What follows belongs to an exercise in optimizing a design on an open flow for small area, a short achievable clock period and few clock cycles; a production flow would make more cautious choices.
At most, simulation tests tie the RTL to the original design; equivalence was not proved.
Not every run is shown, and edits may drop behaviour that the tests do not exercise.
Function not checked in runs 2 to 14: the RTL went through the layout flow alone.

==> design/flow/config.mk <==
export PLATFORM = sky130hd
export DESIGN_NAME = sqrt_u32
export DESIGN_NICKNAME = sqrt_u32
export VERILOG_FILES = /design/flow/design.v
export SDC_FILE = /design/flow/constraint.sdc
export NUM_CORES = 4
export LEC_CHECK = 0
export CAP_MARGIN = 20
export CORE_MARGIN = 2
export CORE_UTILIZATION = 40
export SLEW_MARGIN = 20
==> design/flow/constraint.sdc <==
create_clock -name core_clock -period 10.0 [get_ports {clk}]
set_input_delay 2.0000 -clock core_clock [delete_from_list [all_inputs] [get_ports {clk}]]
set_output_delay 2.0000 -clock core_clock [all_outputs]
set_load 0.01 [all_outputs]
==> design/flow/run.sh <==
#!/bin/bash
# synth_recipe.tcl (not shown) runs the flow's synth.tcl, then flattens the netlist and writes it again
# the make line also repeats each setting of config.mk as NAME=value (left out here)
make -C /OpenROAD-flow-scripts/flow DESIGN_CONFIG=/design/flow/config.mk WORK_HOME=/design/flow/orfs CLKGATE_MAP_FILE= SYNTH_SCRIPT=/design/flow/synth_recipe.tcl finish
==> design/flow/design.v <==
module sqrt_u32(
        input             clk,
        input             rst_n,
        input             vld_in,
        input      [31:0] x,
        output reg        vld_out,
        output     [15:0] y
    );
    localparam K  = 1;                      
    localparam F  = 2;                      
    localparam G  = 0;                      
    localparam L  = (16 - F - G) / K;       
    localparam XW = 32 - 2 * F;             
    localparam CW = (L > 8) ? 4 : (L > 4) ? 3 : (L > 2) ? 2 : 1;
    reg          busy;
    reg [CW-1:0] cnt;                       
    reg [16:0]   r;                         
    reg [15:0]   q;                         
    reg [XW-1:0] xs;                        
    function [32:0] step(input [32:0] rq, input [1:0] xx);
        reg [18:0] c;
        reg [18:0] d;
        begin
            c = {rq[32:16], xx};
            if (!rq[32])
                d = c - {2'b00, rq[14:0], 2'b01};
            else
                d = c + {2'b00, rq[14:0], 2'b11};
            step = {d[16:0], rq[14:0], ~d[18]};
        end
    endfunction
    reg [32:0] ld;                          
    reg [32:0] it;                          
    reg [32:0] ot;                          
    integer k;
    always @* begin
        ld = 33'd0;
        for (k = 0; k < F; k = k + 1)
            ld = step(ld, x[31-2*k -: 2]);
        it = {r, q};
        for (k = 0; k < K; k = k + 1)
            it = step(it, xs[XW-1-2*k -: 2]);
        ot = {r, q};
        for (k = 0; k < G; k = k + 1)
            ot = step(ot, xs[XW-1-2*k -: 2]);
    end
    assign y = ot[15:0];
    always @(posedge clk or negedge rst_n) begin
        if (!rst_n) begin
            busy    <= 1'b0;
            vld_out <= 1'b0;
        end else begin
            vld_out <= busy && cnt == 0;
            if (!busy)
                busy <= vld_in;
            else if (cnt == 0)
                busy <= 1'b0;
        end
    end
    always @(posedge clk) begin
        if (!busy) begin
            {r, q} <= ld;
            xs     <= x[XW-1:0];
            cnt    <= L - 1;
        end else begin
            {r, q} <= it;
            xs     <= xs << (2 * K);
            cnt    <= cnt - 1'b1;
        end
    end
endmodule
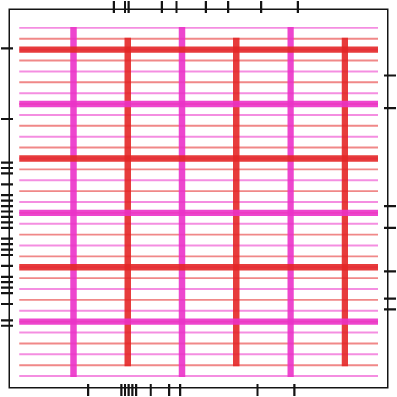
Fig. 1. PDN straps and rails (run 1).
Drawn at 4 px/um. Pins as bars on the die edge.
Red marks VDD. Magenta marks VSS.
33 met1 rails follow the rows. 52 signal pins sit on the boundary. 6 straps on met4. The core has 32 rows. 6 straps on met5.

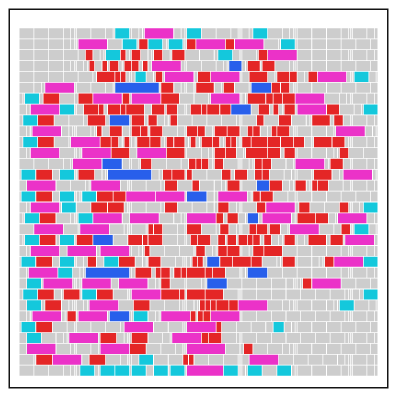
Fig. 2. Placement by cell class (run 1).
Drawn at 4 px/um. Fill, decap, tap and diode cells in gray.
Blue marks clock drivers and dummy loads, cells 16, share of their area 6.5%. Cyan marks other buffers and delay cells, cells 53, share of their area 14%. Red marks all other logic, cells 227, share of their area 45%. Magenta marks flops, cells 67, share of their area 35%.
Floorplan Core Area: 7807 um^2
Core Rows: 32
flip-flop and latch share of the layout cell area: 0.3410
fraction of the core area covered by cells at the end of the flow: 0.5080

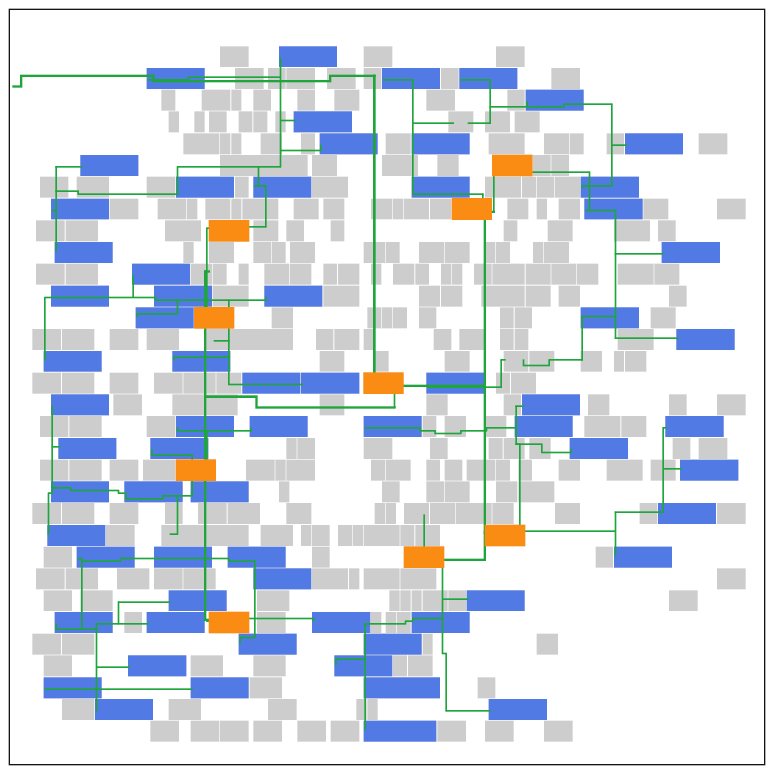
Fig. 3. Clock network drawn from the DEF (run 1).
Drawn at 8 px/um.
Green marks clock wires, length 902 um. Orange marks cells driving clock nets, count 9. Blue marks flip-flops, count 67.
There are 10 routed clock nets. Position of the flops: widely spread.
insertion delay to the later sink of the worst-skew pair: 0.35 ns
setup skew after layout: 0.008053 ns

==> reports/summary.md, run 1 <==
The tightest min-delay check is of the flip-flop to flip-flop type. For this run the aggregate overflow at the end of global routing stands at 0. The clock drives 67 sinks. For the final routed database, the setup TNS stands at 0 ns. Startpoint type of the worst setup path: a flip-flop. Setup repair after global routing left no endpoint under its margin.

In this run the number of H-tree levels came out at 3. The tools report the aggregate global-route resource usage as 0.1566. Ranked by total cell area, the synthesized netlist is headed by sky130_fd_sc_hd__dfxtp_1 40%, sky130_fd_sc_hd__mux2_2 9.0%, sky130_fd_sc_hd__ha_1 7.7%.

At the end of routability-driven placement, the weighted congestion stood at 0.8191. The run finished with no timing, DRC or antenna violations. The routed wire length is 6213 um.

On the worst path, the slowest cell contributes a delay of 0.58 ns. The share of the clock period used by the worst path works out to 0.3328. The flip-flop and latch count after synthesis is 67. The run gives 0 as the total count of hold-check failures in the final report. STA puts the critical path data required time at 8.00 ns. The synthesized design contains 0 enable-type register cells.

The cell with the most instances after synthesis was sky130_fd_sc_hd__dfxtp_1. The largest fanout on the critical path was 3; the cell count after synthesis was 326. Across all register-to-register paths, the minimum setup slack is 7.01 ns. In this run, CTS created clock tree buffers numbering 9. The average instance in the mapped netlist occupies 9.990 um^2. The fraction of post-synthesis cell area in the top cell type by area is 0.3995, and the area overhead of the layout relative to synthesis is 21.78%.

The number of antenna diodes in the final layout is 0. The per-cell via count in the routed design was 5.030; the detailed-route via count was 2339. The maximum number of pins on one net before global-route repair is 46, and the via count of the first global-routing pass is 2262.

Clock-pin slew was measured on the worst setup and hold paths at 0.08 ns. The die span in y was 94.24 um. Number of iterations in the first detailed-routing pass: 4. For this run, design rule violations remaining after detail routing come to 0. For the pin with the worst max-slew slack, the measured transition is 0.9571 ns. The kind of end point of the critical path is an output port.

The fraction of synthesis flops using an asynchronous set or reset pin came out at 0.02985. Gate family responsible for the most delay along the worst path: buffers and inverters. The die width is 94.24 um. The commonest cells after synthesis are 65 x sky130_fd_sc_hd__dfxtp_1, 26 x sky130_fd_sc_hd__mux2_2, 24 x sky130_fd_sc_hd__xnor2_1. The number of different library cells in the post-synthesis netlist was 49.
Testbench counts for the RTL of run 1, summed over its fixed seeds: cycles 36,008.
run 1: sequential cells by signal (all words and copies together), names as in the netlist:
signal and count:
q 16, vld_out 1, xs 28, cnt 4
busy 1, r 17
run 1: area by class of cell:
type / instances / area (um^2)
Clock buffer: 9 / 123.9
Clock inverter: 7 / 123.9
Fill cell: 737 / 3841
Inverter: 13 / 48.80
Multi-Input combinational cell: 214 / 1664
Sequential cell: 67 / 1353
Tap cell: 102 / 127.6
Timing Repair Buffer: 53 / 525.5
run 1: layer usage:
metal	routed length, um	vias up	track usage	part of all wire
met5	0	-	0	0
met4	125	0	0.07246	0.020
met3	332	10	0.03933	0.053
met2	2814	51	0.2339	0.45
met1	2940	1077	0.2114	0.47
li1	-	1201	-	-
run 1: placed cells by master, fill, tap and decap left out, types with 3 or more instances in the layout:
| cell type | count |
|---|---|
| sky130_fd_sc_hd__nand2_1 | 16 |
| sky130_fd_sc_hd__nand3_1 | 7 |
| sky130_fd_sc_hd__mux2i_1 | 3 |
| sky130_fd_sc_hd__o21ai_0 | 10 |
| sky130_fd_sc_hd__or3_1 | 5 |
| sky130_fd_sc_hd__ha_1 | 20 |
| sky130_fd_sc_hd__a31oi_1 | 4 |
| sky130_fd_sc_hd__a311oi_1 | 3 |
| sky130_fd_sc_hd__clkdlybuf4s50_1 | 51 |
| sky130_fd_sc_hd__nand4_1 | 5 |
| sky130_fd_sc_hd__mux2_2 | 26 |
| sky130_fd_sc_hd__a21o_1 | 15 |
| sky130_fd_sc_hd__a21oi_1 | 9 |
| sky130_fd_sc_hd__dfxtp_1 | 65 |
| sky130_fd_sc_hd__nor3_1 | 5 |
| sky130_fd_sc_hd__bufinv_16 | 3 |
| sky130_fd_sc_hd__o2111ai_1 | 3 |
| sky130_fd_sc_hd__clkbuf_8 | 9 |
| sky130_fd_sc_hd__and2_1 | 14 |
| sky130_fd_sc_hd__nor2b_1 | 4 |
| sky130_fd_sc_hd__inv_1 | 13 |
| sky130_fd_sc_hd__xnor2_1 | 24 |
| sky130_fd_sc_hd__nor2_1 | 8 |
run 1: final timing paths:
check                             from      end  depth (start not counted)
min in group asynchronous        rst_n  vld_out                          1
worst max-delay path              q[0]     y[0]                          1
worst min-delay path            cnt[0]   cnt[0]                          1
max in group asynchronous        rst_n     busy                          1
worst min register to register  cnt[0]   cnt[0]                          1
worst max register to register   r[16]    r[16]                          7
run 1: logic make-up after synthesis:
family / count (synthesis) / share of synthesized area
adders and majority gates: 20 / 0.07683
AOI/OAI and AO/OA: 63 / 0.1371
and+or+nand+nor: 76 / 0.1279
xor gates and xnor gates: 26 / 0.06992
buffers and inverters: 45 / 0.07414
DFF: 67 / 0.4149
muxes: 29 / 0.09912
run 1: metrics by stage:
stage / hold slack, ns / setup slack (ns) / area, um^2 / util / instances
CTS: 0.4079 / 6.649 / 3966 / 0.5080 / 465
global route: 0.4214 / 6.602 / 3966 / 0.5080 / 465
floorplan: 0.3717 / 6.876 / 3257 / - / 326
detailed placement: 0.3863 / 6.447 / 3719 / 0.4763 / 449
global placement: 0.3845 / 6.460 / 3719 / 0.4763 / 449
finish: 0.4061 / 6.672 / 3966 / 0.5080 / 465
==> inputs of run 2 (changes only) <==
--- a/design/flow/design.v
+++ b/design/flow/design.v
@@ -11,7 +11,7 @@
     localparam G  = 0;                      
     localparam L  = (16 - F - G) / K;       
     localparam XW = 32 - 2 * F;             
-    localparam CW = (L > 8) ? 4 : (L > 4) ? 3 : (L > 2) ? 2 : 1;
+    localparam CW = (L > 1) ? $clog2(L) : 1;
     reg          busy;
     reg [CW-1:0] cnt;                       
     reg [16:0]   r;                         
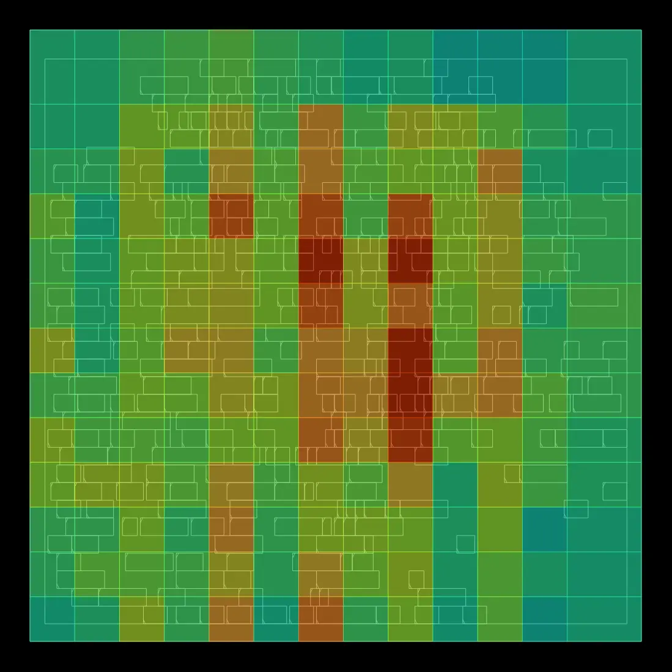
Fig. 4. Congestion heat map (run 2).
met2 usage in global routing: 0.2339
GR Layer Usage met1: 0.2114

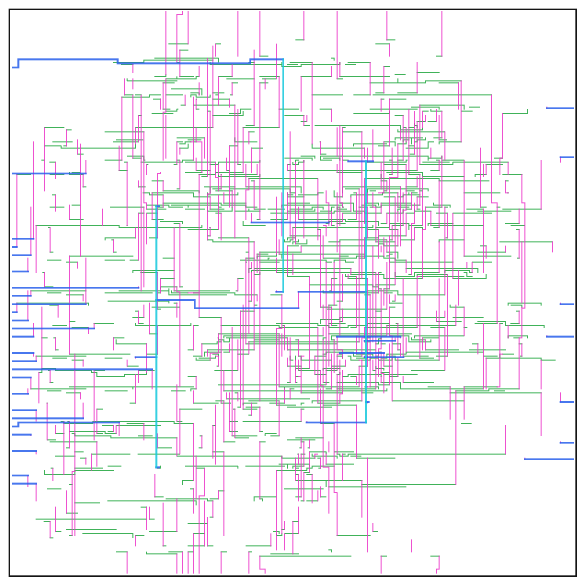
Fig. 5. Routed metal, one color a layer (run 2).
Drawn at 6 px/um.
Blue marks met3, wire length 333 um. Green marks met1, wire length 2940 um. Magenta marks met2, wire length 2810 um. Cyan marks met4, wire length 126 um.

==> run 2 against run 1 <==
  * Still clean
  * Routed wire length stayed put
  * Via count unchanged
  * Highest routed layer unchanged
  * Critical path type unchanged
  * Largest cell class unchanged
  * Critical path depth stayed put
  * Fmax is the same
==> reports/summary.md, run 2 <==
The run finished with no timing, DRC or antenna violations. Cell count after synthesis: 326 (unchanged). The gate family responsible for the most delay along the worst path was buffers and inverters. The clock sink count is 67 (unchanged), and the number of diodes is 0 (unchanged). The detailed-route via count is 2339 (unchanged).

The number of cells on the worst reg-to-reg path is 7 (unchanged), and the die width is 94.24 um (unchanged). The aggregate global-route resource usage is 0.1566 (unchanged), and the clock transition time at the flip-flop clock pins of the worst setup and hold paths is 0.08 ns (about the same). The required time of the critical path was 8.00 ns (about the same).

The routed wire length was 6213 um (unchanged). In the layout the commonest cells are 65 x sky130_fd_sc_hd__dfxtp_1, 51 x sky130_fd_sc_hd__clkdlybuf4s50_1, 26 x sky130_fd_sc_hd__mux2_2.

The number of instances on the worst hold path is 1 (unchanged), and the final core utilization is 0.5080 (unchanged). The mean area per synthesized cell is 9.990 um^2 (unchanged), and the maximum number of pins on one net before global-route repair is 46 (unchanged). The commonest cells after synthesis are 65 x sky130_fd_sc_hd__dfxtp_1, 26 x sky130_fd_sc_hd__mux2_2, 24 x sky130_fd_sc_hd__xnor2_1.

The library cell used most frequently in the layout, excluding fill and tap cells, is sky130_fd_sc_hd__dfxtp_1. The per-cell via count in the routed design is 5.030 (unchanged). Setup repair after global routing left no endpoint under its margin. Die span in y: 94.24 um (unchanged).

The run gives 49 (unchanged) as the number of different library cells in the post-synthesis netlist. The register containing the most flip-flops in the final layout is xs. The worst min-delay path class is flip-flop to flip-flop. The number of cell rows is 32 (unchanged), and the number of flip-flops under the largest register name is 28 (unchanged). The startpoint identified for the worst hold timing path is cnt[0].

The final worst clock skew came out at 0.008053 ns (unchanged). In this run the critical register-to-register path is launched from r[16]. Fraction of synthesis flops using an asynchronous set or reset pin: 0.02985 (unchanged). The worst setup path is launched from a flip-flop. The logs give 0.8191 (unchanged) for the last weighted congestion value of the routability-driven placer and 4 (unchanged) for the number of iterations in the first detailed-routing pass. For the via count of the first global-routing pass, the log shows 2262 (unchanged). The latest clock arrival within the worst-skew pair is 0.35 ns (about the same).

The total congestion overflow after global routing came out at 0 (unchanged). Transition time at the pin with the least slew margin: 0.9571 ns (unchanged). The run gives 7.01 ns (about the same) as the setup slack of the most critical reg-to-reg path.
==> run 2: cell counts after synthesis <==
No cell type changed its count.
==> run 2: stage by stage <==
stage                     area [um^2]  cells  setup WS [ns]  hold WS [ns]
after floorplan                  3257    326          6.876        0.3717
after global placement           3719    449          6.460        0.3845
after detailed placement         3719    449          6.447        0.3863
after CTS                        3966    465          6.649        0.4079
after global routing             3966    465          6.602        0.4214
final                            3966    465          6.672        0.4061
==> run 2: area by class of cell <==
cell class / instances / area, um^2
flip-flops and latches: 67 / 1353
clock inverters: 7 / 123.9
multi-input cells: 214 / 1664
well taps: 102 / 127.6
clock buffers: 9 / 123.9
fillers: 737 / 3841
inverters: 13 / 48.80
repair buffers: 53 / 525.5
==> run 2: worst max-delay path by stage <==
stage / from / end / slack [ns] / cells after the start
floorplan: x[29] / r[12] / 6.88 / 5
global placement: x[30] / r[16] / 6.46 / 6
detailed placement: x[30] / r[16] / 6.45 / 6
CTS: q[0] / y[0] / 6.65 / 1
global route: q[0] / y[0] / 6.60 / 1
finish: q[0] / y[0] / 6.67 / 1
==> run 2: kinds of logic after synthesis <==
family,after synthesis,synth area share
flip-flops,67,0.4149
XOR/XNOR,26,0.06992
AO/OA/AOI/OAI,63,0.1371
adder cells (fa/ha/maj),20,0.07683
buffers and inverters,45,0.07414
AND/OR/NAND/NOR,76,0.1279
multiplexers,29,0.09912
==> run 2: metal layers <==
metal  part of all wire  up-vias  global-route usage
li1                   -     1201                   -
met1               0.47     1077              0.2114
met2               0.45       51              0.2339
met3              0.053       10             0.03933
met4              0.020        0             0.07246
met5                  0        -                   0
==> inputs of run 3 (changes only) <==
--- a/design/flow/design.v
+++ b/design/flow/design.v
@@ -7,7 +7,7 @@
         output     [15:0] y
     );
     localparam K  = 1;                      
-    localparam F  = 2;                      
+    localparam F  = 1;                      
     localparam G  = 0;                      
     localparam L  = (16 - F - G) / K;       
     localparam XW = 32 - 2 * F;             
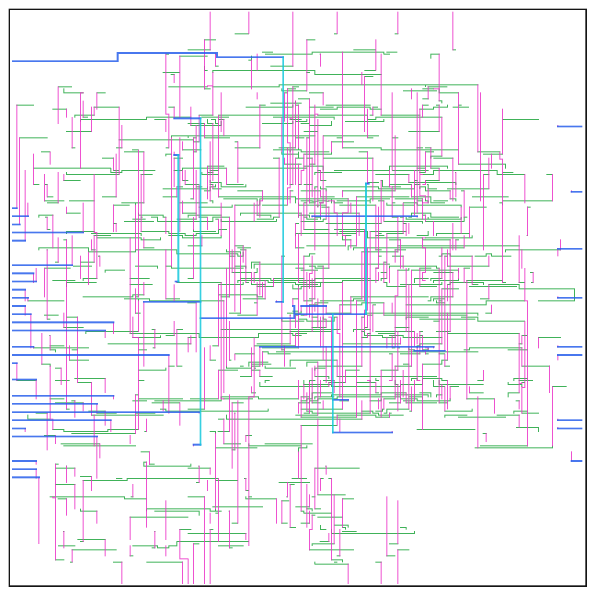
Fig. 6. Routed metal, one color a layer (run 3).
Drawn at 6 px/um.
Blue marks met3, wire length 411 um. Magenta marks met2, wire length 2750 um. Green marks met1, wire length 3000 um. Cyan marks met4, wire length 158 um.
post-detailed-route wirelength per cell: 13.33 um
global-route usage over all layers: 0.1527
routed wire length: 6317 um
Vias: 2375

==> run 3 against run 2 <==
  * Area after synthesis increased by 3.8%
  * Die area grew 3.6%
  * Global-route usage down 0.39 points
  * Cell count grew 1.9%
  * Clock-buffer cell count unchanged
  * Sequential share of layout area grew 0.52 points
  * Critical endpoint unchanged
  * Still clean on timing, DRC and antenna
==> reports/summary.md, run 3 <==
The worst setup path is launched from a flip-flop. After routing, the total negative slack on setup checks comes to 0 ns. Static timing analysis puts the maximum clock frequency at 302.4 MHz. The commonest cells after synthesis are 67 x sky130_fd_sc_hd__dfxtp_1, 28 x sky130_fd_sc_hd__mux2_2, 20 x sky130_fd_sc_hd__ha_1. The number of slew-limit violations in the final report is 0.

Setup repair after global routing left no endpoint under its margin. The layout filler cell count is 799 (+8.4%). The number of flip-flops under the largest register name works out to 30 (+7.1%). The tools report the clock sink count as 69 (+3.0%). The mean area per synthesized cell is 10.21 um^2 (+2.2%).

The last weighted congestion value of the routability-driven placer was 0.7406 (-9.6%). TritonCTS built the clock tree. The run gives 2275 (+0.57%) as the via count of the first global-routing pass. Worst min-delay path class: flip-flop to flip-flop.

For the global-route met2 utilization, the log shows 0.2214 (-0.01248). By area the synthesized netlist is led by sky130_fd_sc_hd__dfxtp_1 40%, sky130_fd_sc_hd__mux2_2 9.3%, sky130_fd_sc_hd__ha_1 7.4%. The fraction of synthesis flops using an asynchronous set or reset pin was 0.02899 (-0.0008652); the count of flip-flops with a built-in enable after synthesis was 0. The number of iterations in the first detailed-routing pass was 5 (+1).

The number of diodes is 0 (unchanged). The number of port buffers is 51, and the number of cell rows is 33 (+3.1%). The register containing the most flip-flops in the final layout is xs. The final worst clock skew was 0.005727 ns (-0.002326 ns). The tools report the cell count after synthesis as 331 (+1.5%).

The fraction of the yosys area taken by sequential cells was 0.4117. Broken down by cell family, the worst path's largest delay share belongs to buffers and inverters.

After layout, the minimum clock period comes to 3.307 ns. The area of the die is 9200 um^2, and the global routing usage on met3 is 0.05247 (+0.01314). The run finished with no timing, DRC or antenna violations.

Of all nets on the critical path, the largest fanout is 3. The latest clock arrival within the worst-skew pair was 0.35 ns (about the same); the clock transition time at the flip-flop clock pins of the worst setup and hold paths was 0.08 ns (about the same). The die width was 95.92 um (+1.8%). The required time of the critical path was 8.00 ns (about the same); the die span in y was 95.92 um (+1.8%).

After global routing, the most crowded layer is met2. The critical path goes through clkdlybuf4s50_1. The transition time at the pin with the least slew margin was 0.9713 ns (+0.01424 ns).

The run gives 81 (+76%) as the maximum number of pins on one net before global-route repair. The leading cell type in the layout, fill and taps excluded is sky130_fd_sc_hd__dfxtp_1. Leaving out fill and tap cells, the most frequent cells in the layout are 67 x sky130_fd_sc_hd__dfxtp_1, 51 x sky130_fd_sc_hd__clkdlybuf4s50_1, 28 x sky130_fd_sc_hd__mux2_2. The per-cell via count in the routed design was 5.011 (-0.39%). The logs give 0 (unchanged) for the total congestion overflow after global routing and 58 (+18%) for the number of different library cells in the post-synthesis netlist.
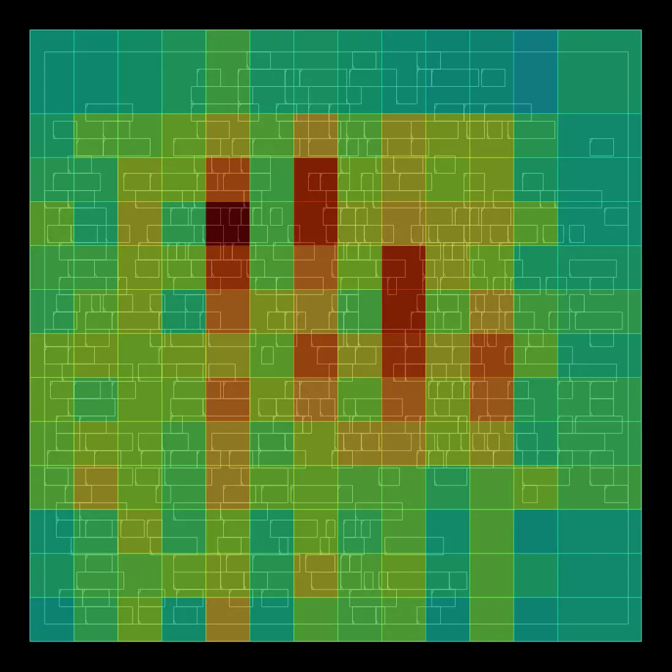
Fig. 7. Congestion heat map (run 3).
fraction of the core area covered by cells at the end of the flow: 0.4896
GR Layer Usage met1: 0.2000

run 3: worst paths after layout:
check / from / slack, ns / cells past startpoint / to
min reg2reg: cnt[0] / 0.45 / 1 / cnt[0]
max in group asynchronous: rst_n / 8.07 / 1 / busy
min in group asynchronous: rst_n / 1.80 / 1 / busy
min: cnt[0] / 0.45 / 1 / cnt[0]
max: q[0] / 6.69 / 1 / y[0]
max reg2reg: r[16] / 7.16 / 7 / r[10]
run 3: area by class of cell:
type	instances	area, um^2	share of cell area
clock buffers	9	123.9	0.03079
clock inverters	7	50.05	0.01244
inverters	10	37.54	0.009331
multi-input cells	221	1762	0.4379
flip-flops and latches	69	1393	0.3462
well taps	105	131.4	0.03266
repair buffers	53	525.5	0.1306
run 3: logic make-up after synthesis:
logic type | after synthesis | synth area share
DFF | 69 | 0.4117
muxes | 31 | 0.1022
buffers and inverters | 41 | 0.06701
xor gates and xnor gates | 22 | 0.05702
and+or+nand+nor | 79 | 0.1359
AOI/OAI and AO/OA | 69 | 0.1522
adders and majority gates | 20 | 0.07405
run 3: layer usage:
| metal | up-vias | part of all wire |
|---|---|---|
| met5 | - | 0 |
| met4 | 0 | 0.025 |
| met3 | 13 | 0.065 |
| met2 | 60 | 0.44 |
| met1 | 1086 | 0.47 |
| li1 | 1216 | - |
run 3: through the flow:
step	instances	hold WS [ns]	worst slack (ns)	instance area, um^2
2_1_floorplan	331	0.4150	6.996	3379
3_3_place_gp	458	0.4359	6.446	3849
3_5_place_dp	458	0.4357	6.375	3849
4_1_cts	474	0.4491	6.664	4023
5_1_grt	474	0.4714	6.606	4023
6_report	474	0.4457	6.693	4023
Fig. 8: run 3, PDN straps and rails
Drawn at 4 px/um. Pins as bars on the die edge.
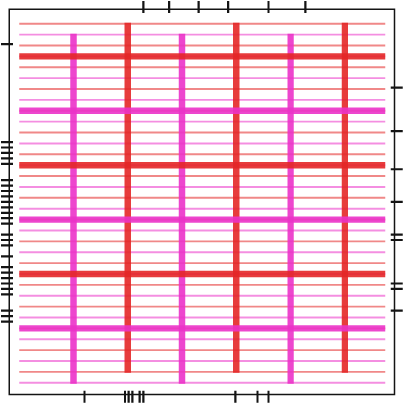

==> inputs of run 4 (changes only) <==
--- a/design/flow/design.v
+++ b/design/flow/design.v
@@ -6,7 +6,7 @@
         output reg        vld_out,
         output     [15:0] y
     );
-    localparam K  = 1;                      
+    localparam K  = 3;                      
     localparam F  = 1;                      
     localparam G  = 0;                      
     localparam L  = (16 - F - G) / K;       
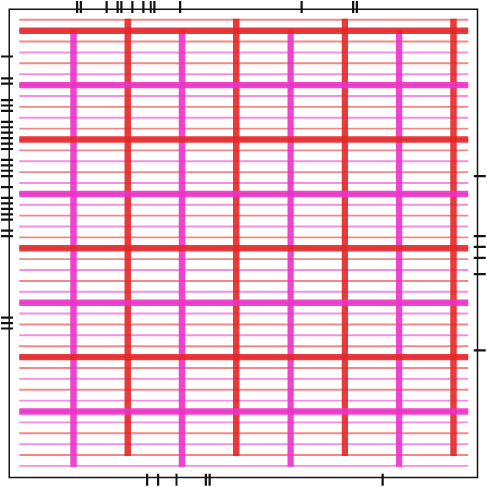
Fig. 9. PDN straps and rails (run 4).
Drawn at 4 px/um. Pins as bars on the die edge.
Floorplan Core Area: 12520 um^2
die outline height: 116.7 um
die boundary width: 116.7 um

==> run 4 against run 3 <==
  * Sequential cell count is 1 lower
  * Core utilization down 1.7 points
  * Cell count rose by 65%
  * Design area increased by 47%
==> reports/summary.md, run 4 <==
The final worst clock skew is 0.01307 ns (+0.007345 ns), and the number of instances on the worst hold path is 1 (unchanged). The minimum clock period is 6.790 ns (+3.483 ns). Leaving out fill and tap cells, the most frequent cell in the layout is sky130_fd_sc_hd__xnor2_1.

The tightest slew margin relative to the limit came out at 0.4251. The top-level I/O count is 52. The logs give 0.1928 (+0.04013) for the aggregate global-route resource usage and 68 (-1.4%) for the clock sink count. The transition time at the pin with the least slew margin works out to 0.8612 ns (-0.1101 ns). The largest fanout on the critical path is 16 (+13), and the total congestion overflow after global routing is 0 (unchanged).

The maximum clock frequency came out at 147.3 MHz (-51%). Maximum number of pins on one net before global-route repair: 64 (-21%). The run gives 0.35 ns (about the same) as the latest clock arrival within the worst-skew pair. The worst hold path begins at cnt[0]. Number of iterations in the first detailed-routing pass: 7 (+2). The register with the most flip-flops in the final layout is xs. The count of flip-flops with a built-in enable after synthesis works out to 0 (unchanged). The tools report the area of the die as 13620 um^2 (+48%). The tools report the launch instance of the worst register-to-register path as r[16]. The run gives 0.4058 as the initial core utilization. Counting instances in the post-synthesis netlist gives the leading cell types as 72 x sky130_fd_sc_hd__xnor2_1, 66 x sky130_fd_sc_hd__dfxtp_1, 56 x sky130_fd_sc_hd__ha_1.

The library cells used most frequently in the layout, excluding fill and tap cells, are 72 x sky130_fd_sc_hd__xnor2_1, 66 x sky130_fd_sc_hd__dfxtp_1, 56 x sky130_fd_sc_hd__ha_1. The via count of the first global-routing pass came out at 3943 (+73%). The run gives 574 (+73%) as the cell count after synthesis. The flow ran to the end and the layout has no timing, DRC or antenna violations. The sink of the worst hold path was cnt[0]. Number of cells on the worst reg-to-reg path: 22 (+15).

The number of slew-limit violations in the final report is 0 (unchanged). The mean area per synthesized cell was 8.850 um^2 (-13%). Ranked by total cell area, the synthesized netlist is headed by sky130_fd_sc_hd__dfxtp_1 26%, sky130_fd_sc_hd__ha_1 14%, sky130_fd_sc_hd__xnor2_1 12%. The worst min-delay path class was flip-flop to flip-flop. The fraction of synthesis flops using an asynchronous set or reset pin came out at 0.02941 (+0.0004263). The clock transition time at the flip-flop clock pins of the worst setup and hold paths is 0.05 ns (-0.03 ns). The worst setup path is launched from a flip-flop.

Setup repair after global routing left no endpoint under its margin. The reg-to-reg critical path endpoint is r[11]. The tools report the setup slack of the most critical reg-to-reg path as 3.21 ns (-3.95 ns).

The run gives 0.2700 (-0.1417) as the fraction of the yosys area taken by sequential cells. The per-cell via count in the routed design was 5.276 (+5.3%); the required time of the critical path was 10.22 ns (+2.22 ns). The number of diodes was 0 (unchanged); the last weighted congestion value of the routability-driven placer was 0.8650 (+17%).

The number of different library cells in the post-synthesis netlist was 64 (+10%); the mean routed wirelength per cell was 16.00 um (+20%). For this block, the initial DRC count from the detailed router was 347. The final-layout setup total negative slack is 0 ns (unchanged), and the detailed-route via count is 4131 (+74%). The number of port buffers was 51 (unchanged); the number of cell rows was 41 (+24%). The routed wire length is 12530 um (+98%).
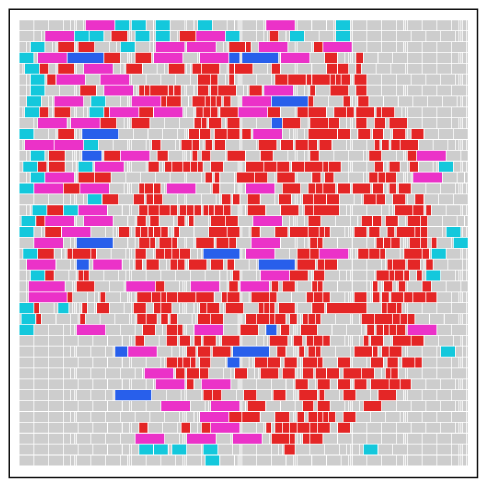
Fig. 10. Placement by cell class (run 4).
Drawn at 4 px/um. Fill, decap, tap and diode cells in gray.
Cyan marks other buffers and delay cells, cells 52, share of their area 9.1%. Red marks all other logic, cells 475, share of their area 62%. Blue marks clock drivers and dummy loads, cells 16, share of their area 5.1%. Magenta marks flops, cells 68, share of their area 24%.
Finished Cell Area: 5909 um^2
fraction of the core area covered by cells at the end of the flow: 0.4721

## run 4: how the worst max path moves through the flow
stage | slack, ns | cells after the start | end | start
floorplan | 3.98 | 27 | r[13] | r[16]
global placement | 3.41 | 22 | r[11] | r[16]
detailed placement | 3.20 | 22 | r[11] | r[16]
CTS | 3.16 | 22 | r[11] | r[16]
global route | 2.54 | 22 | r[11] | r[16]
finish | 3.21 | 22 | r[11] | r[16]
## run 4: layout make-up
type                            count  area, um^2
Clock buffer                       10       239.0
Clock inverter                      6       48.80
Fill cell                        1229        6608
Inverter                           28       105.1
Multi-Input combinational cell    447        3411
Sequential cell                    68        1373
Tap cell                          172       215.2
Timing Repair Buffer               52       518.0
## run 4: kinds of logic (layout without fill, tap and decap cells)
group | count (synthesis) | in the layout | synth area share
buffers and inverters | 59 | 96 | 0.05862
multiplexers | 27 | 27 | 0.05936
AO/OA/AOI/OAI | 143 | 143 | 0.1874
AND/OR/NAND/NOR | 141 | 141 | 0.1451
adder cells (fa/ha/maj) | 56 | 56 | 0.1379
flip-flops | 68 | 68 | 0.2700
XOR/XNOR | 80 | 80 | 0.1416
## run 4: worst max-delay path: stages (launching register included)
cell and delay, ns:
sky130_fd_sc_hd__dfxtp_1 0.88, sky130_fd_sc_hd__xnor2_1 0.18, sky130_fd_sc_hd__ha_1 0.43, sky130_fd_sc_hd__nand4_1 0.25
sky130_fd_sc_hd__nor4_1 0.29, sky130_fd_sc_hd__nor3_1 0.09, sky130_fd_sc_hd__and3_4 0.22, sky130_fd_sc_hd__xnor2_4 0.53
sky130_fd_sc_hd__xnor2_1 0.15, sky130_fd_sc_hd__ha_1 0.40, sky130_fd_sc_hd__o21a_1 0.18, sky130_fd_sc_hd__o31ai_1 0.12
sky130_fd_sc_hd__a21o_1 0.22, sky130_fd_sc_hd__o311ai_1 0.33, sky130_fd_sc_hd__nand2_2 0.37, sky130_fd_sc_hd__xnor2_1 0.26
sky130_fd_sc_hd__ha_1 0.34, sky130_fd_sc_hd__o21ai_0 0.17, sky130_fd_sc_hd__a211o_1 0.36, sky130_fd_sc_hd__a21oi_1 0.27
sky130_fd_sc_hd__o21ai_0 0.15, sky130_fd_sc_hd__nor3b_1 0.16, sky130_fd_sc_hd__o31ai_1 0.32
## run 4: through the flow
stage | setup WS (ns) | area (um^2) | cells | hold WS, ns
after CTS | 3.158 | 5909 | 783 | 0.4198
after global routing | 2.541 | 5909 | 783 | 0.4396
after detailed placement | 3.200 | 5622 | 767 | 0.4121
after floorplan | 3.979 | 5080 | 574 | 0.3925
after global placement | 3.406 | 5622 | 767 | 0.4038
final | 3.210 | 5909 | 783 | 0.4218
## run 4: metal layers
layer	up-vias	share of wire	GRT usage
met5	-	0	0
met4	0	0.032	0.09961
met3	26	0.050	0.03944
met2	113	0.45	0.3048
met1	1909	0.47	0.2486
li1	2083	-	-
Fig. 11: run 4, congestion heat map
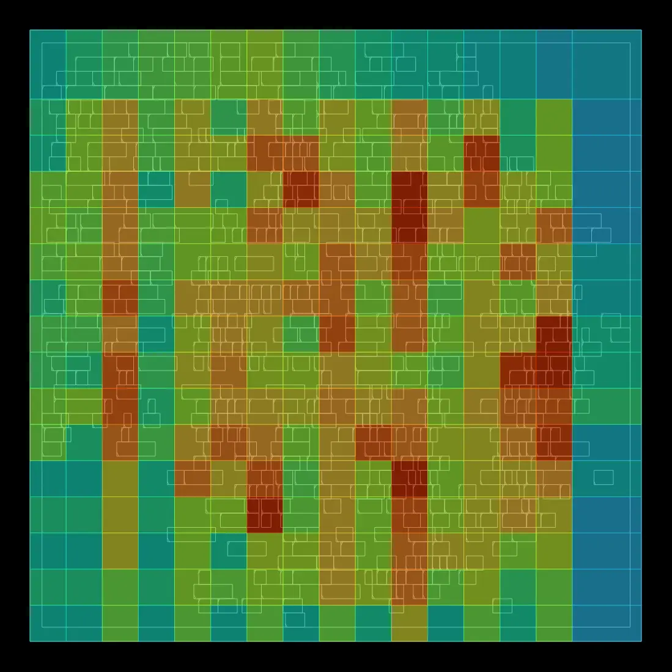

==> inputs of run 5 (changes only) <==
--- a/design/flow/design.v
+++ b/design/flow/design.v
@@ -6,8 +6,8 @@
         output reg        vld_out,
         output     [15:0] y
     );
-    localparam K  = 3;                      
-    localparam F  = 1;                      
+    localparam K  = 2;                      
+    localparam F  = 2;                      
     localparam G  = 0;                      
     localparam L  = (16 - F - G) / K;       
     localparam XW = 32 - 2 * F;             
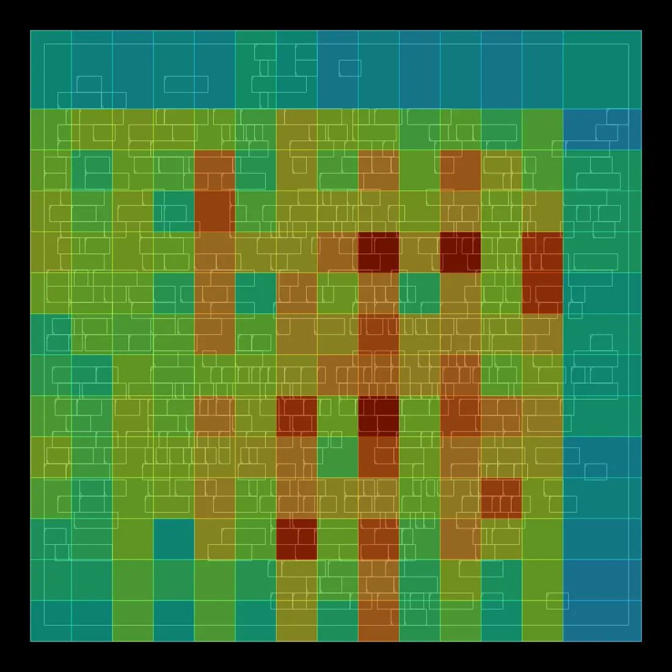
Fig. 12. Congestion heat map (run 5).
post-detailed-route wirelength per cell: 14.24 um
fraction of the core area covered by cells at the end of the flow: 0.4787
met2 usage in global routing: 0.2857
met3 Usage GRT: 0.05559
GR Layer Usage met1: 0.2081

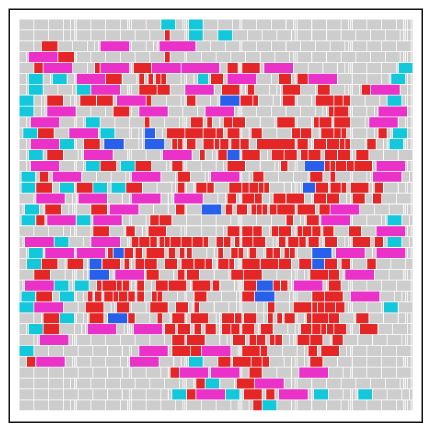
Fig. 13. Placement by cell class (run 5).
Drawn at 4 px/um. Fill, decap, tap and diode cells in gray.
Finished Cell Area: 4614 um^2
Floorplan Core Area: 9639 um^2
flip-flop and latch share of the layout cell area: 0.2888
Core Rows: 36

==> run 5 against run 4 <==
  * Still clean on timing, DRC and antenna
  * Clock skew fell by 0.0062 ns
  * Setup slack better by 1.1 ns
  * Routed wire length decreased by 33%
==> reports/summary.md, run 5 <==
The run finished with no timing, DRC or antenna violations. The tools report the cell count after synthesis as 412 (-28%). In this run the most critical hold path is launched from cnt[0].

The worst setup path is launched from a flip-flop. For the minimum setup slack in the final design, the log shows 4.332 ns (+1.122 ns). The die width works out to 102.9 um (-12%).

The tools report the launch instance of the worst register-to-register path as r[16]. The number of different library cells in the post-synthesis netlist was 50 (-22%); the maximum number of pins on one net before global-route repair was 45 (-30%). The routed wire length is 8346 um (-33%). The transition time at the pin with the least slew margin is 1.068 ns (+0.2068 ns). The minimum clock period was 5.668 ns (-1.122 ns); the detailed-route via count was 3010 (-27%). The top metal layer carrying routed signals was met4. The placed cell area is 4429 um^2 (-21%). The last weighted congestion value of the routability-driven placer is 0.8914 (+3.1%), and the total setup buffers inserted after CTS is 0. The tools report the number of iterations in the first detailed-routing pass as 4 (-3). Setup repair after global routing left no endpoint under its margin.

The number of instances on the worst hold path was 1 (unchanged). Yosys attributes the largest share of cell area to sky130_fd_sc_hd__dfxtp_1 33%, sky130_fd_sc_hd__ha_1 12%, sky130_fd_sc_hd__mux2_2 6.9%. The setup slack of the most critical reg-to-reg path was 4.33 ns (+1.12 ns). The number of port buffers came out at 51 (unchanged). The fraction of synthesis flops using an asynchronous set or reset pin is 0.03030 (+0.0008913). The run gives 0.1735 (-0.01936) as the aggregate global-route resource usage. Sorting the synthesized cells by how often they occur yields 64 x sky130_fd_sc_hd__dfxtp_1, 39 x sky130_fd_sc_hd__ha_1, 28 x sky130_fd_sc_hd__xnor2_1. The logs give 0 (unchanged) for the number of slew-limit violations in the final report and 479 um (-23%) for the met3 wire length.

The path with the worst hold slack has its endpoint at cnt[0]. The total congestion overflow after global routing is 0 (unchanged). The tightest slew margin relative to the limit was 0.2870 (-0.1381). The amount of wire on met2 after detailed routing was 3814 um (-32%).

Reg-to-reg critical path endpoint: r[16]. The largest fanout on the critical path is 16 (unchanged). The worst hold path belongs to the class flip-flop to flip-flop. Area of the die: 10590 um^2 (-22%). Number of cells on the worst reg-to-reg path: 15 (-32%). The library cell used most frequently in the layout, excluding fill and tap cells, is sky130_fd_sc_hd__dfxtp_1. The top-level I/O count is 52 (unchanged), and the die span in y is 102.9 um (-12%).

For the DRC violation total after the first TritonRoute iteration, the log shows 87 (-75%). The maximum clock frequency was 176.4 MHz (+20%). The pre-CTS setup slack is 4.422 ns (+1.222 ns).

The number of diodes is 0 (unchanged), and the mean area per synthesized cell is 9.496 um^2 (+7.3%). The latest clock arrival within the worst-skew pair is 0.36 ns (about the same), and the final-layout setup total negative slack is 0 ns (unchanged). For the clock sink count, the log shows 66 (-2.9%).
==> run 5: cell count changes after synthesis, moves of 5 or more <==
cell	before	now
sky130_fd_sc_hd__a21o_1	13	8
sky130_fd_sc_hd__a21oi_1	41	18
sky130_fd_sc_hd__ha_1	56	39
sky130_fd_sc_hd__inv_1	26	17
sky130_fd_sc_hd__nand2_1	25	18
sky130_fd_sc_hd__nand3_1	10	5
sky130_fd_sc_hd__nand4_1	11	2
sky130_fd_sc_hd__nor2_1	29	22
sky130_fd_sc_hd__o21a_1	11	6
sky130_fd_sc_hd__o21ai_0	25	17
sky130_fd_sc_hd__o31ai_1	6	1
sky130_fd_sc_hd__xnor2_1	72	28
sky130_fd_sc_hd__xor2_1	7	22
==> run 5: worst max path at each step <==
| stage | startpoint | endpoint | slack [ns] | cells after the start |
|---|---|---|---|---|
| 4_1_cts | r[16] | r[16] | 4.38 | 15 |
| 5_1_grt | r[16] | r[16] | 3.95 | 15 |
| 3_5_place_dp | r[16] | r[16] | 4.42 | 15 |
| 3_3_place_gp | r[16] | r[16] | 4.67 | 15 |
| 6_report | r[16] | r[16] | 4.33 | 15 |
| 2_1_floorplan | r[16] | r[16] | 5.20 | 18 |
==> run 5: cells by family after synthesis <==
family | Yosys count | synth area share
flip-flops | 66 | 0.3403
AND/OR/NAND/NOR | 97 | 0.1289
XOR/XNOR | 50 | 0.1119
adder cells (fa/ha/maj) | 39 | 0.1247
multiplexers | 26 | 0.07419
AO/OA/AOI/OAI | 90 | 0.1605
buffers and inverters | 44 | 0.05948
==> run 5: layer usage <==
metal | track usage | vias up
li1 | - | 1519
met1 | 0.2081 | 1400
met2 | 0.2857 | 72
met3 | 0.05559 | 19
met4 | 0.07389 | 0
met5 | 0 | -
==> run 5: cell type report <==
class / count / area [um^2] / share of cell area
Inverter: 17 / 63.81 / 0.01383
Sequential cell: 66 / 1333 / 0.2888
Clock buffer: 9 / 123.9 / 0.02684
Tap cell: 133 / 166.4 / 0.03606
Clock inverter: 7 / 61.31 / 0.01329
Timing Repair Buffer: 52 / 518.0 / 0.1123
Multi-Input combinational cell: 302 / 2349 / 0.5089
==> run 5: stage by stage <==
stage          hold WS, ns  cells
2_1_floorplan       0.3925    412
3_3_place_gp        0.4067    570
3_5_place_dp        0.4113    570
4_1_cts             0.4232    586
5_1_grt             0.4497    586
6_report            0.4184    586
==> run 5: critical path, stage by stage (launching register included) <==
cell,delay (ns)
sky130_fd_sc_hd__dfxtp_1,1.03
sky130_fd_sc_hd__xnor2_1,0.23
sky130_fd_sc_hd__ha_1,0.39
sky130_fd_sc_hd__a21o_1,0.19
sky130_fd_sc_hd__a21oi_1,0.27
sky130_fd_sc_hd__o211ai_1,0.26
sky130_fd_sc_hd__o21a_2,0.31
sky130_fd_sc_hd__o311ai_4,0.88
sky130_fd_sc_hd__xor2_1,0.15
sky130_fd_sc_hd__ha_1,0.39
sky130_fd_sc_hd__a21oi_1,0.29
sky130_fd_sc_hd__nand2_1,0.08
sky130_fd_sc_hd__o21ai_0,0.31
sky130_fd_sc_hd__a211oi_1,0.15
sky130_fd_sc_hd__or3_1,0.37
sky130_fd_sc_hd__a31o_2,0.25
==> inputs of run 6 (changes only) <==
--- a/design/flow/config.mk
+++ b/design/flow/config.mk
@@ -5,6 +5,7 @@
 export SDC_FILE = /design/flow/constraint.sdc
 export NUM_CORES = 4
 export LEC_CHECK = 0
+export ABC_CLOCK_PERIOD_IN_PS = 1500
 export CAP_MARGIN = 20
 export CORE_MARGIN = 2
 export CORE_UTILIZATION = 40
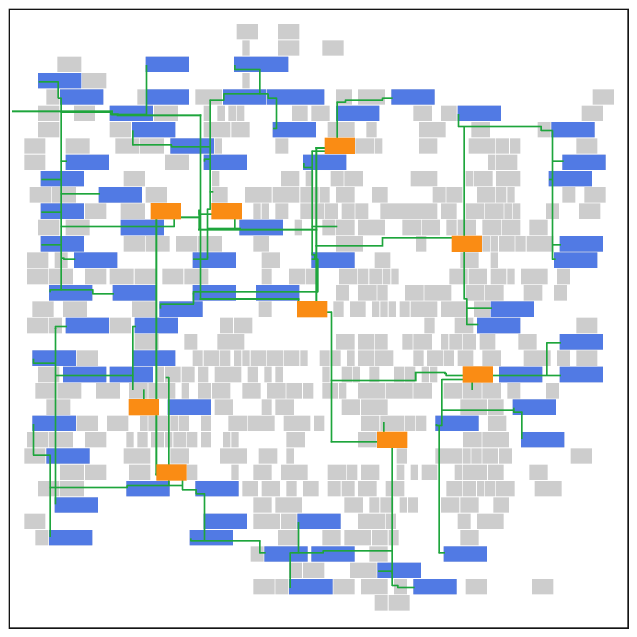
Fig. 14. Clock network drawn from the DEF (run 6).
Drawn at 6 px/um.
Blue marks flip-flops, count 66. Green marks clock wires, length 939 um. Orange marks cells driving clock nets, count 9.
Position of the flops: widely spread. There are 10 routed clock nets.
setup skew after layout: 0.006909 ns

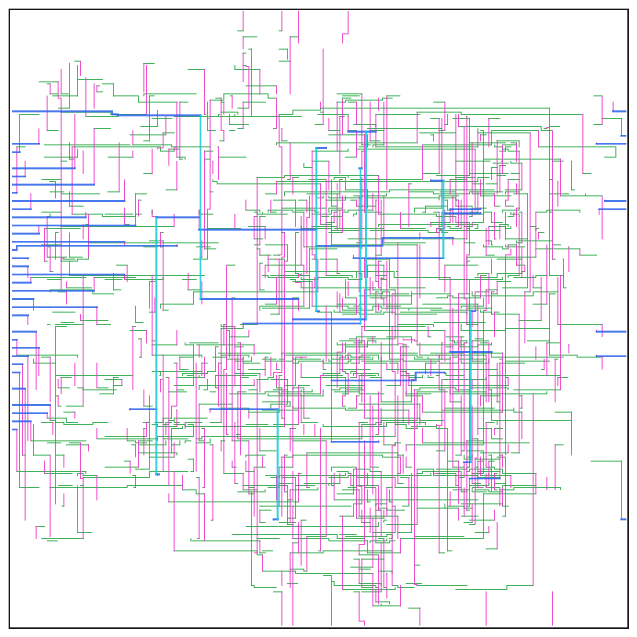
Fig. 15. Routed metal, one color a layer (run 6).
Drawn at 6 px/um.
Green marks met1, wire length 3840 um. Magenta marks met2, wire length 3810 um. Blue marks met3, wire length 480 um. Cyan marks met4, wire length 214 um.
routed wire length: 8346 um
Vias: 3010
global-route usage over all layers: 0.1735

==> run 6 against run 5 <==
  * Clock skew did not move
  * Still clean on timing, DRC and antenna
  * Clock-buffer cell count unchanged
  * Highest routed layer unchanged
  * Via count is the same
  * Sequential cell count did not move
  * Non-clock buffer count stayed put
  * Design area is the same
  * Fmax is the same
  * Hold slack unchanged
  * Setup slack stayed put
==> reports/summary.md, run 6 <==
The tools report the number of diodes as 0 (unchanged). The worst setup path is launched from a flip-flop. The library cells used most frequently in the layout, excluding fill and tap cells, are 64 x sky130_fd_sc_hd__dfxtp_1, 51 x sky130_fd_sc_hd__clkdlybuf4s50_1, 39 x sky130_fd_sc_hd__ha_1.

The tightest slew margin relative to the limit is 0.2870 (unchanged), and the number of port buffers is 51 (unchanged). The transition time at the pin with the least slew margin came out at 1.068 ns (unchanged). The largest fanout on the critical path came out at 16 (unchanged).

The number of different library cells in the post-synthesis netlist is 50 (unchanged). The flow ran to the end and the layout has no timing, DRC or antenna violations. The number of instances on the worst hold path was 1 (unchanged).

The number of cells on the worst reg-to-reg path is 15 (unchanged). Max-cap violations in this run came to 0. The die span in y is 102.9 um (unchanged), and the die width is 102.9 um (unchanged).

The mean area per synthesized cell works out to 9.496 um^2 (unchanged). The worst min-delay path class was flip-flop to flip-flop. Total setup buffers inserted after CTS: 0 (unchanged). The fraction of synthesis flops using an asynchronous set or reset pin was 0.03030 (unchanged).

The commonest cells after synthesis are 64 x sky130_fd_sc_hd__dfxtp_1, 39 x sky130_fd_sc_hd__ha_1, 28 x sky130_fd_sc_hd__xnor2_1. The cell count after synthesis is 412 (unchanged), and the DRC violation total after the first TritonRoute iteration is 87 (unchanged). The minimum clock period came out at 5.668 ns (unchanged). The run gives 176.4 MHz (unchanged) as the maximum clock frequency.

The maximum number of pins on one net before global-route repair is 45 (unchanged), and the top-level I/O count is 52 (unchanged). The tools report the clock sink count as 66 (unchanged). The logs give 0 (unchanged) for the total congestion overflow after global routing and 9639 um^2 (unchanged) for the core area. Per-cell via count in the routed design: 5.137.

After clock tree synthesis, the repair step resized 0 gates. The number of iterations in the first detailed-routing pass came out at 4 (unchanged). The library cell used most frequently in the layout, excluding fill and tap cells, is sky130_fd_sc_hd__dfxtp_1.

The area of the die was 10590 um^2 (unchanged); the mean routed wirelength per cell was 14.24 um (unchanged). The number of cell rows came out at 36 (unchanged).

The run gives 0 ns (unchanged) as the final-layout setup total negative slack. The run gives 0 as the total count of hold-check failures in the final report. Setup repair after global routing left no endpoint under its margin. For the last weighted congestion value of the routability-driven placer, the log shows 0.8914 (unchanged). For the number of slew-limit violations in the final report, the log shows 0 (unchanged). By area the synthesized netlist is led by sky130_fd_sc_hd__dfxtp_1 33%, sky130_fd_sc_hd__ha_1 12%, sky130_fd_sc_hd__mux2_2 6.9%. The tools report the latest clock arrival within the worst-skew pair as 0.36 ns (about the same).
==> run 6: cell counts in the layout (fill, tap and decap cells not counted) <==
Identical to the previous run, type by type.
==> run 6: logic make-up (layout without fill, tap and decap cells) <==
group,Yosys count,in the layout,synth area share
simple gates,97,97,0.1289
xor+xnor,50,50,0.1119
buf+inv,44,85,0.05948
compound gates,90,90,0.1605
mux,26,26,0.07419
fa+ha+maj,39,39,0.1247
flops,66,66,0.3403
==> run 6: stage by stage <==
stage / area (um^2) / setup WS (ns) / util / instances / hold slack (ns)
after floorplan: 3913 / 5.196 / - / 412 / 0.3925
after global placement: 4429 / 4.670 / 0.4595 / 570 / 0.4067
after detailed placement: 4429 / 4.422 / 0.4595 / 570 / 0.4113
after CTS: 4614 / 4.381 / 0.4787 / 586 / 0.4232
after global routing: 4614 / 3.951 / 0.4787 / 586 / 0.4497
final: 4614 / 4.332 / 0.4787 / 586 / 0.4184
==> run 6: routing by layer <==
metal | GRT usage | up-vias | share of wire
li1 | - | 1519 | -
met1 | 0.2081 | 1400 | 0.46
met2 | 0.2857 | 72 | 0.46
met3 | 0.05559 | 19 | 0.057
met4 | 0.07389 | 0 | 0.026
met5 | 0 | - | 0
==> run 6: worst paths after layout <==
check,from,end,slack (ns)
setup / recovery,r[16],r[16],4.33
hold / removal,cnt[0],cnt[0],0.42
setup reg to reg,r[16],r[16],4.33
hold reg to reg,cnt[0],cnt[0],0.42
max in group asynchronous,rst_n,busy,8.07
min in group asynchronous,rst_n,vld_out,1.80
==> run 6: cell type report <==
class	count	area, um^2	area share
Multi-Input combinational cell	302	2349	0.5089
Sequential cell	66	1333	0.2888
Timing Repair Buffer	52	518.0	0.1123
Tap cell	133	166.4	0.03606
Clock buffer	9	123.9	0.02684
Inverter	17	63.81	0.01383
Clock inverter	7	61.31	0.01329
==> run 6: worst max-delay path, stage by stage (launching register included) <==
cell	delay, ns
sky130_fd_sc_hd__dfxtp_1	1.03
sky130_fd_sc_hd__xnor2_1	0.23
sky130_fd_sc_hd__ha_1	0.39
sky130_fd_sc_hd__a21o_1	0.19
sky130_fd_sc_hd__a21oi_1	0.27
sky130_fd_sc_hd__o211ai_1	0.26
sky130_fd_sc_hd__o21a_2	0.31
sky130_fd_sc_hd__o311ai_4	0.88
sky130_fd_sc_hd__xor2_1	0.15
sky130_fd_sc_hd__ha_1	0.39
sky130_fd_sc_hd__a21oi_1	0.29
sky130_fd_sc_hd__nand2_1	0.08
sky130_fd_sc_hd__o21ai_0	0.31
sky130_fd_sc_hd__a211oi_1	0.15
sky130_fd_sc_hd__or3_1	0.37
sky130_fd_sc_hd__a31o_2	0.25
==> inputs of run 7 (changes only) <==
--- a/design/flow/design.v
+++ b/design/flow/design.v
@@ -6,7 +6,7 @@
         output reg        vld_out,
         output     [15:0] y
     );
-    localparam K  = 2;                      
+    localparam K  = 1;                      
     localparam F  = 2;                      
     localparam G  = 0;                      
     localparam L  = (16 - F - G) / K;       
==> run 7 against run 6 <==
  * Non-clock buffer count rose by 1
  * Clock skew rose by 0.0011 ns
  * Cell count fell by 21%
  * Hold slack got worse by 0.012 ns
  * Via count fell by 22%
  * Clock-buffer cell count did not move
  * Critical path depth fell by 14
  * Sequential cell count rose by 1
==> reports/summary.md, run 7 <==
The run finished with no timing, DRC or antenna violations. The number of cell rows is 32 (-11%). Number of different library cells in the post-synthesis netlist: 49 (-2.0%). The tools report the routed wire length as 6213 um (-26%). The slowest stage of the critical path belongs to the cell sky130_fd_sc_hd__clkdlybuf4s50_1. Total congestion overflow after global routing: 0 (unchanged).

For the number of iterations in the first detailed-routing pass, the log shows 4 (unchanged). Setup repair after global routing left no endpoint under its margin. The global routing usage on met3 is 0.03933 (-0.01627), and the mean routed wirelength per cell is 13.36 um (-6.2%). The number of slew-limit violations in the final report was 0 (unchanged); the synthesized-area fraction occupied by ao, oa, aoi and oai cells was 0.1371 (-0.02339).

The largest stage delay on the critical path is 0.58 ns (-0.45 ns), and the number of diodes is 0 (unchanged). The placed cell area is 3719 um^2 (-16%). The post-synthesis mux area share is 0.09912 (+0.02492). The die span in y works out to 94.24 um (-8.4%). The core area was 7807 um^2 (-19%); the global-route met2 utilization was 0.2339 (-0.05179). The number of max-cap violations came out at 0 (unchanged). The run gives 0 (unchanged) as the total of cells resized after clock tree synthesis. Final-layout setup total negative slack: 0 ns (unchanged). met2 is the most crowded layer. Gate family responsible for the most delay along the worst path: buffers and inverters. The minimum clock period was 3.328 ns (-2.339 ns). Latest clock arrival within the worst-skew pair: 0.35 ns (about the same).

In the layout the commonest cells are 65 x sky130_fd_sc_hd__dfxtp_1, 51 x sky130_fd_sc_hd__clkdlybuf4s50_1, 26 x sky130_fd_sc_hd__mux2_2. The top-level I/O count came out at 52 (unchanged). The aggregate global-route resource usage was 0.1566 (-0.01684).

STA classifies the critical path startpoint as a flip-flop. The maximum number of pins on one net before global-route repair was 46 (+2.2%). The largest fanout on the critical path is 3 (-13). The run gives 465 (-21%) as the post-layout instance count excluding filler cells.

Adder-cell area share of the yosys netlist: 0.07683 (-0.04789). Area share of xor/xnor cells in the synthesized design: 0.06992 (-0.04201).
run 7: cell count changes in the layout (fill, tap and decap cells not counted), sizes merged, moves of 4 or more:
cell    change
o21ai       -6
a211oi      -6
xor2       -20
inv         -7
o21a        -5
a21oi       -9
ha         -19
nor2       -14
xnor2       -4
a21o        +7
run 7: logic make-up (layout without fill, tap and decap cells):
logic type	count (synthesis)	in the layout
and+or+nand+nor	76	76
AOI/OAI and AO/OA	63	63
adders and majority gates	20	20
xor gates and xnor gates	26	26
DFF	67	67
muxes	29	29
buffers and inverters	45	82
run 7: cell type report:
cell class,instances,area (um^2)
clock inverters,7,123.9
well taps,102,127.6
repair buffers,53,525.5
fillers,737,3841
multi-input cells,214,1664
clock buffers,9,123.9
flip-flops and latches,67,1353
inverters,13,48.80
run 7: final timing paths:
path                        start      end  slack, ns  cells past startpoint
max                          q[0]     y[0]       6.67                      1
min                        cnt[0]   cnt[0]       0.41                      1
max reg2reg                 r[16]    r[16]       7.01                      7
min reg2reg                cnt[0]   cnt[0]       0.41                      1
max in group asynchronous   rst_n     busy       8.05                      1
min in group asynchronous   rst_n  vld_out       1.82                      1
run 7: through the flow:
step	utilization	hold WS [ns]	setup slack, ns
after global routing	0.5080	0.4214	6.602
final	0.5080	0.4061	6.672
after detailed placement	0.4763	0.3863	6.447
after global placement	0.4763	0.3845	6.460
after floorplan	-	0.3717	6.876
after CTS	0.5080	0.4079	6.649
run 7: per-layer routing:
layer | up-vias | wire (um)
li1 | 1201 | -
met1 | 1077 | 2940
met2 | 51 | 2814
met3 | 10 | 332
met4 | 0 | 125
met5 | - | 0
==> inputs of run 8 (changes only) <==
--- a/design/flow/design.v
+++ b/design/flow/design.v
@@ -6,8 +6,8 @@
         output reg        vld_out,
         output     [15:0] y
     );
-    localparam K  = 1;                      
-    localparam F  = 2;                      
+    localparam K  = 4;                      
+    localparam F  = 0;                      
     localparam G  = 0;                      
     localparam L  = (16 - F - G) / K;       
     localparam XW = 32 - 2 * F;             
--- a/design/flow/config.mk
+++ b/design/flow/config.mk
@@ -5,7 +5,6 @@
 export SDC_FILE = /design/flow/constraint.sdc
 export NUM_CORES = 4
 export LEC_CHECK = 0
-export ABC_CLOCK_PERIOD_IN_PS = 1500
 export CAP_MARGIN = 20
 export CORE_MARGIN = 2
 export CORE_UTILIZATION = 40
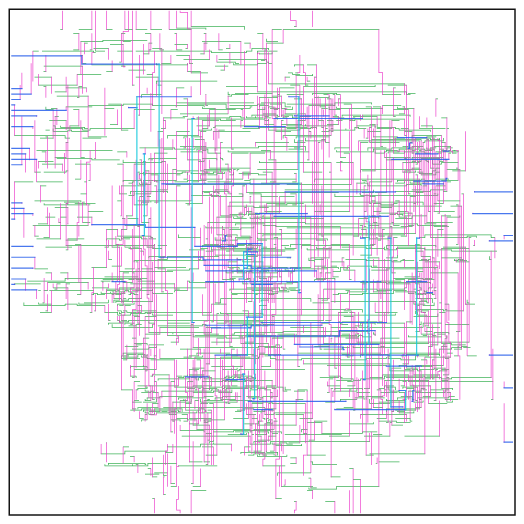
Fig. 16. Routed metal, one color a layer (run 8).
Drawn at 4 px/um.
Green marks met1, wire length 6470 um. Blue marks met3, wire length 830 um. Magenta marks met2, wire length 6860 um. Cyan marks met4, wire length 435 um.

==> run 8 against run 7 <==
  * Routed wire length increased by 130%
  * Via count grew 96%
  * Critical path depth is 33 higher
  * Clock-buffer cell count is 1 higher
  * Core utilization decreased by 3.7 points
  * Synthesized cell count increased by 96%
  * Cell count increased by 84%
  * Fmax shrank 63%
  * Register-to-register slack got worse by 6.1 ns
  * Critical endpoint is now r[16]
==> reports/summary.md, run 8 <==
The aggregate global-route resource usage is 0.1873 (+0.03072). The tools report the post-layout instance count excluding filler cells as 856 (+84%). Number of iterations in the first detailed-routing pass: 6 (+2). The flow ran to the end and the layout has no timing, DRC or antenna violations. The number of slew-limit violations in the final report was 0 (unchanged); the latest clock arrival within the worst-skew pair was 0.34 ns (about the same). The cell at the root of the clock tree is sky130_fd_sc_hd__clkbuf_16.

The number of max-cap violations came out at 0 (unchanged). The tools report the total congestion overflow after global routing as 0 (unchanged). The run gives 14590 um (+130%) as the routed wire length.

The slowest stage of the critical path is the sky130_fd_sc_hd__xnor2_4 cell. The total count of hold-check failures in the final report was 0. The worst register-to-register path ends at r[16]. The die span in y works out to 126.1 um (+34%). The largest stage delay on the critical path is 0.74 ns (+0.16 ns).

The setup slack of the most critical reg-to-reg path is 0.89 ns (-6.12 ns). The number of different library cells in the post-synthesis netlist is 68 (+39%). The tools report the beginning of the worst hold path as cnt[0]. The number of instances on the worst hold path is 1 (unchanged). The worst register-to-register path begins at r[16]. The tools report the maximum number of pins on one net before global-route repair as 74 (+61%). The top cell types in the final layout, fill and taps aside, are 72 x sky130_fd_sc_hd__xnor2_1, 71 x sky130_fd_sc_hd__ha_1, 67 x sky130_fd_sc_hd__dfxtp_1.

The number of diodes was 0 (unchanged); the largest fanout on the critical path was 16 (+13). Minimum clock period: 9.107 ns (+5.778 ns). Startpoint type of the worst setup path: a flip-flop. Sink of the worst hold path: cnt[0]. From synthesis to final layout, the design area changed by 14.90%. The run gives 52 (unchanged) as the top-level I/O count.
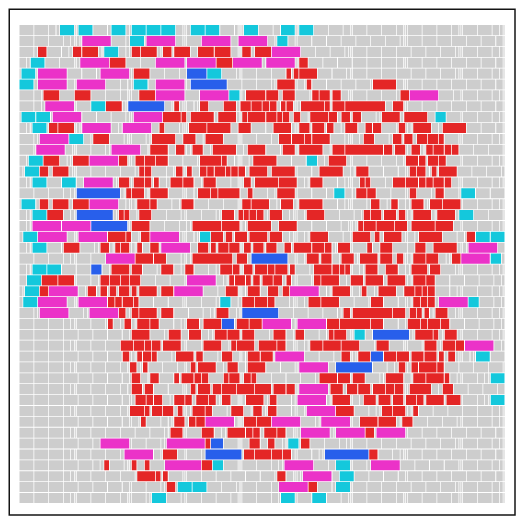
Fig. 17. Placement by cell class (run 8).
Drawn at 4 px/um. Fill, decap, tap and diode cells in gray.
Finished Cell Area: 6849 um^2
fraction of the core area covered by cells at the end of the flow: 0.4712
flip-flop and latch share of the layout cell area: 0.2033
Core Rows: 44

## run 8: changes by cell type after synthesis, moves of 8 or more
cell | previous run | this run
sky130_fd_sc_hd__a21oi_1 | 9 | 51
sky130_fd_sc_hd__o21a_1 | 2 | 17
sky130_fd_sc_hd__xnor2_2 | 0 | 10
sky130_fd_sc_hd__xor2_1 | 2 | 19
sky130_fd_sc_hd__nor2b_1 | 4 | 20
sky130_fd_sc_hd__nor2_1 | 8 | 19
sky130_fd_sc_hd__xnor2_1 | 24 | 72
sky130_fd_sc_hd__inv_1 | 13 | 26
sky130_fd_sc_hd__xor2_2 | 0 | 8
sky130_fd_sc_hd__clkbuf_1 | 11 | 24
sky130_fd_sc_hd__ha_1 | 20 | 71
## run 8: stage by stage
| step | instance area (um^2) | hold WS, ns | utilization | setup slack (ns) |
|---|---|---|---|---|
| after global routing | 6849 | 0.4032 | 0.4712 | 0.2110 |
| final | 6849 | 0.3873 | 0.4712 | 0.8931 |
| after global placement | 6516 | 0.3640 | 0.4483 | 1.310 |
| after detailed placement | 6516 | 0.3804 | 0.4483 | 0.9904 |
| after floorplan | 5961 | 0.3579 | - | 2.067 |
| after CTS | 6849 | 0.3936 | 0.4712 | 0.9547 |
## run 8: how the worst max path moves through the flow
stage                     start     to  slack [ns]  cells past startpoint
after floorplan           r[16]  r[13]        2.07                     36
after global placement    r[16]  r[16]        1.31                     34
after detailed placement  r[16]  r[16]        0.99                     34
after CTS                 r[16]  r[16]        0.95                     34
after global routing      r[16]  r[16]        0.21                     35
final                     r[16]  r[16]        0.89                     34
## run 8: cells by family after synthesis
logic type | Yosys count | share of synthesized area
compound gates | 154 | 0.1818
buf+inv | 73 | 0.06276
simple gates | 136 | 0.1293
xor+xnor | 112 | 0.1967
flops | 69 | 0.2334
fa+ha+maj | 71 | 0.1490
mux | 25 | 0.04702
## run 8: cell type report
| type | count | area [um^2] |
|---|---|---|
| inverter | 26 | 97.59 |
| clock buffer | 10 | 239.0 |
| clock inverter | 6 | 93.84 |
| multi-input combinational | 498 | 4195 |
| timing repair buffer | 63 | 600.6 |
| tap | 184 | 230.2 |
| sequential | 69 | 1393 |
| fill | 1425 | 7685 |
## run 8: layer usage
layer,track usage,up-vias,part of all wire
met4,0.07369,0,0.030
met3,0.03653,36,0.057
met1,0.2404,2134,0.44
li1,-,2284,-
met5,0,-,0
met2,0.3102,132,0.47
## run 8: worst max-delay path: cells and delay by family (launching register included)
kind                     cells  cell delay [ns]
AND/OR/NAND/NOR              2             0.33
adder cells (fa/ha/maj)      4             1.41
flip-flops                   1             0.55
XOR/XNOR                     7             2.25
buffers and inverters        2             0.60
AO/OA/AOI/OAI               19             3.81
Fig. 18: run 8, congestion heat map
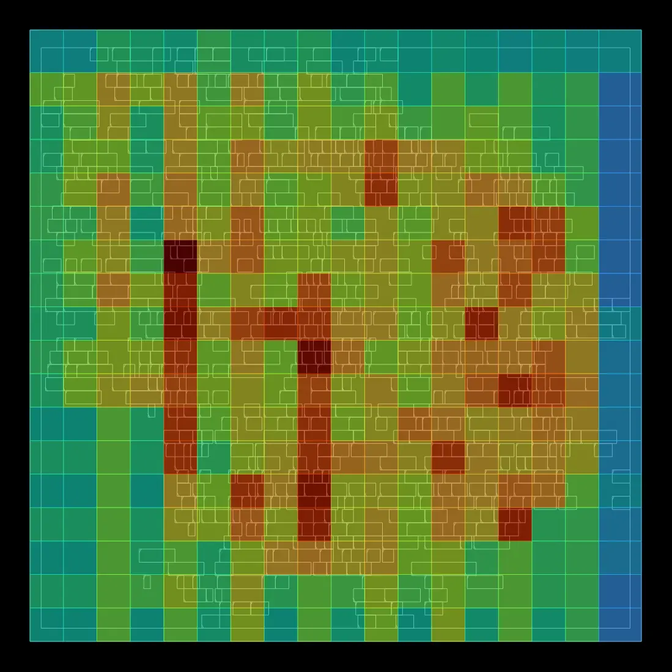

==> inputs of run 9 (changes only) <==
--- a/design/flow/design.v
+++ b/design/flow/design.v
@@ -7,7 +7,7 @@
         output     [15:0] y
     );
     localparam K  = 4;                      
-    localparam F  = 0;                      
+    localparam F  = 4;                      
     localparam G  = 0;                      
     localparam L  = (16 - F - G) / K;       
     localparam XW = 32 - 2 * F;             
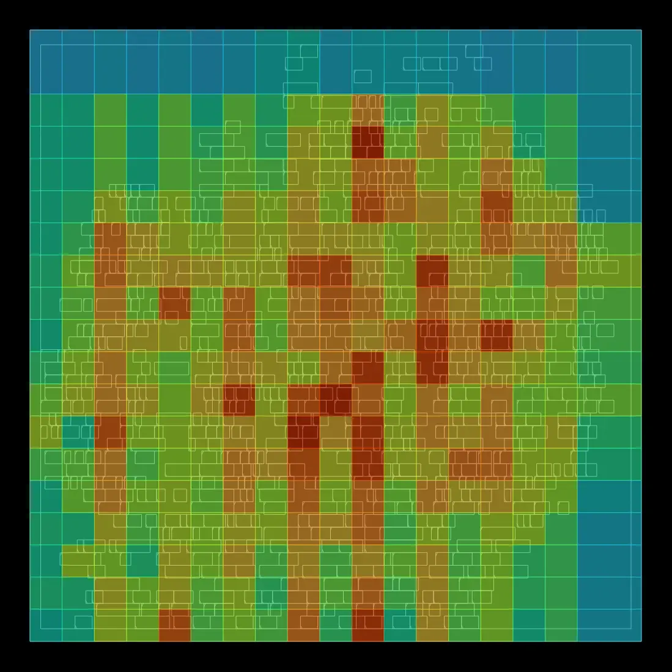
Fig. 19. Congestion heat map (run 9).
most congested layer reported by global routing: met2
GR Layer Usage met1: 0.2778
post-detailed-route wirelength per cell: 16.05 um
met2 usage in global routing: 0.3337

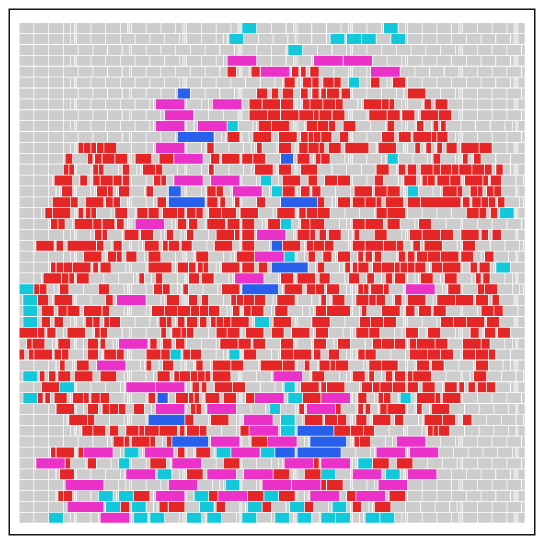
Fig. 20. Placement by cell class (run 9).
Drawn at 4 px/um. Fill, decap, tap and diode cells in gray.
Cyan marks other buffers and delay cells, cells 65, share of their area 8.6%. Blue marks clock drivers and dummy loads, cells 16, share of their area 4.3%. Magenta marks flops, cells 61, share of their area 17%. Red marks all other logic, cells 667, share of their area 70%.
flip-flop and latch share of the layout cell area: 0.1662
Core Rows: 46

==> run 9 against run 8 <==
  * Clock skew increased by 0.0019 ns
  * Area after synthesis up 8.3%
  * Non-clock buffer count grew 2
  * Cell count is 20% higher
  * Synthesized cell count rose by 21%
  * Design area rose by 8.3%
  * Global-route usage rose by 1.4 points
  * Critical endpoint is now r[15]
==> reports/summary.md, run 9 <==
The minimum setup slack in the final design was 0.8226 ns (-0.07048 ns); the area overhead of the layout relative to synthesis was 14.89% (about the same). The flow ran to the end and the layout has no timing, DRC or antenna violations. The number of different library cells in the post-synthesis netlist is 60 (-12%). The number of instances on the worst hold path is 1 (unchanged). The clock passes through at most 2 buffers.

The tree is rooted in a sky130_fd_sc_hd__clkbuf_16. The number of iterations in the first detailed-routing pass is 5 (-1). The logs give 0 (unchanged) for the number of slew-limit violations in the final report and 0.2011 (+0.01374) for the aggregate global-route resource usage.

For the top-level I/O count, the log shows 52 (unchanged). Leaving out fill and tap cells, the most frequent cells in the layout are 99 x sky130_fd_sc_hd__xnor2_1, 90 x sky130_fd_sc_hd__ha_1, 70 x sky130_fd_sc_hd__a21oi_1. The minimum clock period was 9.177 ns (+0.07048 ns); the number of max-cap violations was 0 (unchanged). The startpoint type of the worst setup path is a flip-flop. Count of flip-flops with a built-in enable after synthesis: 0.

Post-CTS repair changed the size of 0 cells. The library cell used most frequently in the layout, excluding fill and tap cells, is sky130_fd_sc_hd__xnor2_1. The number of port buffers is 51. The fraction of synthesis flops using an asynchronous set or reset pin is 0.03279. The slowest cell on the critical path is sky130_fd_sc_hd__dfxtp_1. The die span in y came out at 131.0 um (+3.9%). The congestion estimate from routability-driven global placement came to 0.9169. The pre-CTS setup slack was 0.6705 ns (-0.3199 ns).

In the synthesized netlist, the cells that appear most often are 99 x sky130_fd_sc_hd__xnor2_1, 90 x sky130_fd_sc_hd__ha_1, 70 x sky130_fd_sc_hd__a21oi_1. The cell with the most instances after synthesis was sky130_fd_sc_hd__xnor2_1.

Largest stage delay on the critical path: 0.53 ns (-0.21 ns). Latest clock arrival within the worst-skew pair: 0.33 ns (about the same). For the total count of hold-check failures in the final report, the log shows 0 (unchanged).

The routed wire length was 16450 um (+13%); the maximum number of pins on one net before global-route repair was 68 (-8.1%). The layout filler cell count is 1551 (+8.8%). The number of diodes was 0 (unchanged). The run gives 0 (unchanged) as the total congestion overflow after global routing.
run 9: cell types whose count changed after synthesis, sizes merged, moves of 11 or more:
cell | previous run | this run
nor2 | 19 | 34
xnor2 | 85 | 101
ha | 71 | 90
inv | 26 | 42
nand2b | 2 | 13
nand2 | 23 | 34
o21ai | 22 | 41
a21oi | 54 | 72
run 9: path summary, 6_finish.rpt:
kind                             start      end  slack [ns]
worst max-delay path              q[1]    r[15]        0.82
worst min-delay path            cnt[0]   cnt[0]        0.42
worst max register to register    q[1]    r[15]        0.82
worst min register to register  cnt[0]   cnt[0]        0.42
max in group asynchronous        rst_n     busy        8.05
min in group asynchronous        rst_n  vld_out        1.82
run 9: cell families after synthesis:
family | share of synthesized area
multiplexers | 0.04614
XOR/XNOR | 0.1826
adder cells (fa/ha/maj) | 0.1776
buffers and inverters | 0.06282
flip-flops | 0.1908
AO/OA/AOI/OAI | 0.2150
AND/OR/NAND/NOR | 0.1250
run 9: worst max-delay path: cells and delay by family, from the launching register on:
family	cells	cell delay [ns]
XOR/XNOR	7	1.58
multiplexers	2	0.35
flip-flops	1	0.53
adder cells (fa/ha/maj)	4	1.48
AND/OR/NAND/NOR	5	0.89
AO/OA/AOI/OAI	14	4.20
run 9: routing by layer:
metal | vias to the layer above | share of wire | GRT usage
li1 | 2778 | - | -
met1 | 2438 | 0.49 | 0.2778
met2 | 117 | 0.46 | 0.3337
met3 | 13 | 0.044 | 0.02728
met4 | 0 | 0.012 | 0.04506
met5 | - | 0 | 0
run 9: area by class of cell:
type | count | area (um^2) | share of cell area
multi-input cells | 625 | 4828 | 0.6512
flip-flops and latches | 61 | 1232 | 0.1662
repair buffers | 65 | 615.6 | 0.08302
well taps | 216 | 270.3 | 0.03645
clock buffers | 10 | 239.0 | 0.03223
inverters | 42 | 157.7 | 0.02126
clock inverters | 6 | 71.32 | 0.009619
run 9: through the flow:
stage,hold WS (ns),std cells,utilization,area (um^2)
floorplan,0.3918,775,-,6454
detailed placement,0.4042,1009,0.4481,7093
global placement,0.4037,1009,0.4481,7093
CTS,0.4198,1025,0.4677,7403
global route,0.4427,1025,0.4685,7415
finish,0.4193,1025,0.4685,7415
Fig. 21: run 9, clock network drawn from the DEF
Drawn at 4 px/um.
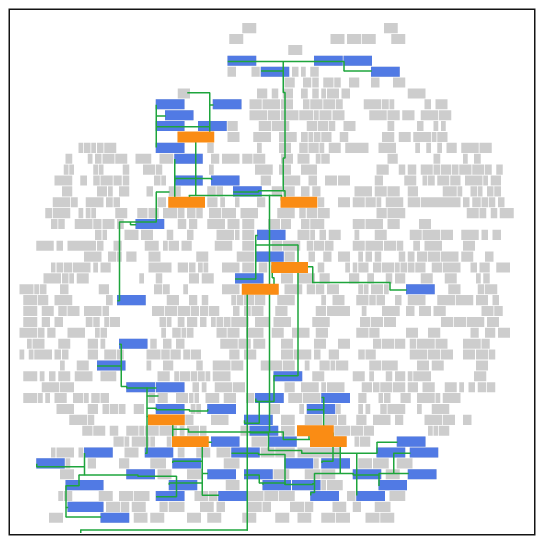

==> inputs of run 10 (changes only) <==
--- a/design/flow/design.v
+++ b/design/flow/design.v
@@ -11,7 +11,7 @@
     localparam G  = 0;                      
     localparam L  = (16 - F - G) / K;       
     localparam XW = 32 - 2 * F;             
-    localparam CW = (L > 1) ? $clog2(L) : 1;
+    localparam CW = (L > 8) ? 4 : (L > 4) ? 3 : (L > 2) ? 2 : 1;
     reg          busy;
     reg [CW-1:0] cnt;                       
     reg [16:0]   r;                         
--- a/design/flow/config.mk
+++ b/design/flow/config.mk
@@ -8,4 +8,5 @@
 export CAP_MARGIN = 20
 export CORE_MARGIN = 2
 export CORE_UTILIZATION = 40
+export SETUP_SLACK_MARGIN = 5
 export SLEW_MARGIN = 20
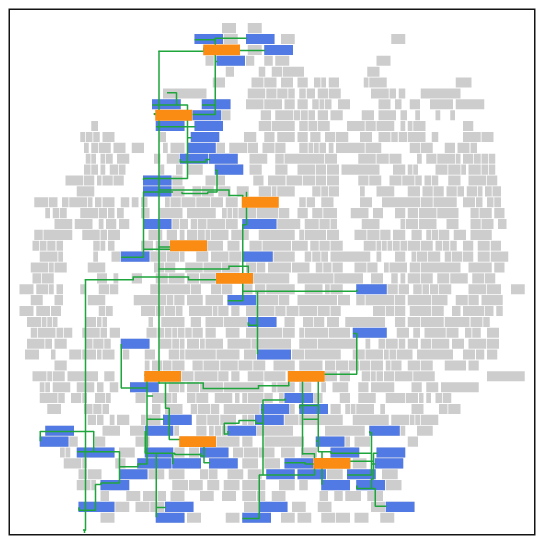
Fig. 22. Clock network drawn from the DEF (run 10).
Drawn at 4 px/um.
Orange marks cells driving clock nets, count 9. Blue marks flip-flops, count 61. Green marks clock wires, length 970 um.
There are 10 routed clock nets.

==> run 10 against run 9 <==
  * Die area unchanged
  * Hold slack got worse by 0.0063 ns
  * Design area increased by 20%
  * Sequential cell count unchanged
  * Fmax increased by 16%
  * Routed wire length increased by 19%
  * Global-route usage increased by 2.4 points
  * Clock skew about the same
==> reports/summary.md, run 10 <==
The flow ran to the end and the layout has no timing, DRC or antenna violations. The number of diodes was 0 (unchanged); the routed wire length was 19610 um (+19%). The number of warning messages in the yosys log is 1, and the area overhead of the layout relative to synthesis is 38.08%. Global-route met2 utilization: 0.3859 (+0.05212).

By instance count, the leading cell after synthesis is sky130_fd_sc_hd__xnor2_1. The tools report the cell at the root of the clock tree as sky130_fd_sc_hd__clkbuf_16. Fraction of synthesis flops using an asynchronous set or reset pin: 0.03279 (unchanged).

The reg-to-reg critical path endpoint is r[15]. By count the netlist is led by 99 x sky130_fd_sc_hd__xnor2_1, 90 x sky130_fd_sc_hd__ha_1, 70 x sky130_fd_sc_hd__a21oi_1. The latest clock arrival within the worst-skew pair is 0.35 ns (+0.02 ns). The tightest slew margin relative to the limit came out at 0.5018. Of all nets on the critical path, the largest fanout is 6. The maximum number of pins on one net before global-route repair is 68 (unchanged). Minimum clock period: 7.885 ns (-1.293 ns). The tools report the beginning of the worst hold path as cnt[0].

The slowest cell on the critical path was sky130_fd_sc_hd__a221o_2. The tightest min-delay check is of the flip-flop to flip-flop type. Leaving out fill and tap cells, the most frequent cell in the layout is sky130_fd_sc_hd__xnor2_1. The maximum clock path buffer count is 2 (unchanged). The global routing usage on met3 came out at 0.04072 (+0.01344). The tools report the sink of the worst hold path as cnt[0]. Startpoint type of the worst setup path: a flip-flop. The pre-CTS setup slack is 0.9304 ns (+0.2598 ns). The number of iterations in the first detailed-routing pass is 5 (unchanged), and the number of instances on the worst hold path is 1 (unchanged).

The run gives 60 (unchanged) as the number of different library cells in the post-synthesis netlist. After detailed routing, the number of remaining DRC violations is 0. The number of cell rows was 46 (unchanged). The number of max-cap violations is 0 (unchanged), and the count of flip-flops with a built-in enable after synthesis is 0 (unchanged). The total congestion overflow after global routing is 0 (unchanged). The met1 capacity usage during global routing is 0.2792 (+0.001453), and the aggregate global-route resource usage is 0.2253 (+0.02423). Busiest metal layer after global routing: met2. The largest stage delay on the critical path was 0.42 ns (-0.11 ns); the total count of hold-check failures in the final report was 0 (unchanged). The top-level I/O count is 52 (unchanged). When the netlist entered floorplanning its net count stood at 901.

Mean routed wirelength per cell: 17.86 um (+11%). For the layout filler cell count, the log shows 1360 (-12%). Leaving out fill and tap cells, the most frequent cells in the layout are 83 x sky130_fd_sc_hd__xnor2_1, 72 x sky130_fd_sc_hd__ha_1, 66 x sky130_fd_sc_hd__buf_4. The tools report the setup slack of the most critical reg-to-reg path as 2.12 ns (+1.29 ns).

The launch instance of the worst register-to-register path was r[16]. The die span in y is 131.0 um (unchanged). The number of port buffers came out at 51 (unchanged). The run gives 0.9526 (+3.9%) as the last weighted congestion value of the routability-driven placer. The number of slew-limit violations in the final report is 0 (unchanged), and the fraction of post-synthesis cell area in the top cell type by area is 0.1830.

The tools report the minimum setup slack in the final design as 2.115 ns (+1.293 ns).
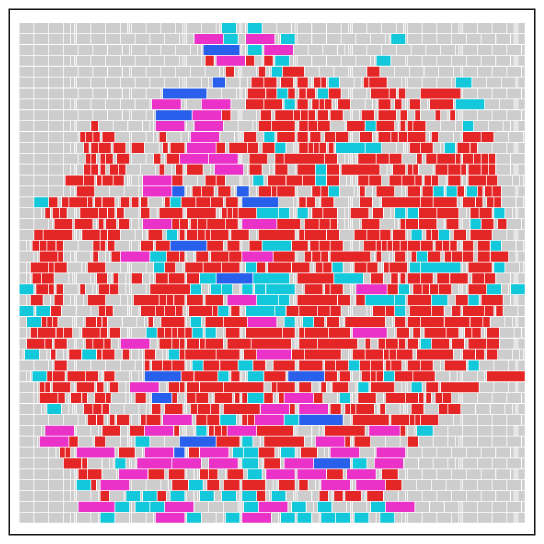
Fig. 23. Placement by cell class (run 10).
Drawn at 4 px/um. Fill, decap, tap and diode cells in gray.
fraction of the core area covered by cells at the end of the flow: 0.5630
Floorplan Core Area: 15830 um^2
Finished Cell Area: 8911 um^2

==> run 10: cell counts after synthesis <==
No cell type changed its count.
==> run 10: repair_timing <==
| item | CTS | global route |
|---|---|---|
| hold buffers | 0 | 0 |
| setup endpoints to repair | 18 | 17 |
| gates resized for setup | 75 | 51 |
| setup buffers | 51 | 27 |
| pin swaps | 40 | 42 |
| cloned | 2 | 0 |
==> run 10: per-stage QoR <==
| stage | instances | instance area (um^2) |
|---|---|---|
| 4_1_cts | 1071 | 8364 |
| 2_1_floorplan | 775 | 6656 |
| 3_3_place_gp | 1002 | 7194 |
| 3_5_place_dp | 1002 | 7194 |
| 5_1_grt | 1098 | 8911 |
| 6_report | 1098 | 8911 |
==> run 10: worst max-delay path, delay by kind of cell (launching register included) <==
kind	cells	cell delay [ns]
xor gates and xnor gates	7	1.04
muxes	2	0.33
buffers and inverters	5	0.70
and+or+nand+nor	6	1.14
AOI/OAI and AO/OA	13	3.12
DFF	1	0.37
adders and majority gates	4	1.02
==> run 10: final cells by class <==
type	instances	area, um^2	area share
clock buffer	10	239.0	0.02682
clock inverter	6	93.84	0.01053
inverter	42	157.7	0.01769
multi-input combinational	625	5558	0.6237
sequential	61	1251	0.1404
tap	216	270.3	0.03033
timing repair buffer	138	1341	0.1505
==> run 10: kinds of logic after synthesis <==
kind of cell | count (synthesis) | synth area share
AOI/OAI and AO/OA | 217 | 0.2150
xor gates and xnor gates | 132 | 0.1826
adders and majority gates | 91 | 0.1776
buffers and inverters | 89 | 0.06282
DFF | 61 | 0.1908
muxes | 27 | 0.04614
and+or+nand+nor | 158 | 0.1250
==> run 10: worst max-delay path by stage <==
stage	from	endpoint	depth (start not counted)	slack [ns]
4_1_cts	r[16]	r[15]	34	2.28
5_1_grt	r[16]	r[15]	36	1.81
3_5_place_dp	r[16]	r[15]	35	0.93
3_3_place_gp	r[16]	r[15]	35	0.92
2_1_floorplan	r[16]	r[15]	36	2.08
6_report	r[16]	r[15]	37	2.12
==> run 10: routing by layer <==
| layer | wire, um | share of wire |
|---|---|---|
| met5 | 0 | 0 |
| met2 | 9708 | 0.50 |
| met4 | 576 | 0.029 |
| met3 | 888 | 0.045 |
| met1 | 8433 | 0.43 |
Fig. 24: run 10, routed metal, one color a layer
Drawn at 4 px/um.
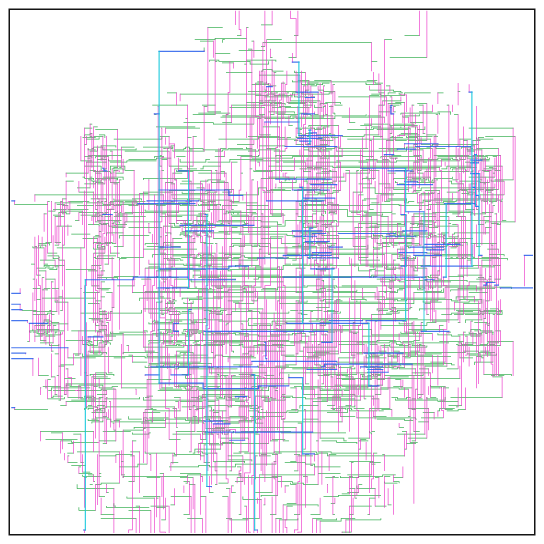

==> inputs of run 11 (changes only) <==
--- a/design/flow/design.v
+++ b/design/flow/design.v
@@ -6,8 +6,8 @@
         output reg        vld_out,
         output     [15:0] y
     );
-    localparam K  = 4;                      
-    localparam F  = 4;                      
+    localparam K  = 2;                      
+    localparam F  = 2;                      
     localparam G  = 0;                      
     localparam L  = (16 - F - G) / K;       
     localparam XW = 32 - 2 * F;             
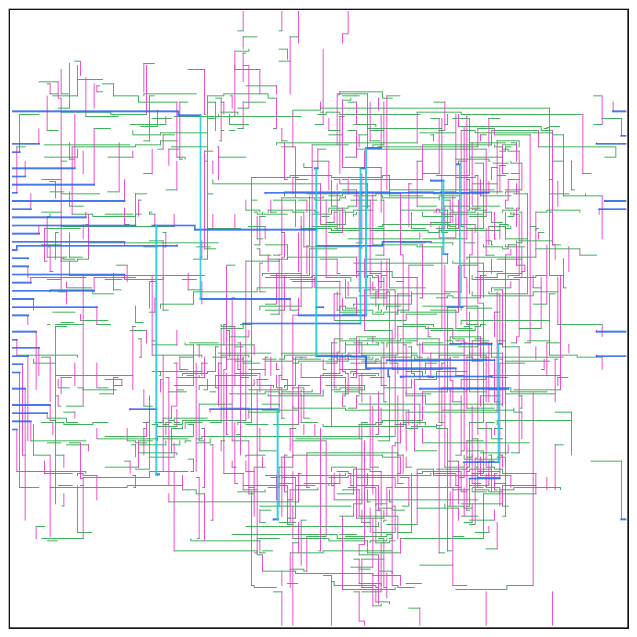
Fig. 25. Routed metal, one color a layer (run 11).
Drawn at 6 px/um.
routed wire length: 8428 um
post-detailed-route wirelength per cell: 14.28 um
Vias: 3015

==> run 11 against run 10 <==
  * Sequential share of layout area up 15 points
  * Critical path depth down 21
  * Via count down 50%
  * Register-to-register slack better by 3.3 ns
  * Still clean
  * Sequential cell count up 5
  * Die area down 38%
  * Routed wire length down 57%
  * Critical path type unchanged
  * Clock skew down 0.0036 ns
  * Hold slack better by 0.0050 ns
==> reports/summary.md, run 11 <==
The run gives 1336 um^2 (+6.8%) as the footprint of the flip-flops and latches. The core area was 9639 um^2 (-39%). The run gives 4.422 ns (+3.492 ns) as the pre-CTS setup slack. Total congestion overflow after global routing: 0 (unchanged). The number of cell rows is 36 (-22%).

Remaining design rule violation count: 0 (unchanged). STA classifies the critical path startpoint as a flip-flop. The worst min-delay path class is flip-flop to flip-flop.

The tools report the post-layout instance count excluding filler cells as 590 (-46%). sky130_fd_sc_hd__dfxtp_1 is the most common cell in the netlist. The number of iterations in the first detailed-routing pass is 4 (-1), and the number of hold buffers added after cts is 0 (unchanged). The fraction of synthesis flops using an asynchronous set or reset pin is 0.03030 (-0.002484).

For the maximum number of pins on one net before global-route repair, the log shows 45 (-34%). The logs give 4429 um^2 (-38%) for the placed cell area and 0.1753 (-0.05002) for the aggregate global-route resource usage. Number of instances on the worst hold path: 1 (unchanged).

The layout filler cell count was 933 (-31%). The logs give 0.35 ns (about the same) for the latest clock arrival within the worst-skew pair and 0.2085 (-0.07066) for the met1 capacity usage during global routing. The fraction of post-synthesis cell area in the top cell type by area was 0.3275 (+0.1445). By count the netlist is led by 64 x sky130_fd_sc_hd__dfxtp_1, 39 x sky130_fd_sc_hd__ha_1, 28 x sky130_fd_sc_hd__xnor2_1. In this run the critical register-to-register path is captured at r[16].

The number of max-cap violations was 0 (unchanged); the number of diodes was 0 (unchanged). The die span in y was 102.9 um (-21%). In this run the critical register-to-register path is launched from r[16]. The minimum setup slack in the final design was 5.437 ns (+3.322 ns); the number of port buffers was 51 (unchanged).

Clock tree synthesis selected as its root buffer the cell sky130_fd_sc_hd__clkbuf_8. The run gives 0 (unchanged) as the number of slew-limit violations in the final report. The flow ran to the end and the layout has no timing, DRC or antenna violations. Leaving out fill and tap cells, the most frequent cells in the layout are 63 x sky130_fd_sc_hd__dfxtp_1, 51 x sky130_fd_sc_hd__clkdlybuf4s50_1, 39 x sky130_fd_sc_hd__ha_1.

Count of flip-flops with a built-in enable after synthesis: 0 (unchanged). The busiest metal layer after global routing was met2.

The run gives 0.8914 (-6.4%) as the last weighted congestion value of the routability-driven placer. The tools report the number of different library cells in the post-synthesis netlist as 50 (-17%). The largest fanout on the critical path is 16 (+10). The placed instance count is 570 (-43%). The run gives 52 (unchanged) as the top-level I/O count. The minimum clock period works out to 4.563 ns (-3.322 ns). The run gives 4661 um^2 (-48%) as the cell area after layout.

The tools report the maximum clock path buffer count as 2 (unchanged). The global-route met2 utilization was 0.2922 (-0.09365); the area overhead of the layout relative to synthesis was 19.12%.
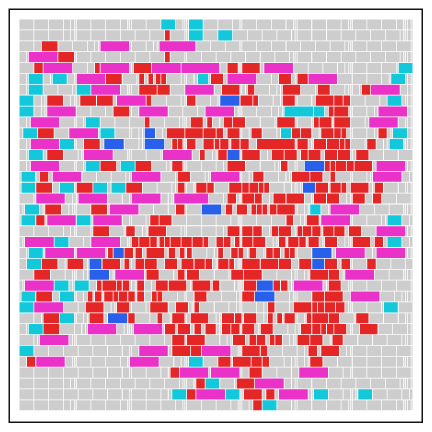
Fig. 26. Placement by cell class (run 11).
Drawn at 4 px/um. Fill, decap, tap and diode cells in gray.
Magenta marks flops, cells 66, share of their area 30%. Blue marks clock drivers and dummy loads, cells 16, share of their area 4.1%. Cyan marks other buffers and delay cells, cells 56, share of their area 12%. Red marks all other logic, cells 319, share of their area 54%.

[run 11: final cells by class]
class / instances / share of cell area
clock buffer: 9 / 0.02658
clock inverter: 7 / 0.01315
inverter: 17 / 0.01369
multi-input combinational: 302 / 0.5039
sequential: 66 / 0.2867
tap: 133 / 0.03570
timing repair buffer: 56 / 0.1203
[run 11: critical path, stage by stage, from the launching register on]
cell                       delay [ns]
sky130_fd_sc_hd__dfxtp_4         0.56
sky130_fd_sc_hd__xnor2_1         0.20
sky130_fd_sc_hd__ha_1            0.31
sky130_fd_sc_hd__a21o_1          0.19
sky130_fd_sc_hd__a21oi_1         0.27
sky130_fd_sc_hd__o211ai_1        0.26
sky130_fd_sc_hd__o21a_2          0.30
sky130_fd_sc_hd__o311ai_4        0.28
sky130_fd_sc_hd__buf_12          0.17
sky130_fd_sc_hd__xor2_1          0.15
sky130_fd_sc_hd__ha_1            0.28
sky130_fd_sc_hd__a21oi_1         0.29
sky130_fd_sc_hd__nand2_1         0.08
sky130_fd_sc_hd__o21ai_0         0.33
sky130_fd_sc_hd__a211oi_1        0.16
sky130_fd_sc_hd__or3_1           0.38
sky130_fd_sc_hd__a31o_2          0.25
[run 11: cells by family (layout without fill, tap and decap cells)]
family,after synthesis,count (layout),synth area share
multiplexers,26,26,0.07419
XOR/XNOR,50,50,0.1119
flip-flops,66,66,0.3403
adder cells (fa/ha/maj),39,39,0.1247
buffers and inverters,44,89,0.05948
AO/OA/AOI/OAI,90,90,0.1605
AND/OR/NAND/NOR,97,97,0.1289
[run 11: worst max path at each step]
stage                     startpoint  cells past startpoint  endpoint
after detailed placement       r[16]                     15     r[16]
final                          r[16]                     16     r[16]
after floorplan                r[16]                     18     r[16]
after global routing           r[16]                     16     r[16]
after global placement         r[16]                     15     r[16]
after CTS                      r[16]                     16     r[16]
[run 11: repair_timing]
action                                  4_1_cts  5_1_grt
endpoints found under the setup margin       13        4
cloned                                        0        0
pin swaps                                     1        0
buffers inserted                              4        0
resized for setup                             1        1
[run 11: routing by layer]
layer | up-vias | routed length, um
met1 | 1390 | 3768
met3 | 22 | 536
met2 | 76 | 3892
met4 | 0 | 231
met5 | - | 0
li1 | 1527 | -
[run 11: metrics by stage]
stage	utilization
CTS	0.4833
global placement	0.4595
finish	0.4835
floorplan	-
global route	0.4835
detailed placement	0.4595
Fig. 27: run 11, congestion heat map
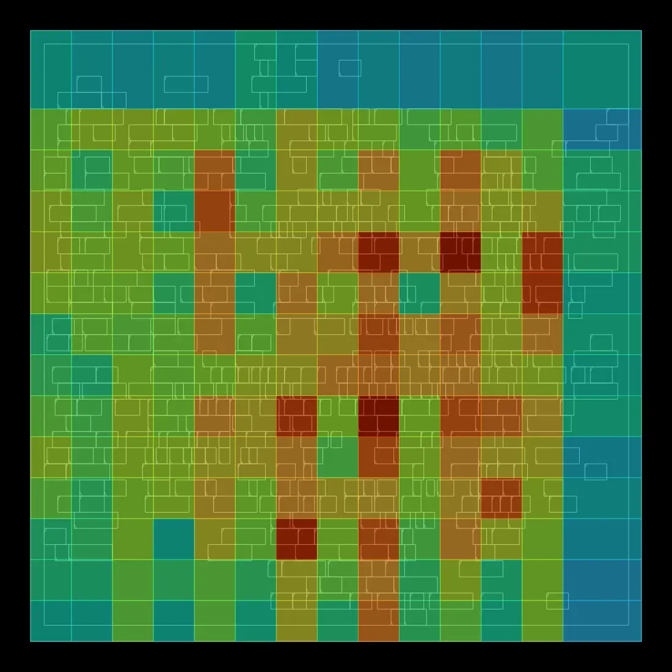

==> inputs of run 12 (changes only) <==
--- a/design/flow/design.v
+++ b/design/flow/design.v
@@ -8,10 +8,10 @@
     );
     localparam K  = 2;                      
     localparam F  = 2;                      
-    localparam G  = 0;                      
+    localparam G  = 2;                      
     localparam L  = (16 - F - G) / K;       
     localparam XW = 32 - 2 * F;             
-    localparam CW = (L > 8) ? 4 : (L > 4) ? 3 : (L > 2) ? 2 : 1;
+    localparam CW = (L > 1) ? $clog2(L) : 1;
     reg          busy;
     reg [CW-1:0] cnt;                       
     reg [16:0]   r;                         
--- a/design/flow/config.mk
+++ b/design/flow/config.mk
@@ -8,5 +8,4 @@
 export CAP_MARGIN = 20
 export CORE_MARGIN = 2
 export CORE_UTILIZATION = 40
-export SETUP_SLACK_MARGIN = 5
 export SLEW_MARGIN = 20
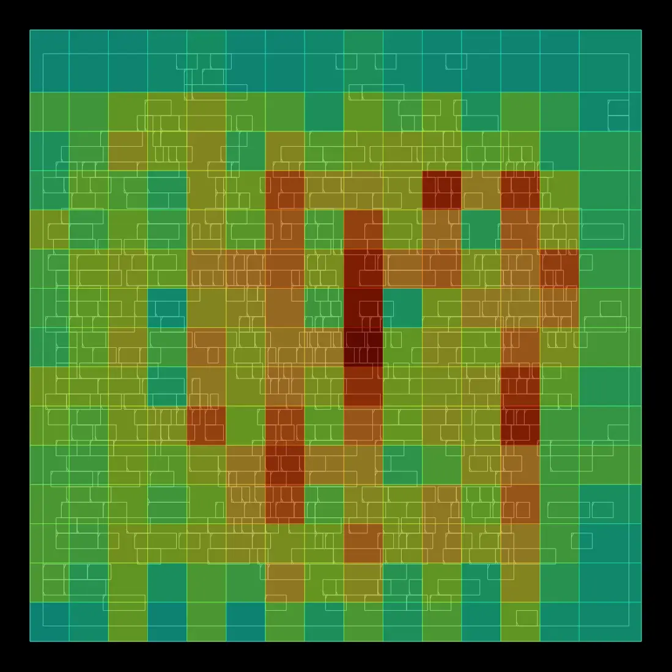
Fig. 28. Congestion heat map (run 12).
met2 usage in global routing: 0.3010
met3 Usage GRT: 0.05085
GR Layer Usage met1: 0.2429
fraction of the core area covered by cells at the end of the flow: 0.4827

==> run 12 against run 11 <==
  * Cell count grew 5.3%
  * Critical path depth is the same
  * Clock skew grew 0.0030 ns
  * Hold slack lost 0.019 ns
  * Non-clock buffer count shrank 4
  * Design area grew 7.4%
  * Critical endpoint is now y[0]
  * Highest routed layer unchanged
==> reports/summary.md, run 12 <==
The flow ran to the end and the layout has no timing, DRC or antenna violations. The critical path goes through xnor2_1, ha_1, a21o_1, a22o_1, o311ai_4, a21oi_2, a21oi_4, xnor3_1, ha_1, o21a_1, o31a_1, o31ai_2, nand2b_1, a21oi_1, nand2_1, clkdlybuf4s50_1. The number of diodes came out at 0 (unchanged).

After detailed routing, no signal wire sits above met4. The run gives 2 (unchanged) as the maximum clock path buffer count. Total congestion overflow after global routing: 0 (unchanged). The mean routed wirelength per cell is 15.89 um (+11%), and the latest clock arrival within the worst-skew pair is 0.35 ns (about the same). The largest stage delay on the critical path is 0.91 ns (+0.35 ns), and the number of max-cap violations is 0 (unchanged). The run gives 4654 um (+24%) as the routed metal-1 wire length. The startpoint identified for the worst register-to-register timing path is r[16].

The run gives 1313 um^2 (-1.8%) as the footprint of the flip-flops and latches. The die span in y came out at 107.5 um (+4.5%). Met3 wire length: 554 um (+3.4%). Sum of buffers and inverters on the critical path: 1 (unchanged). The number of port buffers came out at 51 (unchanged). The gate family responsible for the most delay along the worst path is compound AO/OA/AOI/OAI gates. The top-level I/O count came out at 52 (unchanged). The number of different library cells in the post-synthesis netlist was 58 (+16%); the simple-gate share of the synthesized area was 0.1290 (about the same). Total setup buffers inserted after CTS: 0 (-4).

The minimum clock period is 7.471 ns (+2.908 ns). The placed instance count is 605 (+6.1%), and the fraction of synthesis flops using an asynchronous set or reset pin is 0.03077 (+0.0004662). The area share of xor/xnor cells in the synthesized design is 0.1491 (+0.03718). The amount of wire on met2 after detailed routing came out at 4571 um (+17%). The worst setup path is launched from a flip-flop.

In the layout the commonest cells are 63 x sky130_fd_sc_hd__dfxtp_1, 51 x sky130_fd_sc_hd__clkdlybuf4s50_1, 39 x sky130_fd_sc_hd__ha_1. Layout filler cell count: 1029 (+10%). After synthesis, the most frequently instantiated cells are 63 x sky130_fd_sc_hd__dfxtp_1, 39 x sky130_fd_sc_hd__ha_1, 30 x sky130_fd_sc_hd__xnor2_1. The run gives 0 (unchanged) as the number of hold buffers added after cts. The post-synthesis mux area share is 0.07266 (-0.001534).

The tools report the cell at the root of the clock tree as sky130_fd_sc_hd__clkbuf_8. The worst min-delay path class was flip-flop to flip-flop. The remaining design rule violation count is 0 (unchanged).

The count of flip-flops with a built-in enable after synthesis came out at 0 (unchanged). After synthesis, the largest family of logic cells by area is compound AO/OA/AOI/OAI gates. The total of cells resized after clock tree synthesis is 0 (-1). The largest fanout on the critical path came out at 16 (unchanged). The most numerous cell type found on the critical path is sky130_fd_sc_hd__ha_1.

The maximum number of pins on one net before global-route repair is 60 (+33%), and the last weighted congestion value of the routability-driven placer is 0.8164 (-8.4%). In the post-synthesis netlist, the cell with the most instances is sky130_fd_sc_hd__dfxtp_1.
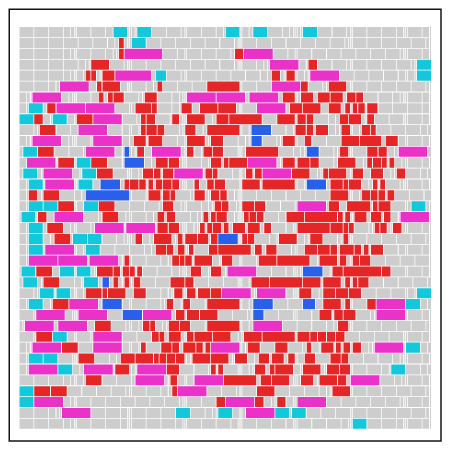
Fig. 29. Placement by cell class (run 12).
Drawn at 4 px/um. Fill, decap, tap and diode cells in gray.
Core Rows: 37
Finished Cell Area: 5006 um^2
Floorplan Core Area: 10370 um^2

## run 12: changes by cell type after synthesis, sizes merged, moves of 5 or more
cell	before	now
xor2	22	7
a21oi	18	25
o21ai	17	23
xnor3	0	14
nand2	18	23
## run 12: logic make-up (layout without fill, tap and decap cells)
group	count (synthesis)	after routing
AOI/OAI and AO/OA	108	108
DFF	65	65
and+or+nand+nor	107	107
xor gates and xnor gates	51	51
adders and majority gates	39	39
muxes	28	28
buffers and inverters	47	87
## run 12: final timing paths
| path | endpoint | slack (ns) | depth (start not counted) |
|---|---|---|---|
| worst min register to register | cnt[0] | 0.40 | 1 |
| worst max register to register | r[14] | 4.89 | 15 |
| worst max-delay path | y[0] | 2.53 | 16 |
| min in group asynchronous | busy | 1.80 | 1 |
| worst min-delay path | cnt[0] | 0.40 | 1 |
| max in group asynchronous | busy | 8.07 | 1 |
## run 12: metrics by stage
stage                 util  setup WS (ns)
finish              0.4827          2.529
global placement    0.4639          3.020
CTS                 0.4827          2.468
global route        0.4827          2.152
detailed placement  0.4639          2.867
floorplan                -          3.703
## run 12: worst reg2reg max path: cells and delay by family, from the launching register on
family,cells,cell delay [ns]
compound gates,8,2.02
xor+xnor,2,0.52
flops,1,0.91
simple gates,3,0.80
fa+ha+maj,2,0.73
## run 12: metal layers
layer	global-route usage	vias up
li1	-	1648
met1	0.2429	1518
met2	0.3010	80
met3	0.05085	7
met4	0.03755	0
met5	0	-
## run 12: area by class of cell
class / instances / share of cell area
multi-input combinational: 333 / 0.5471
sequential: 65 / 0.2622
timing repair buffer: 52 / 0.1035
tap: 136 / 0.03399
clock buffer: 10 / 0.02549
inverter: 19 / 0.01425
clock inverter: 6 / 0.01350
Fig. 30: run 12, routed metal, one color a layer
Drawn at 6 px/um.
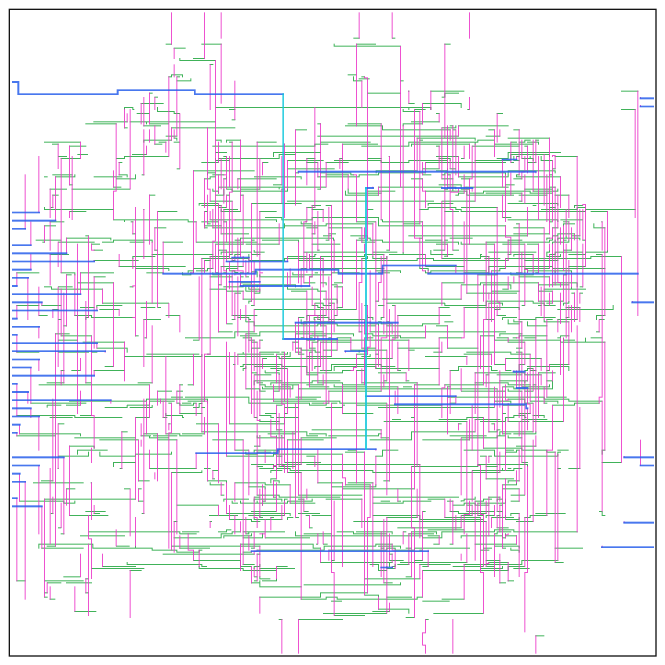

==> inputs of run 13 (changes only) <==
--- a/design/flow/design.v
+++ b/design/flow/design.v
@@ -6,9 +6,9 @@
         output reg        vld_out,
         output     [15:0] y
     );
-    localparam K  = 2;                      
-    localparam F  = 2;                      
-    localparam G  = 2;                      
+    localparam K  = 1;                      
+    localparam F  = 1;                      
+    localparam G  = 1;                      
     localparam L  = (16 - F - G) / K;       
     localparam XW = 32 - 2 * F;             
     localparam CW = (L > 1) ? $clog2(L) : 1;
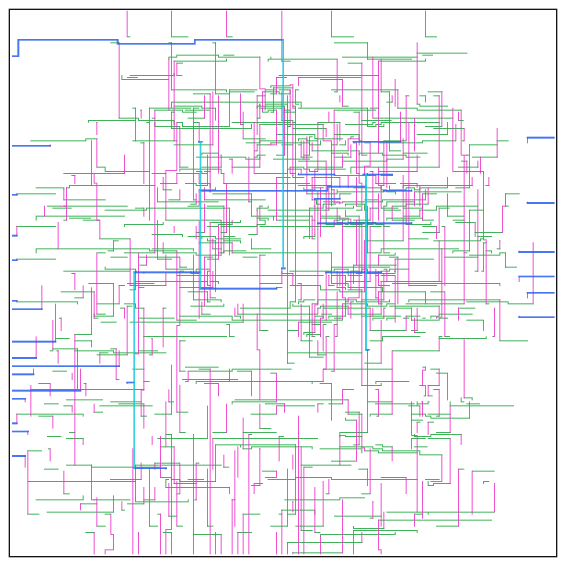
Fig. 31. Routed metal, one color a layer (run 13).
Drawn at 6 px/um.
Blue marks met3, wire length 255 um. Cyan marks met4, wire length 124 um. Green marks met1, wire length 2850 um. Magenta marks met2, wire length 2510 um.
routed wire length: 5746 um
post-detailed-route wirelength per cell: 13.03 um

==> run 13 against run 12 <==
  * Routed wire length fell by 42%
  * Sequential cell count rose by 3
  * Critical path depth fell by 7
  * Core utilization rose by 4.4 points
  * Sequential share of layout area rose by 9.5 points
  * Synthesized cell count fell by 36%
  * Clock-buffer cell count rose by 2
  * Largest cell class unchanged
  * Highest routed layer unchanged
==> reports/summary.md, run 13 <==
Main combinational cell family by area after synthesis: compound AO/OA/AOI/OAI gates. The number of port buffers came out at 51 (unchanged). The minimum clock period is 5.500 ns (-1.971 ns), and the largest fanout on the critical path is 16 (unchanged).

The met3 wire length was 255 um (-54%); the maximum number of pins on one net before global-route repair was 71 (+18%). For the total of cells resized after clock tree synthesis, the log shows 0 (unchanged). The area share of xor/xnor cells in the synthesized design was 0.08392 (-0.06519).

The worst register-to-register path begins at r[16]. The tools report the number of diodes as 0 (unchanged). The routed metal-1 wire length was 2851 um (-39%). The largest stage delay on the critical path was 0.92 ns (about the same); the setup slack of the most critical reg-to-reg path was 7.16 ns (+2.27 ns).

Number of cells on the worst reg-to-reg path: 8 (-7). The flow ran to the end and the layout has no timing, DRC or antenna violations. Cell at the root of the clock tree: sky130_fd_sc_hd__clkbuf_8.

The path with the worst hold slack has its endpoint at cnt[0]. For the core area, the log shows 7292 um^2 (-30%). The latest clock arrival within the worst-skew pair is 0.35 ns (about the same).

The run gives 0 (unchanged) as the total setup buffers inserted after CTS. Fraction of synthesis flops using an asynchronous set or reset pin: 0.02941 (-0.001357). STA classifies the critical path startpoint as a flip-flop.

The post-synthesis mux area share came out at 0.1141 (+0.04144). The worst min-delay path class was flip-flop to flip-flop. Top metal layer carrying routed signals: met4. In the post-synthesis netlist, the cell with the most instances is sky130_fd_sc_hd__dfxtp_1. The count of flip-flops with a built-in enable after synthesis came out at 0 (unchanged). The simple-gate share of the synthesized area came out at 0.1021 (-0.02687).
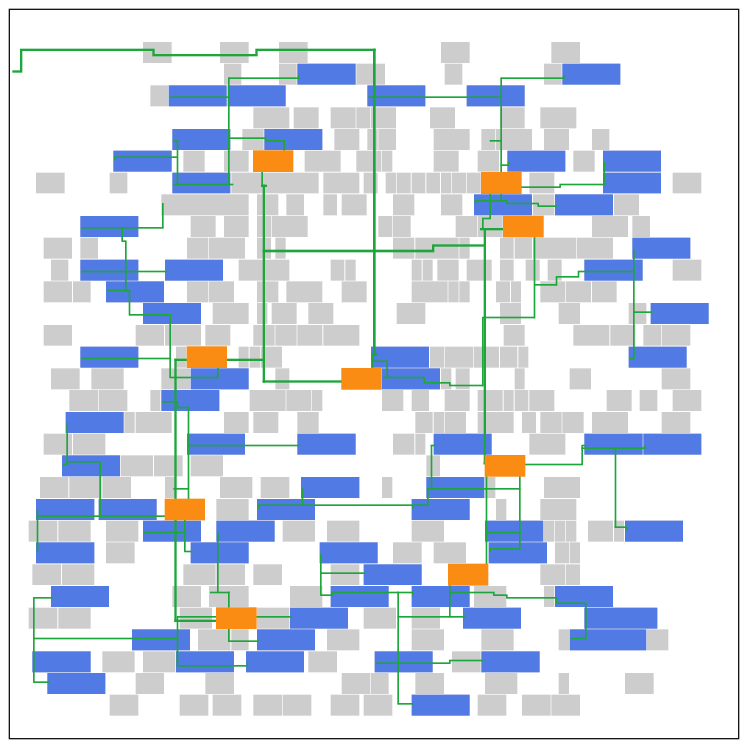
Fig. 32. Clock network drawn from the DEF (run 13).
Drawn at 8 px/um.
Blue marks flip-flops, count 68. Green marks clock wires, length 906 um. Orange marks cells driving clock nets, count 9.
Position of the flops: widely spread.

-- run 13: critical path, delay by kind of cell, from the launching register on --
kind | cells | cell delay [ns]
and+or+nand+nor | 2 | 0.27
xor gates and xnor gates | 1 | 0.17
buffers and inverters | 1 | 0.53
adders and majority gates | 1 | 0.37
DFF | 1 | 0.92
AOI/OAI and AO/OA | 4 | 0.88
-- run 13: metrics by stage --
stage	setup slack, ns	hold WS [ns]
4_1_cts	4.463	0.4027
2_1_floorplan	5.622	0.3707
3_3_place_gp	4.900	0.3822
3_5_place_dp	4.849	0.3851
5_1_grt	4.235	0.4270
6_report	4.500	0.4008
-- run 13: metal layers --
layer	vias up	global-route usage
met5	-	0
met4	0	0.07197
met3	12	0.04315
met2	43	0.2340
met1	986	0.1995
li1	1092	-
-- run 13: cell type report --
class                      count  area, um^2
fill                         701        3450
timing repair buffer          52       518.0
multi-input combinational    195        1569
sequential                    68        1373
clock inverter                 4       72.57
tap                           99       123.9
clock buffer                  12       145.1
inverter                      11       41.29
-- run 13: cells by family (layout without fill, tap and decap cells) --
group                    Yosys count  in the layout
flip-flops                        68             68
AND/OR/NAND/NOR                   59             59
AO/OA/AOI/OAI                     56             56
multiplexers                      31             31
adder cells (fa/ha/maj)           20             20
buffers and inverters             23             79
XOR/XNOR                          29             29
-- run 13: worst max path at each step --
stage	end	slack, ns
floorplan	y[0]	5.62
global placement	y[0]	4.90
detailed placement	y[0]	4.85
CTS	y[0]	4.46
global route	y[0]	4.23
finish	y[0]	4.50
Fig. 33: run 13, PDN straps and rails
Drawn at 4 px/um. Pins as bars on the die edge.
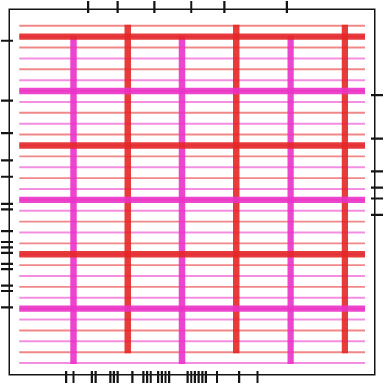

==> inputs of run 14 (changes only) <==
--- a/design/flow/design.v
+++ b/design/flow/design.v
@@ -6,12 +6,12 @@
         output reg        vld_out,
         output     [15:0] y
     );
-    localparam K  = 1;                      
+    localparam K  = 3;                      
     localparam F  = 1;                      
-    localparam G  = 1;                      
+    localparam G  = 0;                      
     localparam L  = (16 - F - G) / K;       
     localparam XW = 32 - 2 * F;             
-    localparam CW = (L > 1) ? $clog2(L) : 1;
+    localparam CW = (L > 8) ? 4 : (L > 4) ? 3 : (L > 2) ? 2 : 1;
     reg          busy;
     reg [CW-1:0] cnt;                       
     reg [16:0]   r;                         
--- a/design/flow/config.mk
+++ b/design/flow/config.mk
@@ -8,4 +8,5 @@
 export CAP_MARGIN = 20
 export CORE_MARGIN = 2
 export CORE_UTILIZATION = 40
+export SETUP_SLACK_MARGIN = 5
 export SLEW_MARGIN = 20
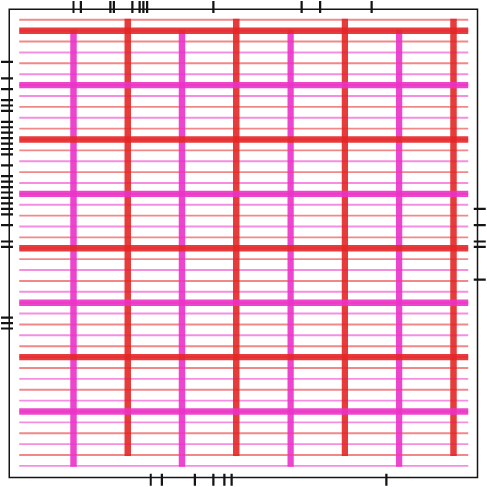
Fig. 34. PDN straps and rails (run 14).
Drawn at 4 px/um. Pins as bars on the die edge.
Magenta marks VSS. Red marks VDD.
8 straps on met4. The core has 41 rows. 52 signal pins sit on the boundary. 42 met1 rails follow the rows.

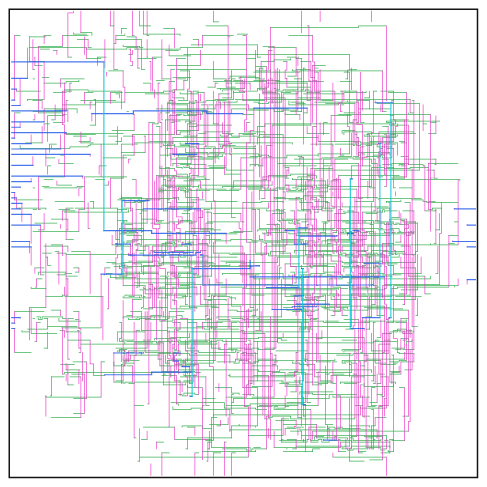
Fig. 35. Routed metal, one color a layer (run 14).
Drawn at 4 px/um.
Green marks met1, wire length 6530 um. Magenta marks met2, wire length 6670 um. Cyan marks met4, wire length 284 um. Blue marks met3, wire length 542 um.

==> run 14 against run 13 <==
  * Still clean on timing, DRC and antenna
  * Register-to-register slack worse by 2.5 ns
  * Cell count is 89% higher
  * Synthesized cell count up 100%
  * Non-clock buffer count is 49 higher
  * First-iteration DRC count rose to 3.1 times the previous value
==> reports/summary.md, run 14 <==
The run finished with no timing, DRC or antenna violations. The pre-CTS setup slack came out at 3.815 ns (-1.034 ns). The number of cells on the worst reg-to-reg path came out at 24 (+16). The launch instance of the worst register-to-register path is r[16]. The number of diodes was 0 (unchanged).

The count of flip-flops with a built-in enable after synthesis was 0 (unchanged). Minimum setup slack in the final design: 4.643 ns (+0.1430 ns). The main combinational cell family by area after synthesis was compound AO/OA/AOI/OAI gates. The minimum clock period works out to 5.357 ns (-0.1430 ns). The simple-gate share of the synthesized area is 0.1451 (+0.04297).

In the post-synthesis netlist, the cell with the most instances is sky130_fd_sc_hd__xnor2_1. The post-synthesis mux area share is 0.05936 (-0.05474), and the setup slack of the most critical reg-to-reg path is 4.64 ns (-2.52 ns).

The run gives 12520 um^2 (+72%) as the core area. STA classifies the critical path startpoint as a flip-flop. The cell at the root of the clock tree was sky130_fd_sc_hd__clkbuf_16.

Footprint of the flip-flops and latches: 1388 um^2 (+1.1%). For hold timing, the worst endpoint is cnt[0]. The tools report the required time of the critical path as 10.23 ns.

Sorting the synthesized cells by area gives the leading types as sky130_fd_sc_hd__dfxtp_1 26%, sky130_fd_sc_hd__ha_1 14%, sky130_fd_sc_hd__xnor2_1 12%. The fraction of synthesis flops using an asynchronous set or reset pin was 0.02941 (unchanged).

The largest fanout on the critical path works out to 8 (-8). The logs give 67 (+67) for the total of cells resized after clock tree synthesis and 35 (+35) for the total setup buffers inserted after CTS. The layout filler cell count came out at 1121 (+60%).

The run gives 0.34 ns (about the same) as the latest clock arrival within the worst-skew pair. The total overflow left after global routing is 0. The maximum number of pins on one net before global-route repair is 64 (-9.9%), and the multi-input logic area is 3989 um^2 (+150%). Number of port buffers: 51 (unchanged).
run 14: cell types whose count changed after synthesis, sizes merged, moves of 6 or more:
| cell | change |
|---|---|
| nand4 | +9 |
| o21a | +8 |
| or3 | +6 |
| ha | +36 |
| inv | +17 |
| nor2 | +20 |
| xnor2 | +50 |
| o21ai | +18 |
| nand3 | +8 |
| a21oi | +29 |
| buf | +17 |
| nand2 | +10 |
| nor2b | +6 |
run 14: metrics by stage:
stage | hold WS, ns | std cells
after detailed placement | 0.4270 | 768
after floorplan | 0.3925 | 574
after global placement | 0.4022 | 768
after CTS | 0.4349 | 821
after global routing | 0.4424 | 832
final | 0.4386 | 832
run 14: worst max-delay path, stage by stage (launching register included):
cell,delay (ns)
sky130_fd_sc_hd__dfxtp_4,0.37
sky130_fd_sc_hd__buf_12,0.15
sky130_fd_sc_hd__xnor2_1,0.13
sky130_fd_sc_hd__ha_1,0.35
sky130_fd_sc_hd__and2_4,0.19
sky130_fd_sc_hd__a22o_4,0.24
sky130_fd_sc_hd__o21ai_2,0.14
sky130_fd_sc_hd__and3_4,0.24
sky130_fd_sc_hd__xnor2_4,0.09
sky130_fd_sc_hd__buf_12,0.15
sky130_fd_sc_hd__buf_16,0.14
sky130_fd_sc_hd__xnor2_1,0.13
sky130_fd_sc_hd__ha_1,0.38
sky130_fd_sc_hd__nand3_2,0.14
sky130_fd_sc_hd__or2_4,0.29
sky130_fd_sc_hd__o311ai_4,0.30
sky130_fd_sc_hd__nand2_4,0.17
sky130_fd_sc_hd__xnor2_1,0.21
sky130_fd_sc_hd__ha_2,0.32
sky130_fd_sc_hd__o21ai_1,0.16
sky130_fd_sc_hd__a21oi_2,0.09
sky130_fd_sc_hd__o31ai_4,0.27
sky130_fd_sc_hd__a21oi_4,0.11
sky130_fd_sc_hd__or3_1,0.40
sky130_fd_sc_hd__o311ai_1,0.08
run 14: metal layers:
layer | wire length, um | up-vias | global-route usage
li1 | - | 2197 | -
met1 | 6525 | 2148 | 0.2779
met2 | 6665 | 103 | 0.3487
met3 | 541 | 19 | 0.04359
met4 | 283 | 0 | 0.07451
met5 | 0 | - | 0
run 14: cell type report:
class                           count  share of cell area
Tap cell                          172             0.03082
Multi-Input combinational cell    447              0.5713
Clock buffer                        9             0.03226
Timing Repair Buffer              101              0.1401
Inverter                           28             0.01505
Clock inverter                      7             0.01165
Sequential cell                    68              0.1987

==> notes/layouts.md <==
Pictures saved along the way, in no particular order.

Clock network drawn from the DEF.
Drawn at 6 px/um.
Plate I
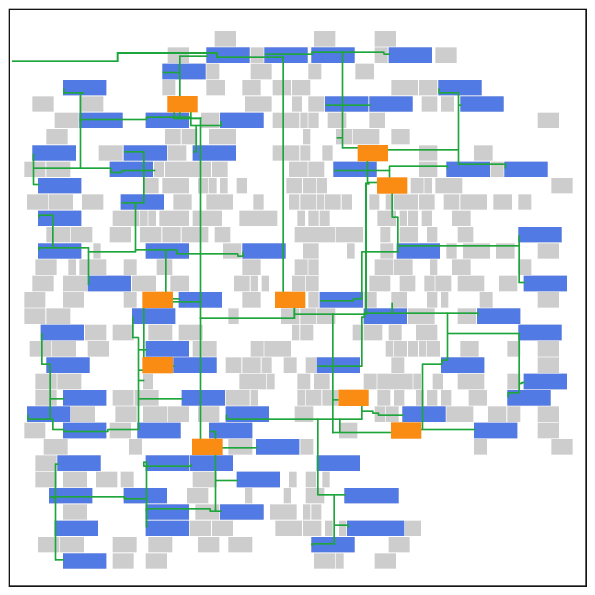
Plate II
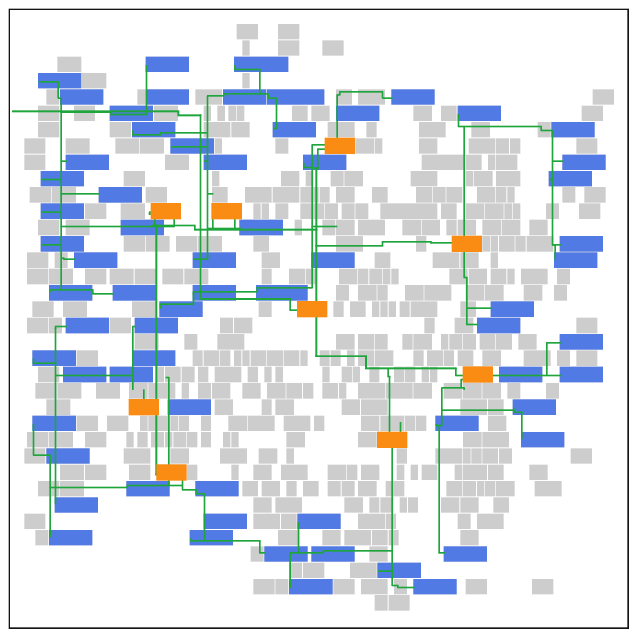
Plate III
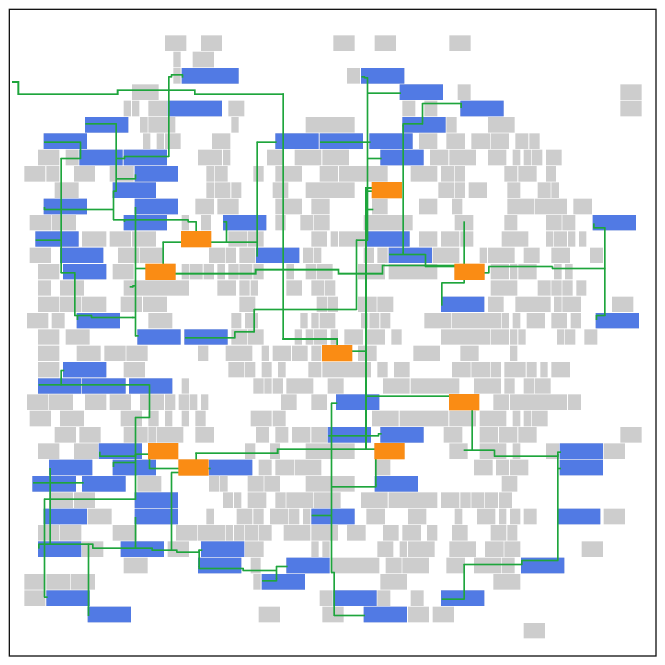
Plate IV
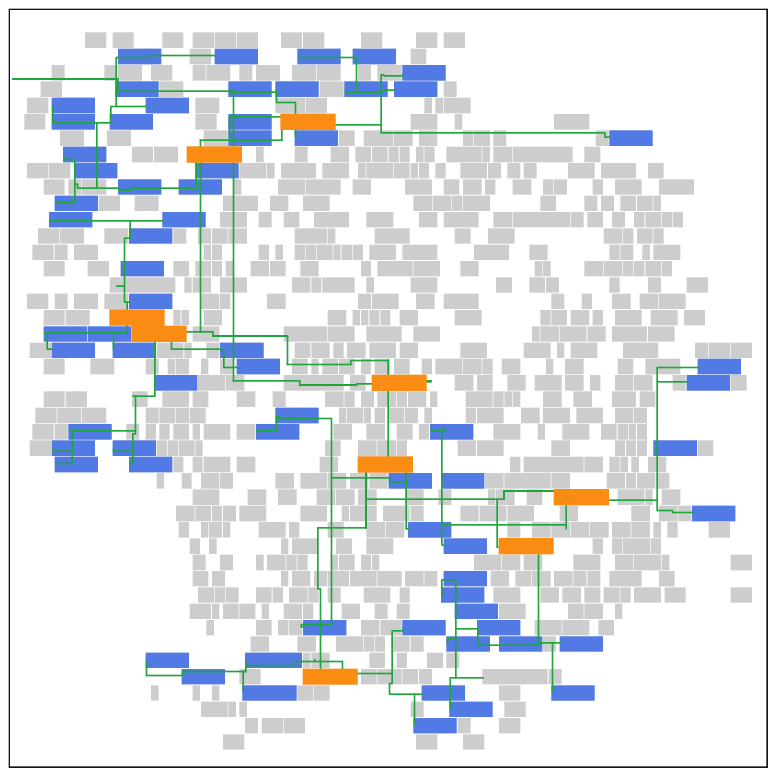
Plate V
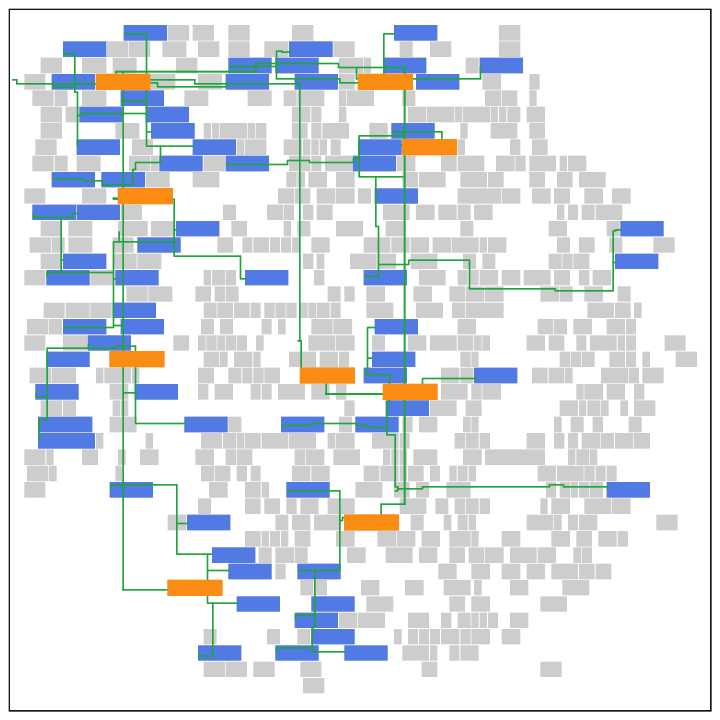
Plate III -> run 12
Plate II -> run 11
Plate IV -> run 8
Plate V -> run 4
Plate I -> run 3
The one with the smallest die is Plate I.

Key to Plate IV:
Green marks clock wires, length 1030 um. Blue marks flip-flops, count 69. Orange marks cells driving clock nets, count 9.
There are 10 routed clock nets.


==> gallery <==
Placement by cell class.
Drawn at 4 px/um. Fill, decap, tap and diode cells in gray.
picture 1
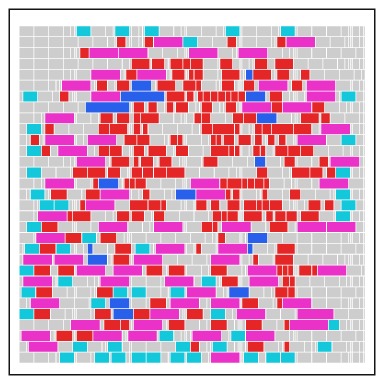
picture 2
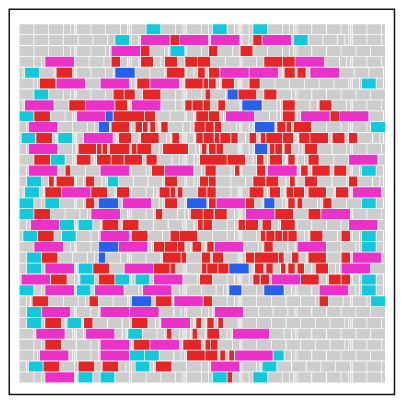
Picture 2 is run 3.
Picture 1 is run 13.

[separate check: timing with driven ports]
The results above use ideal ports. As a check the final layouts listed here were re-extracted and re-timed, cells and wires unchanged.
Step 1: set_driving_cell puts a clkbuf_16 on clk and a buf_2 on each other input, an assumption about the parent block.
Step 2 also shifts input and output timing later by t, the mid clock arrival at the registers, as if the neighbouring blocks saw the same clock.
Slacks: no drivers / after step 1 / after step 2; pairs: no drivers / after step 1.
run | t (ns) | setup WS [ns] | worst setup path after step 2 | latest minus earliest clock arrival (ns) | pins driven straight from the clock port
run 1 | 0.373 | 6.672 / 6.640 / 6.431 | input to register | 0.008 / 0.008 | 1
run 2 | 0.373 | 6.672 / 6.640 / 6.431 | input to register | 0.008 / 0.008 | 1
run 3 | 0.379 | 6.693 / 6.661 / 6.388 | input to register | 0.006 / 0.006 | 1
run 4 | 0.383 | 3.210 / 3.210 / 3.210 | register to register | 0.013 / 0.013 | 1
run 5 | 0.383 | 4.332 / 4.332 / 4.332 | register to register | 0.008 / 0.008 | 1
run 6 | 0.383 | 4.332 / 4.332 / 4.332 | register to register | 0.008 / 0.008 | 1
run 7 | 0.373 | 6.672 / 6.640 / 6.431 | input to register | 0.008 / 0.008 | 1
run 8 | 0.380 | 0.893 / 0.893 / 0.893 | register to register | 0.009 / 0.009 | 1
run 9 | 0.364 | 0.823 / 0.823 / 0.823 | register to register | 0.011 / 0.010 | 1
run 10 | 0.383 | 2.115 / 2.115 / 2.115 | register to register | 0.011 / 0.010 | 1
run 11 | 0.379 | 5.437 / 5.437 / 5.437 | register to register | 0.008 / 0.008 | 1
run 12 | 0.379 | 2.529 / 2.497 / 2.876 | register to output | 0.010 / 0.010 | 1
run 13 | 0.375 | 4.500 / 4.468 / 4.843 | register to output | 0.007 / 0.008 | 1
run 14 | 0.369 | 4.643 / 4.643 / 4.643 | register to register | 0.010 / 0.010 | 1
After both steps setup and hold are still met in every run listed. For run 3, which loses most, drivers alone change the setup slack by -0.032 ns; drivers and shift together by -0.305 ns.
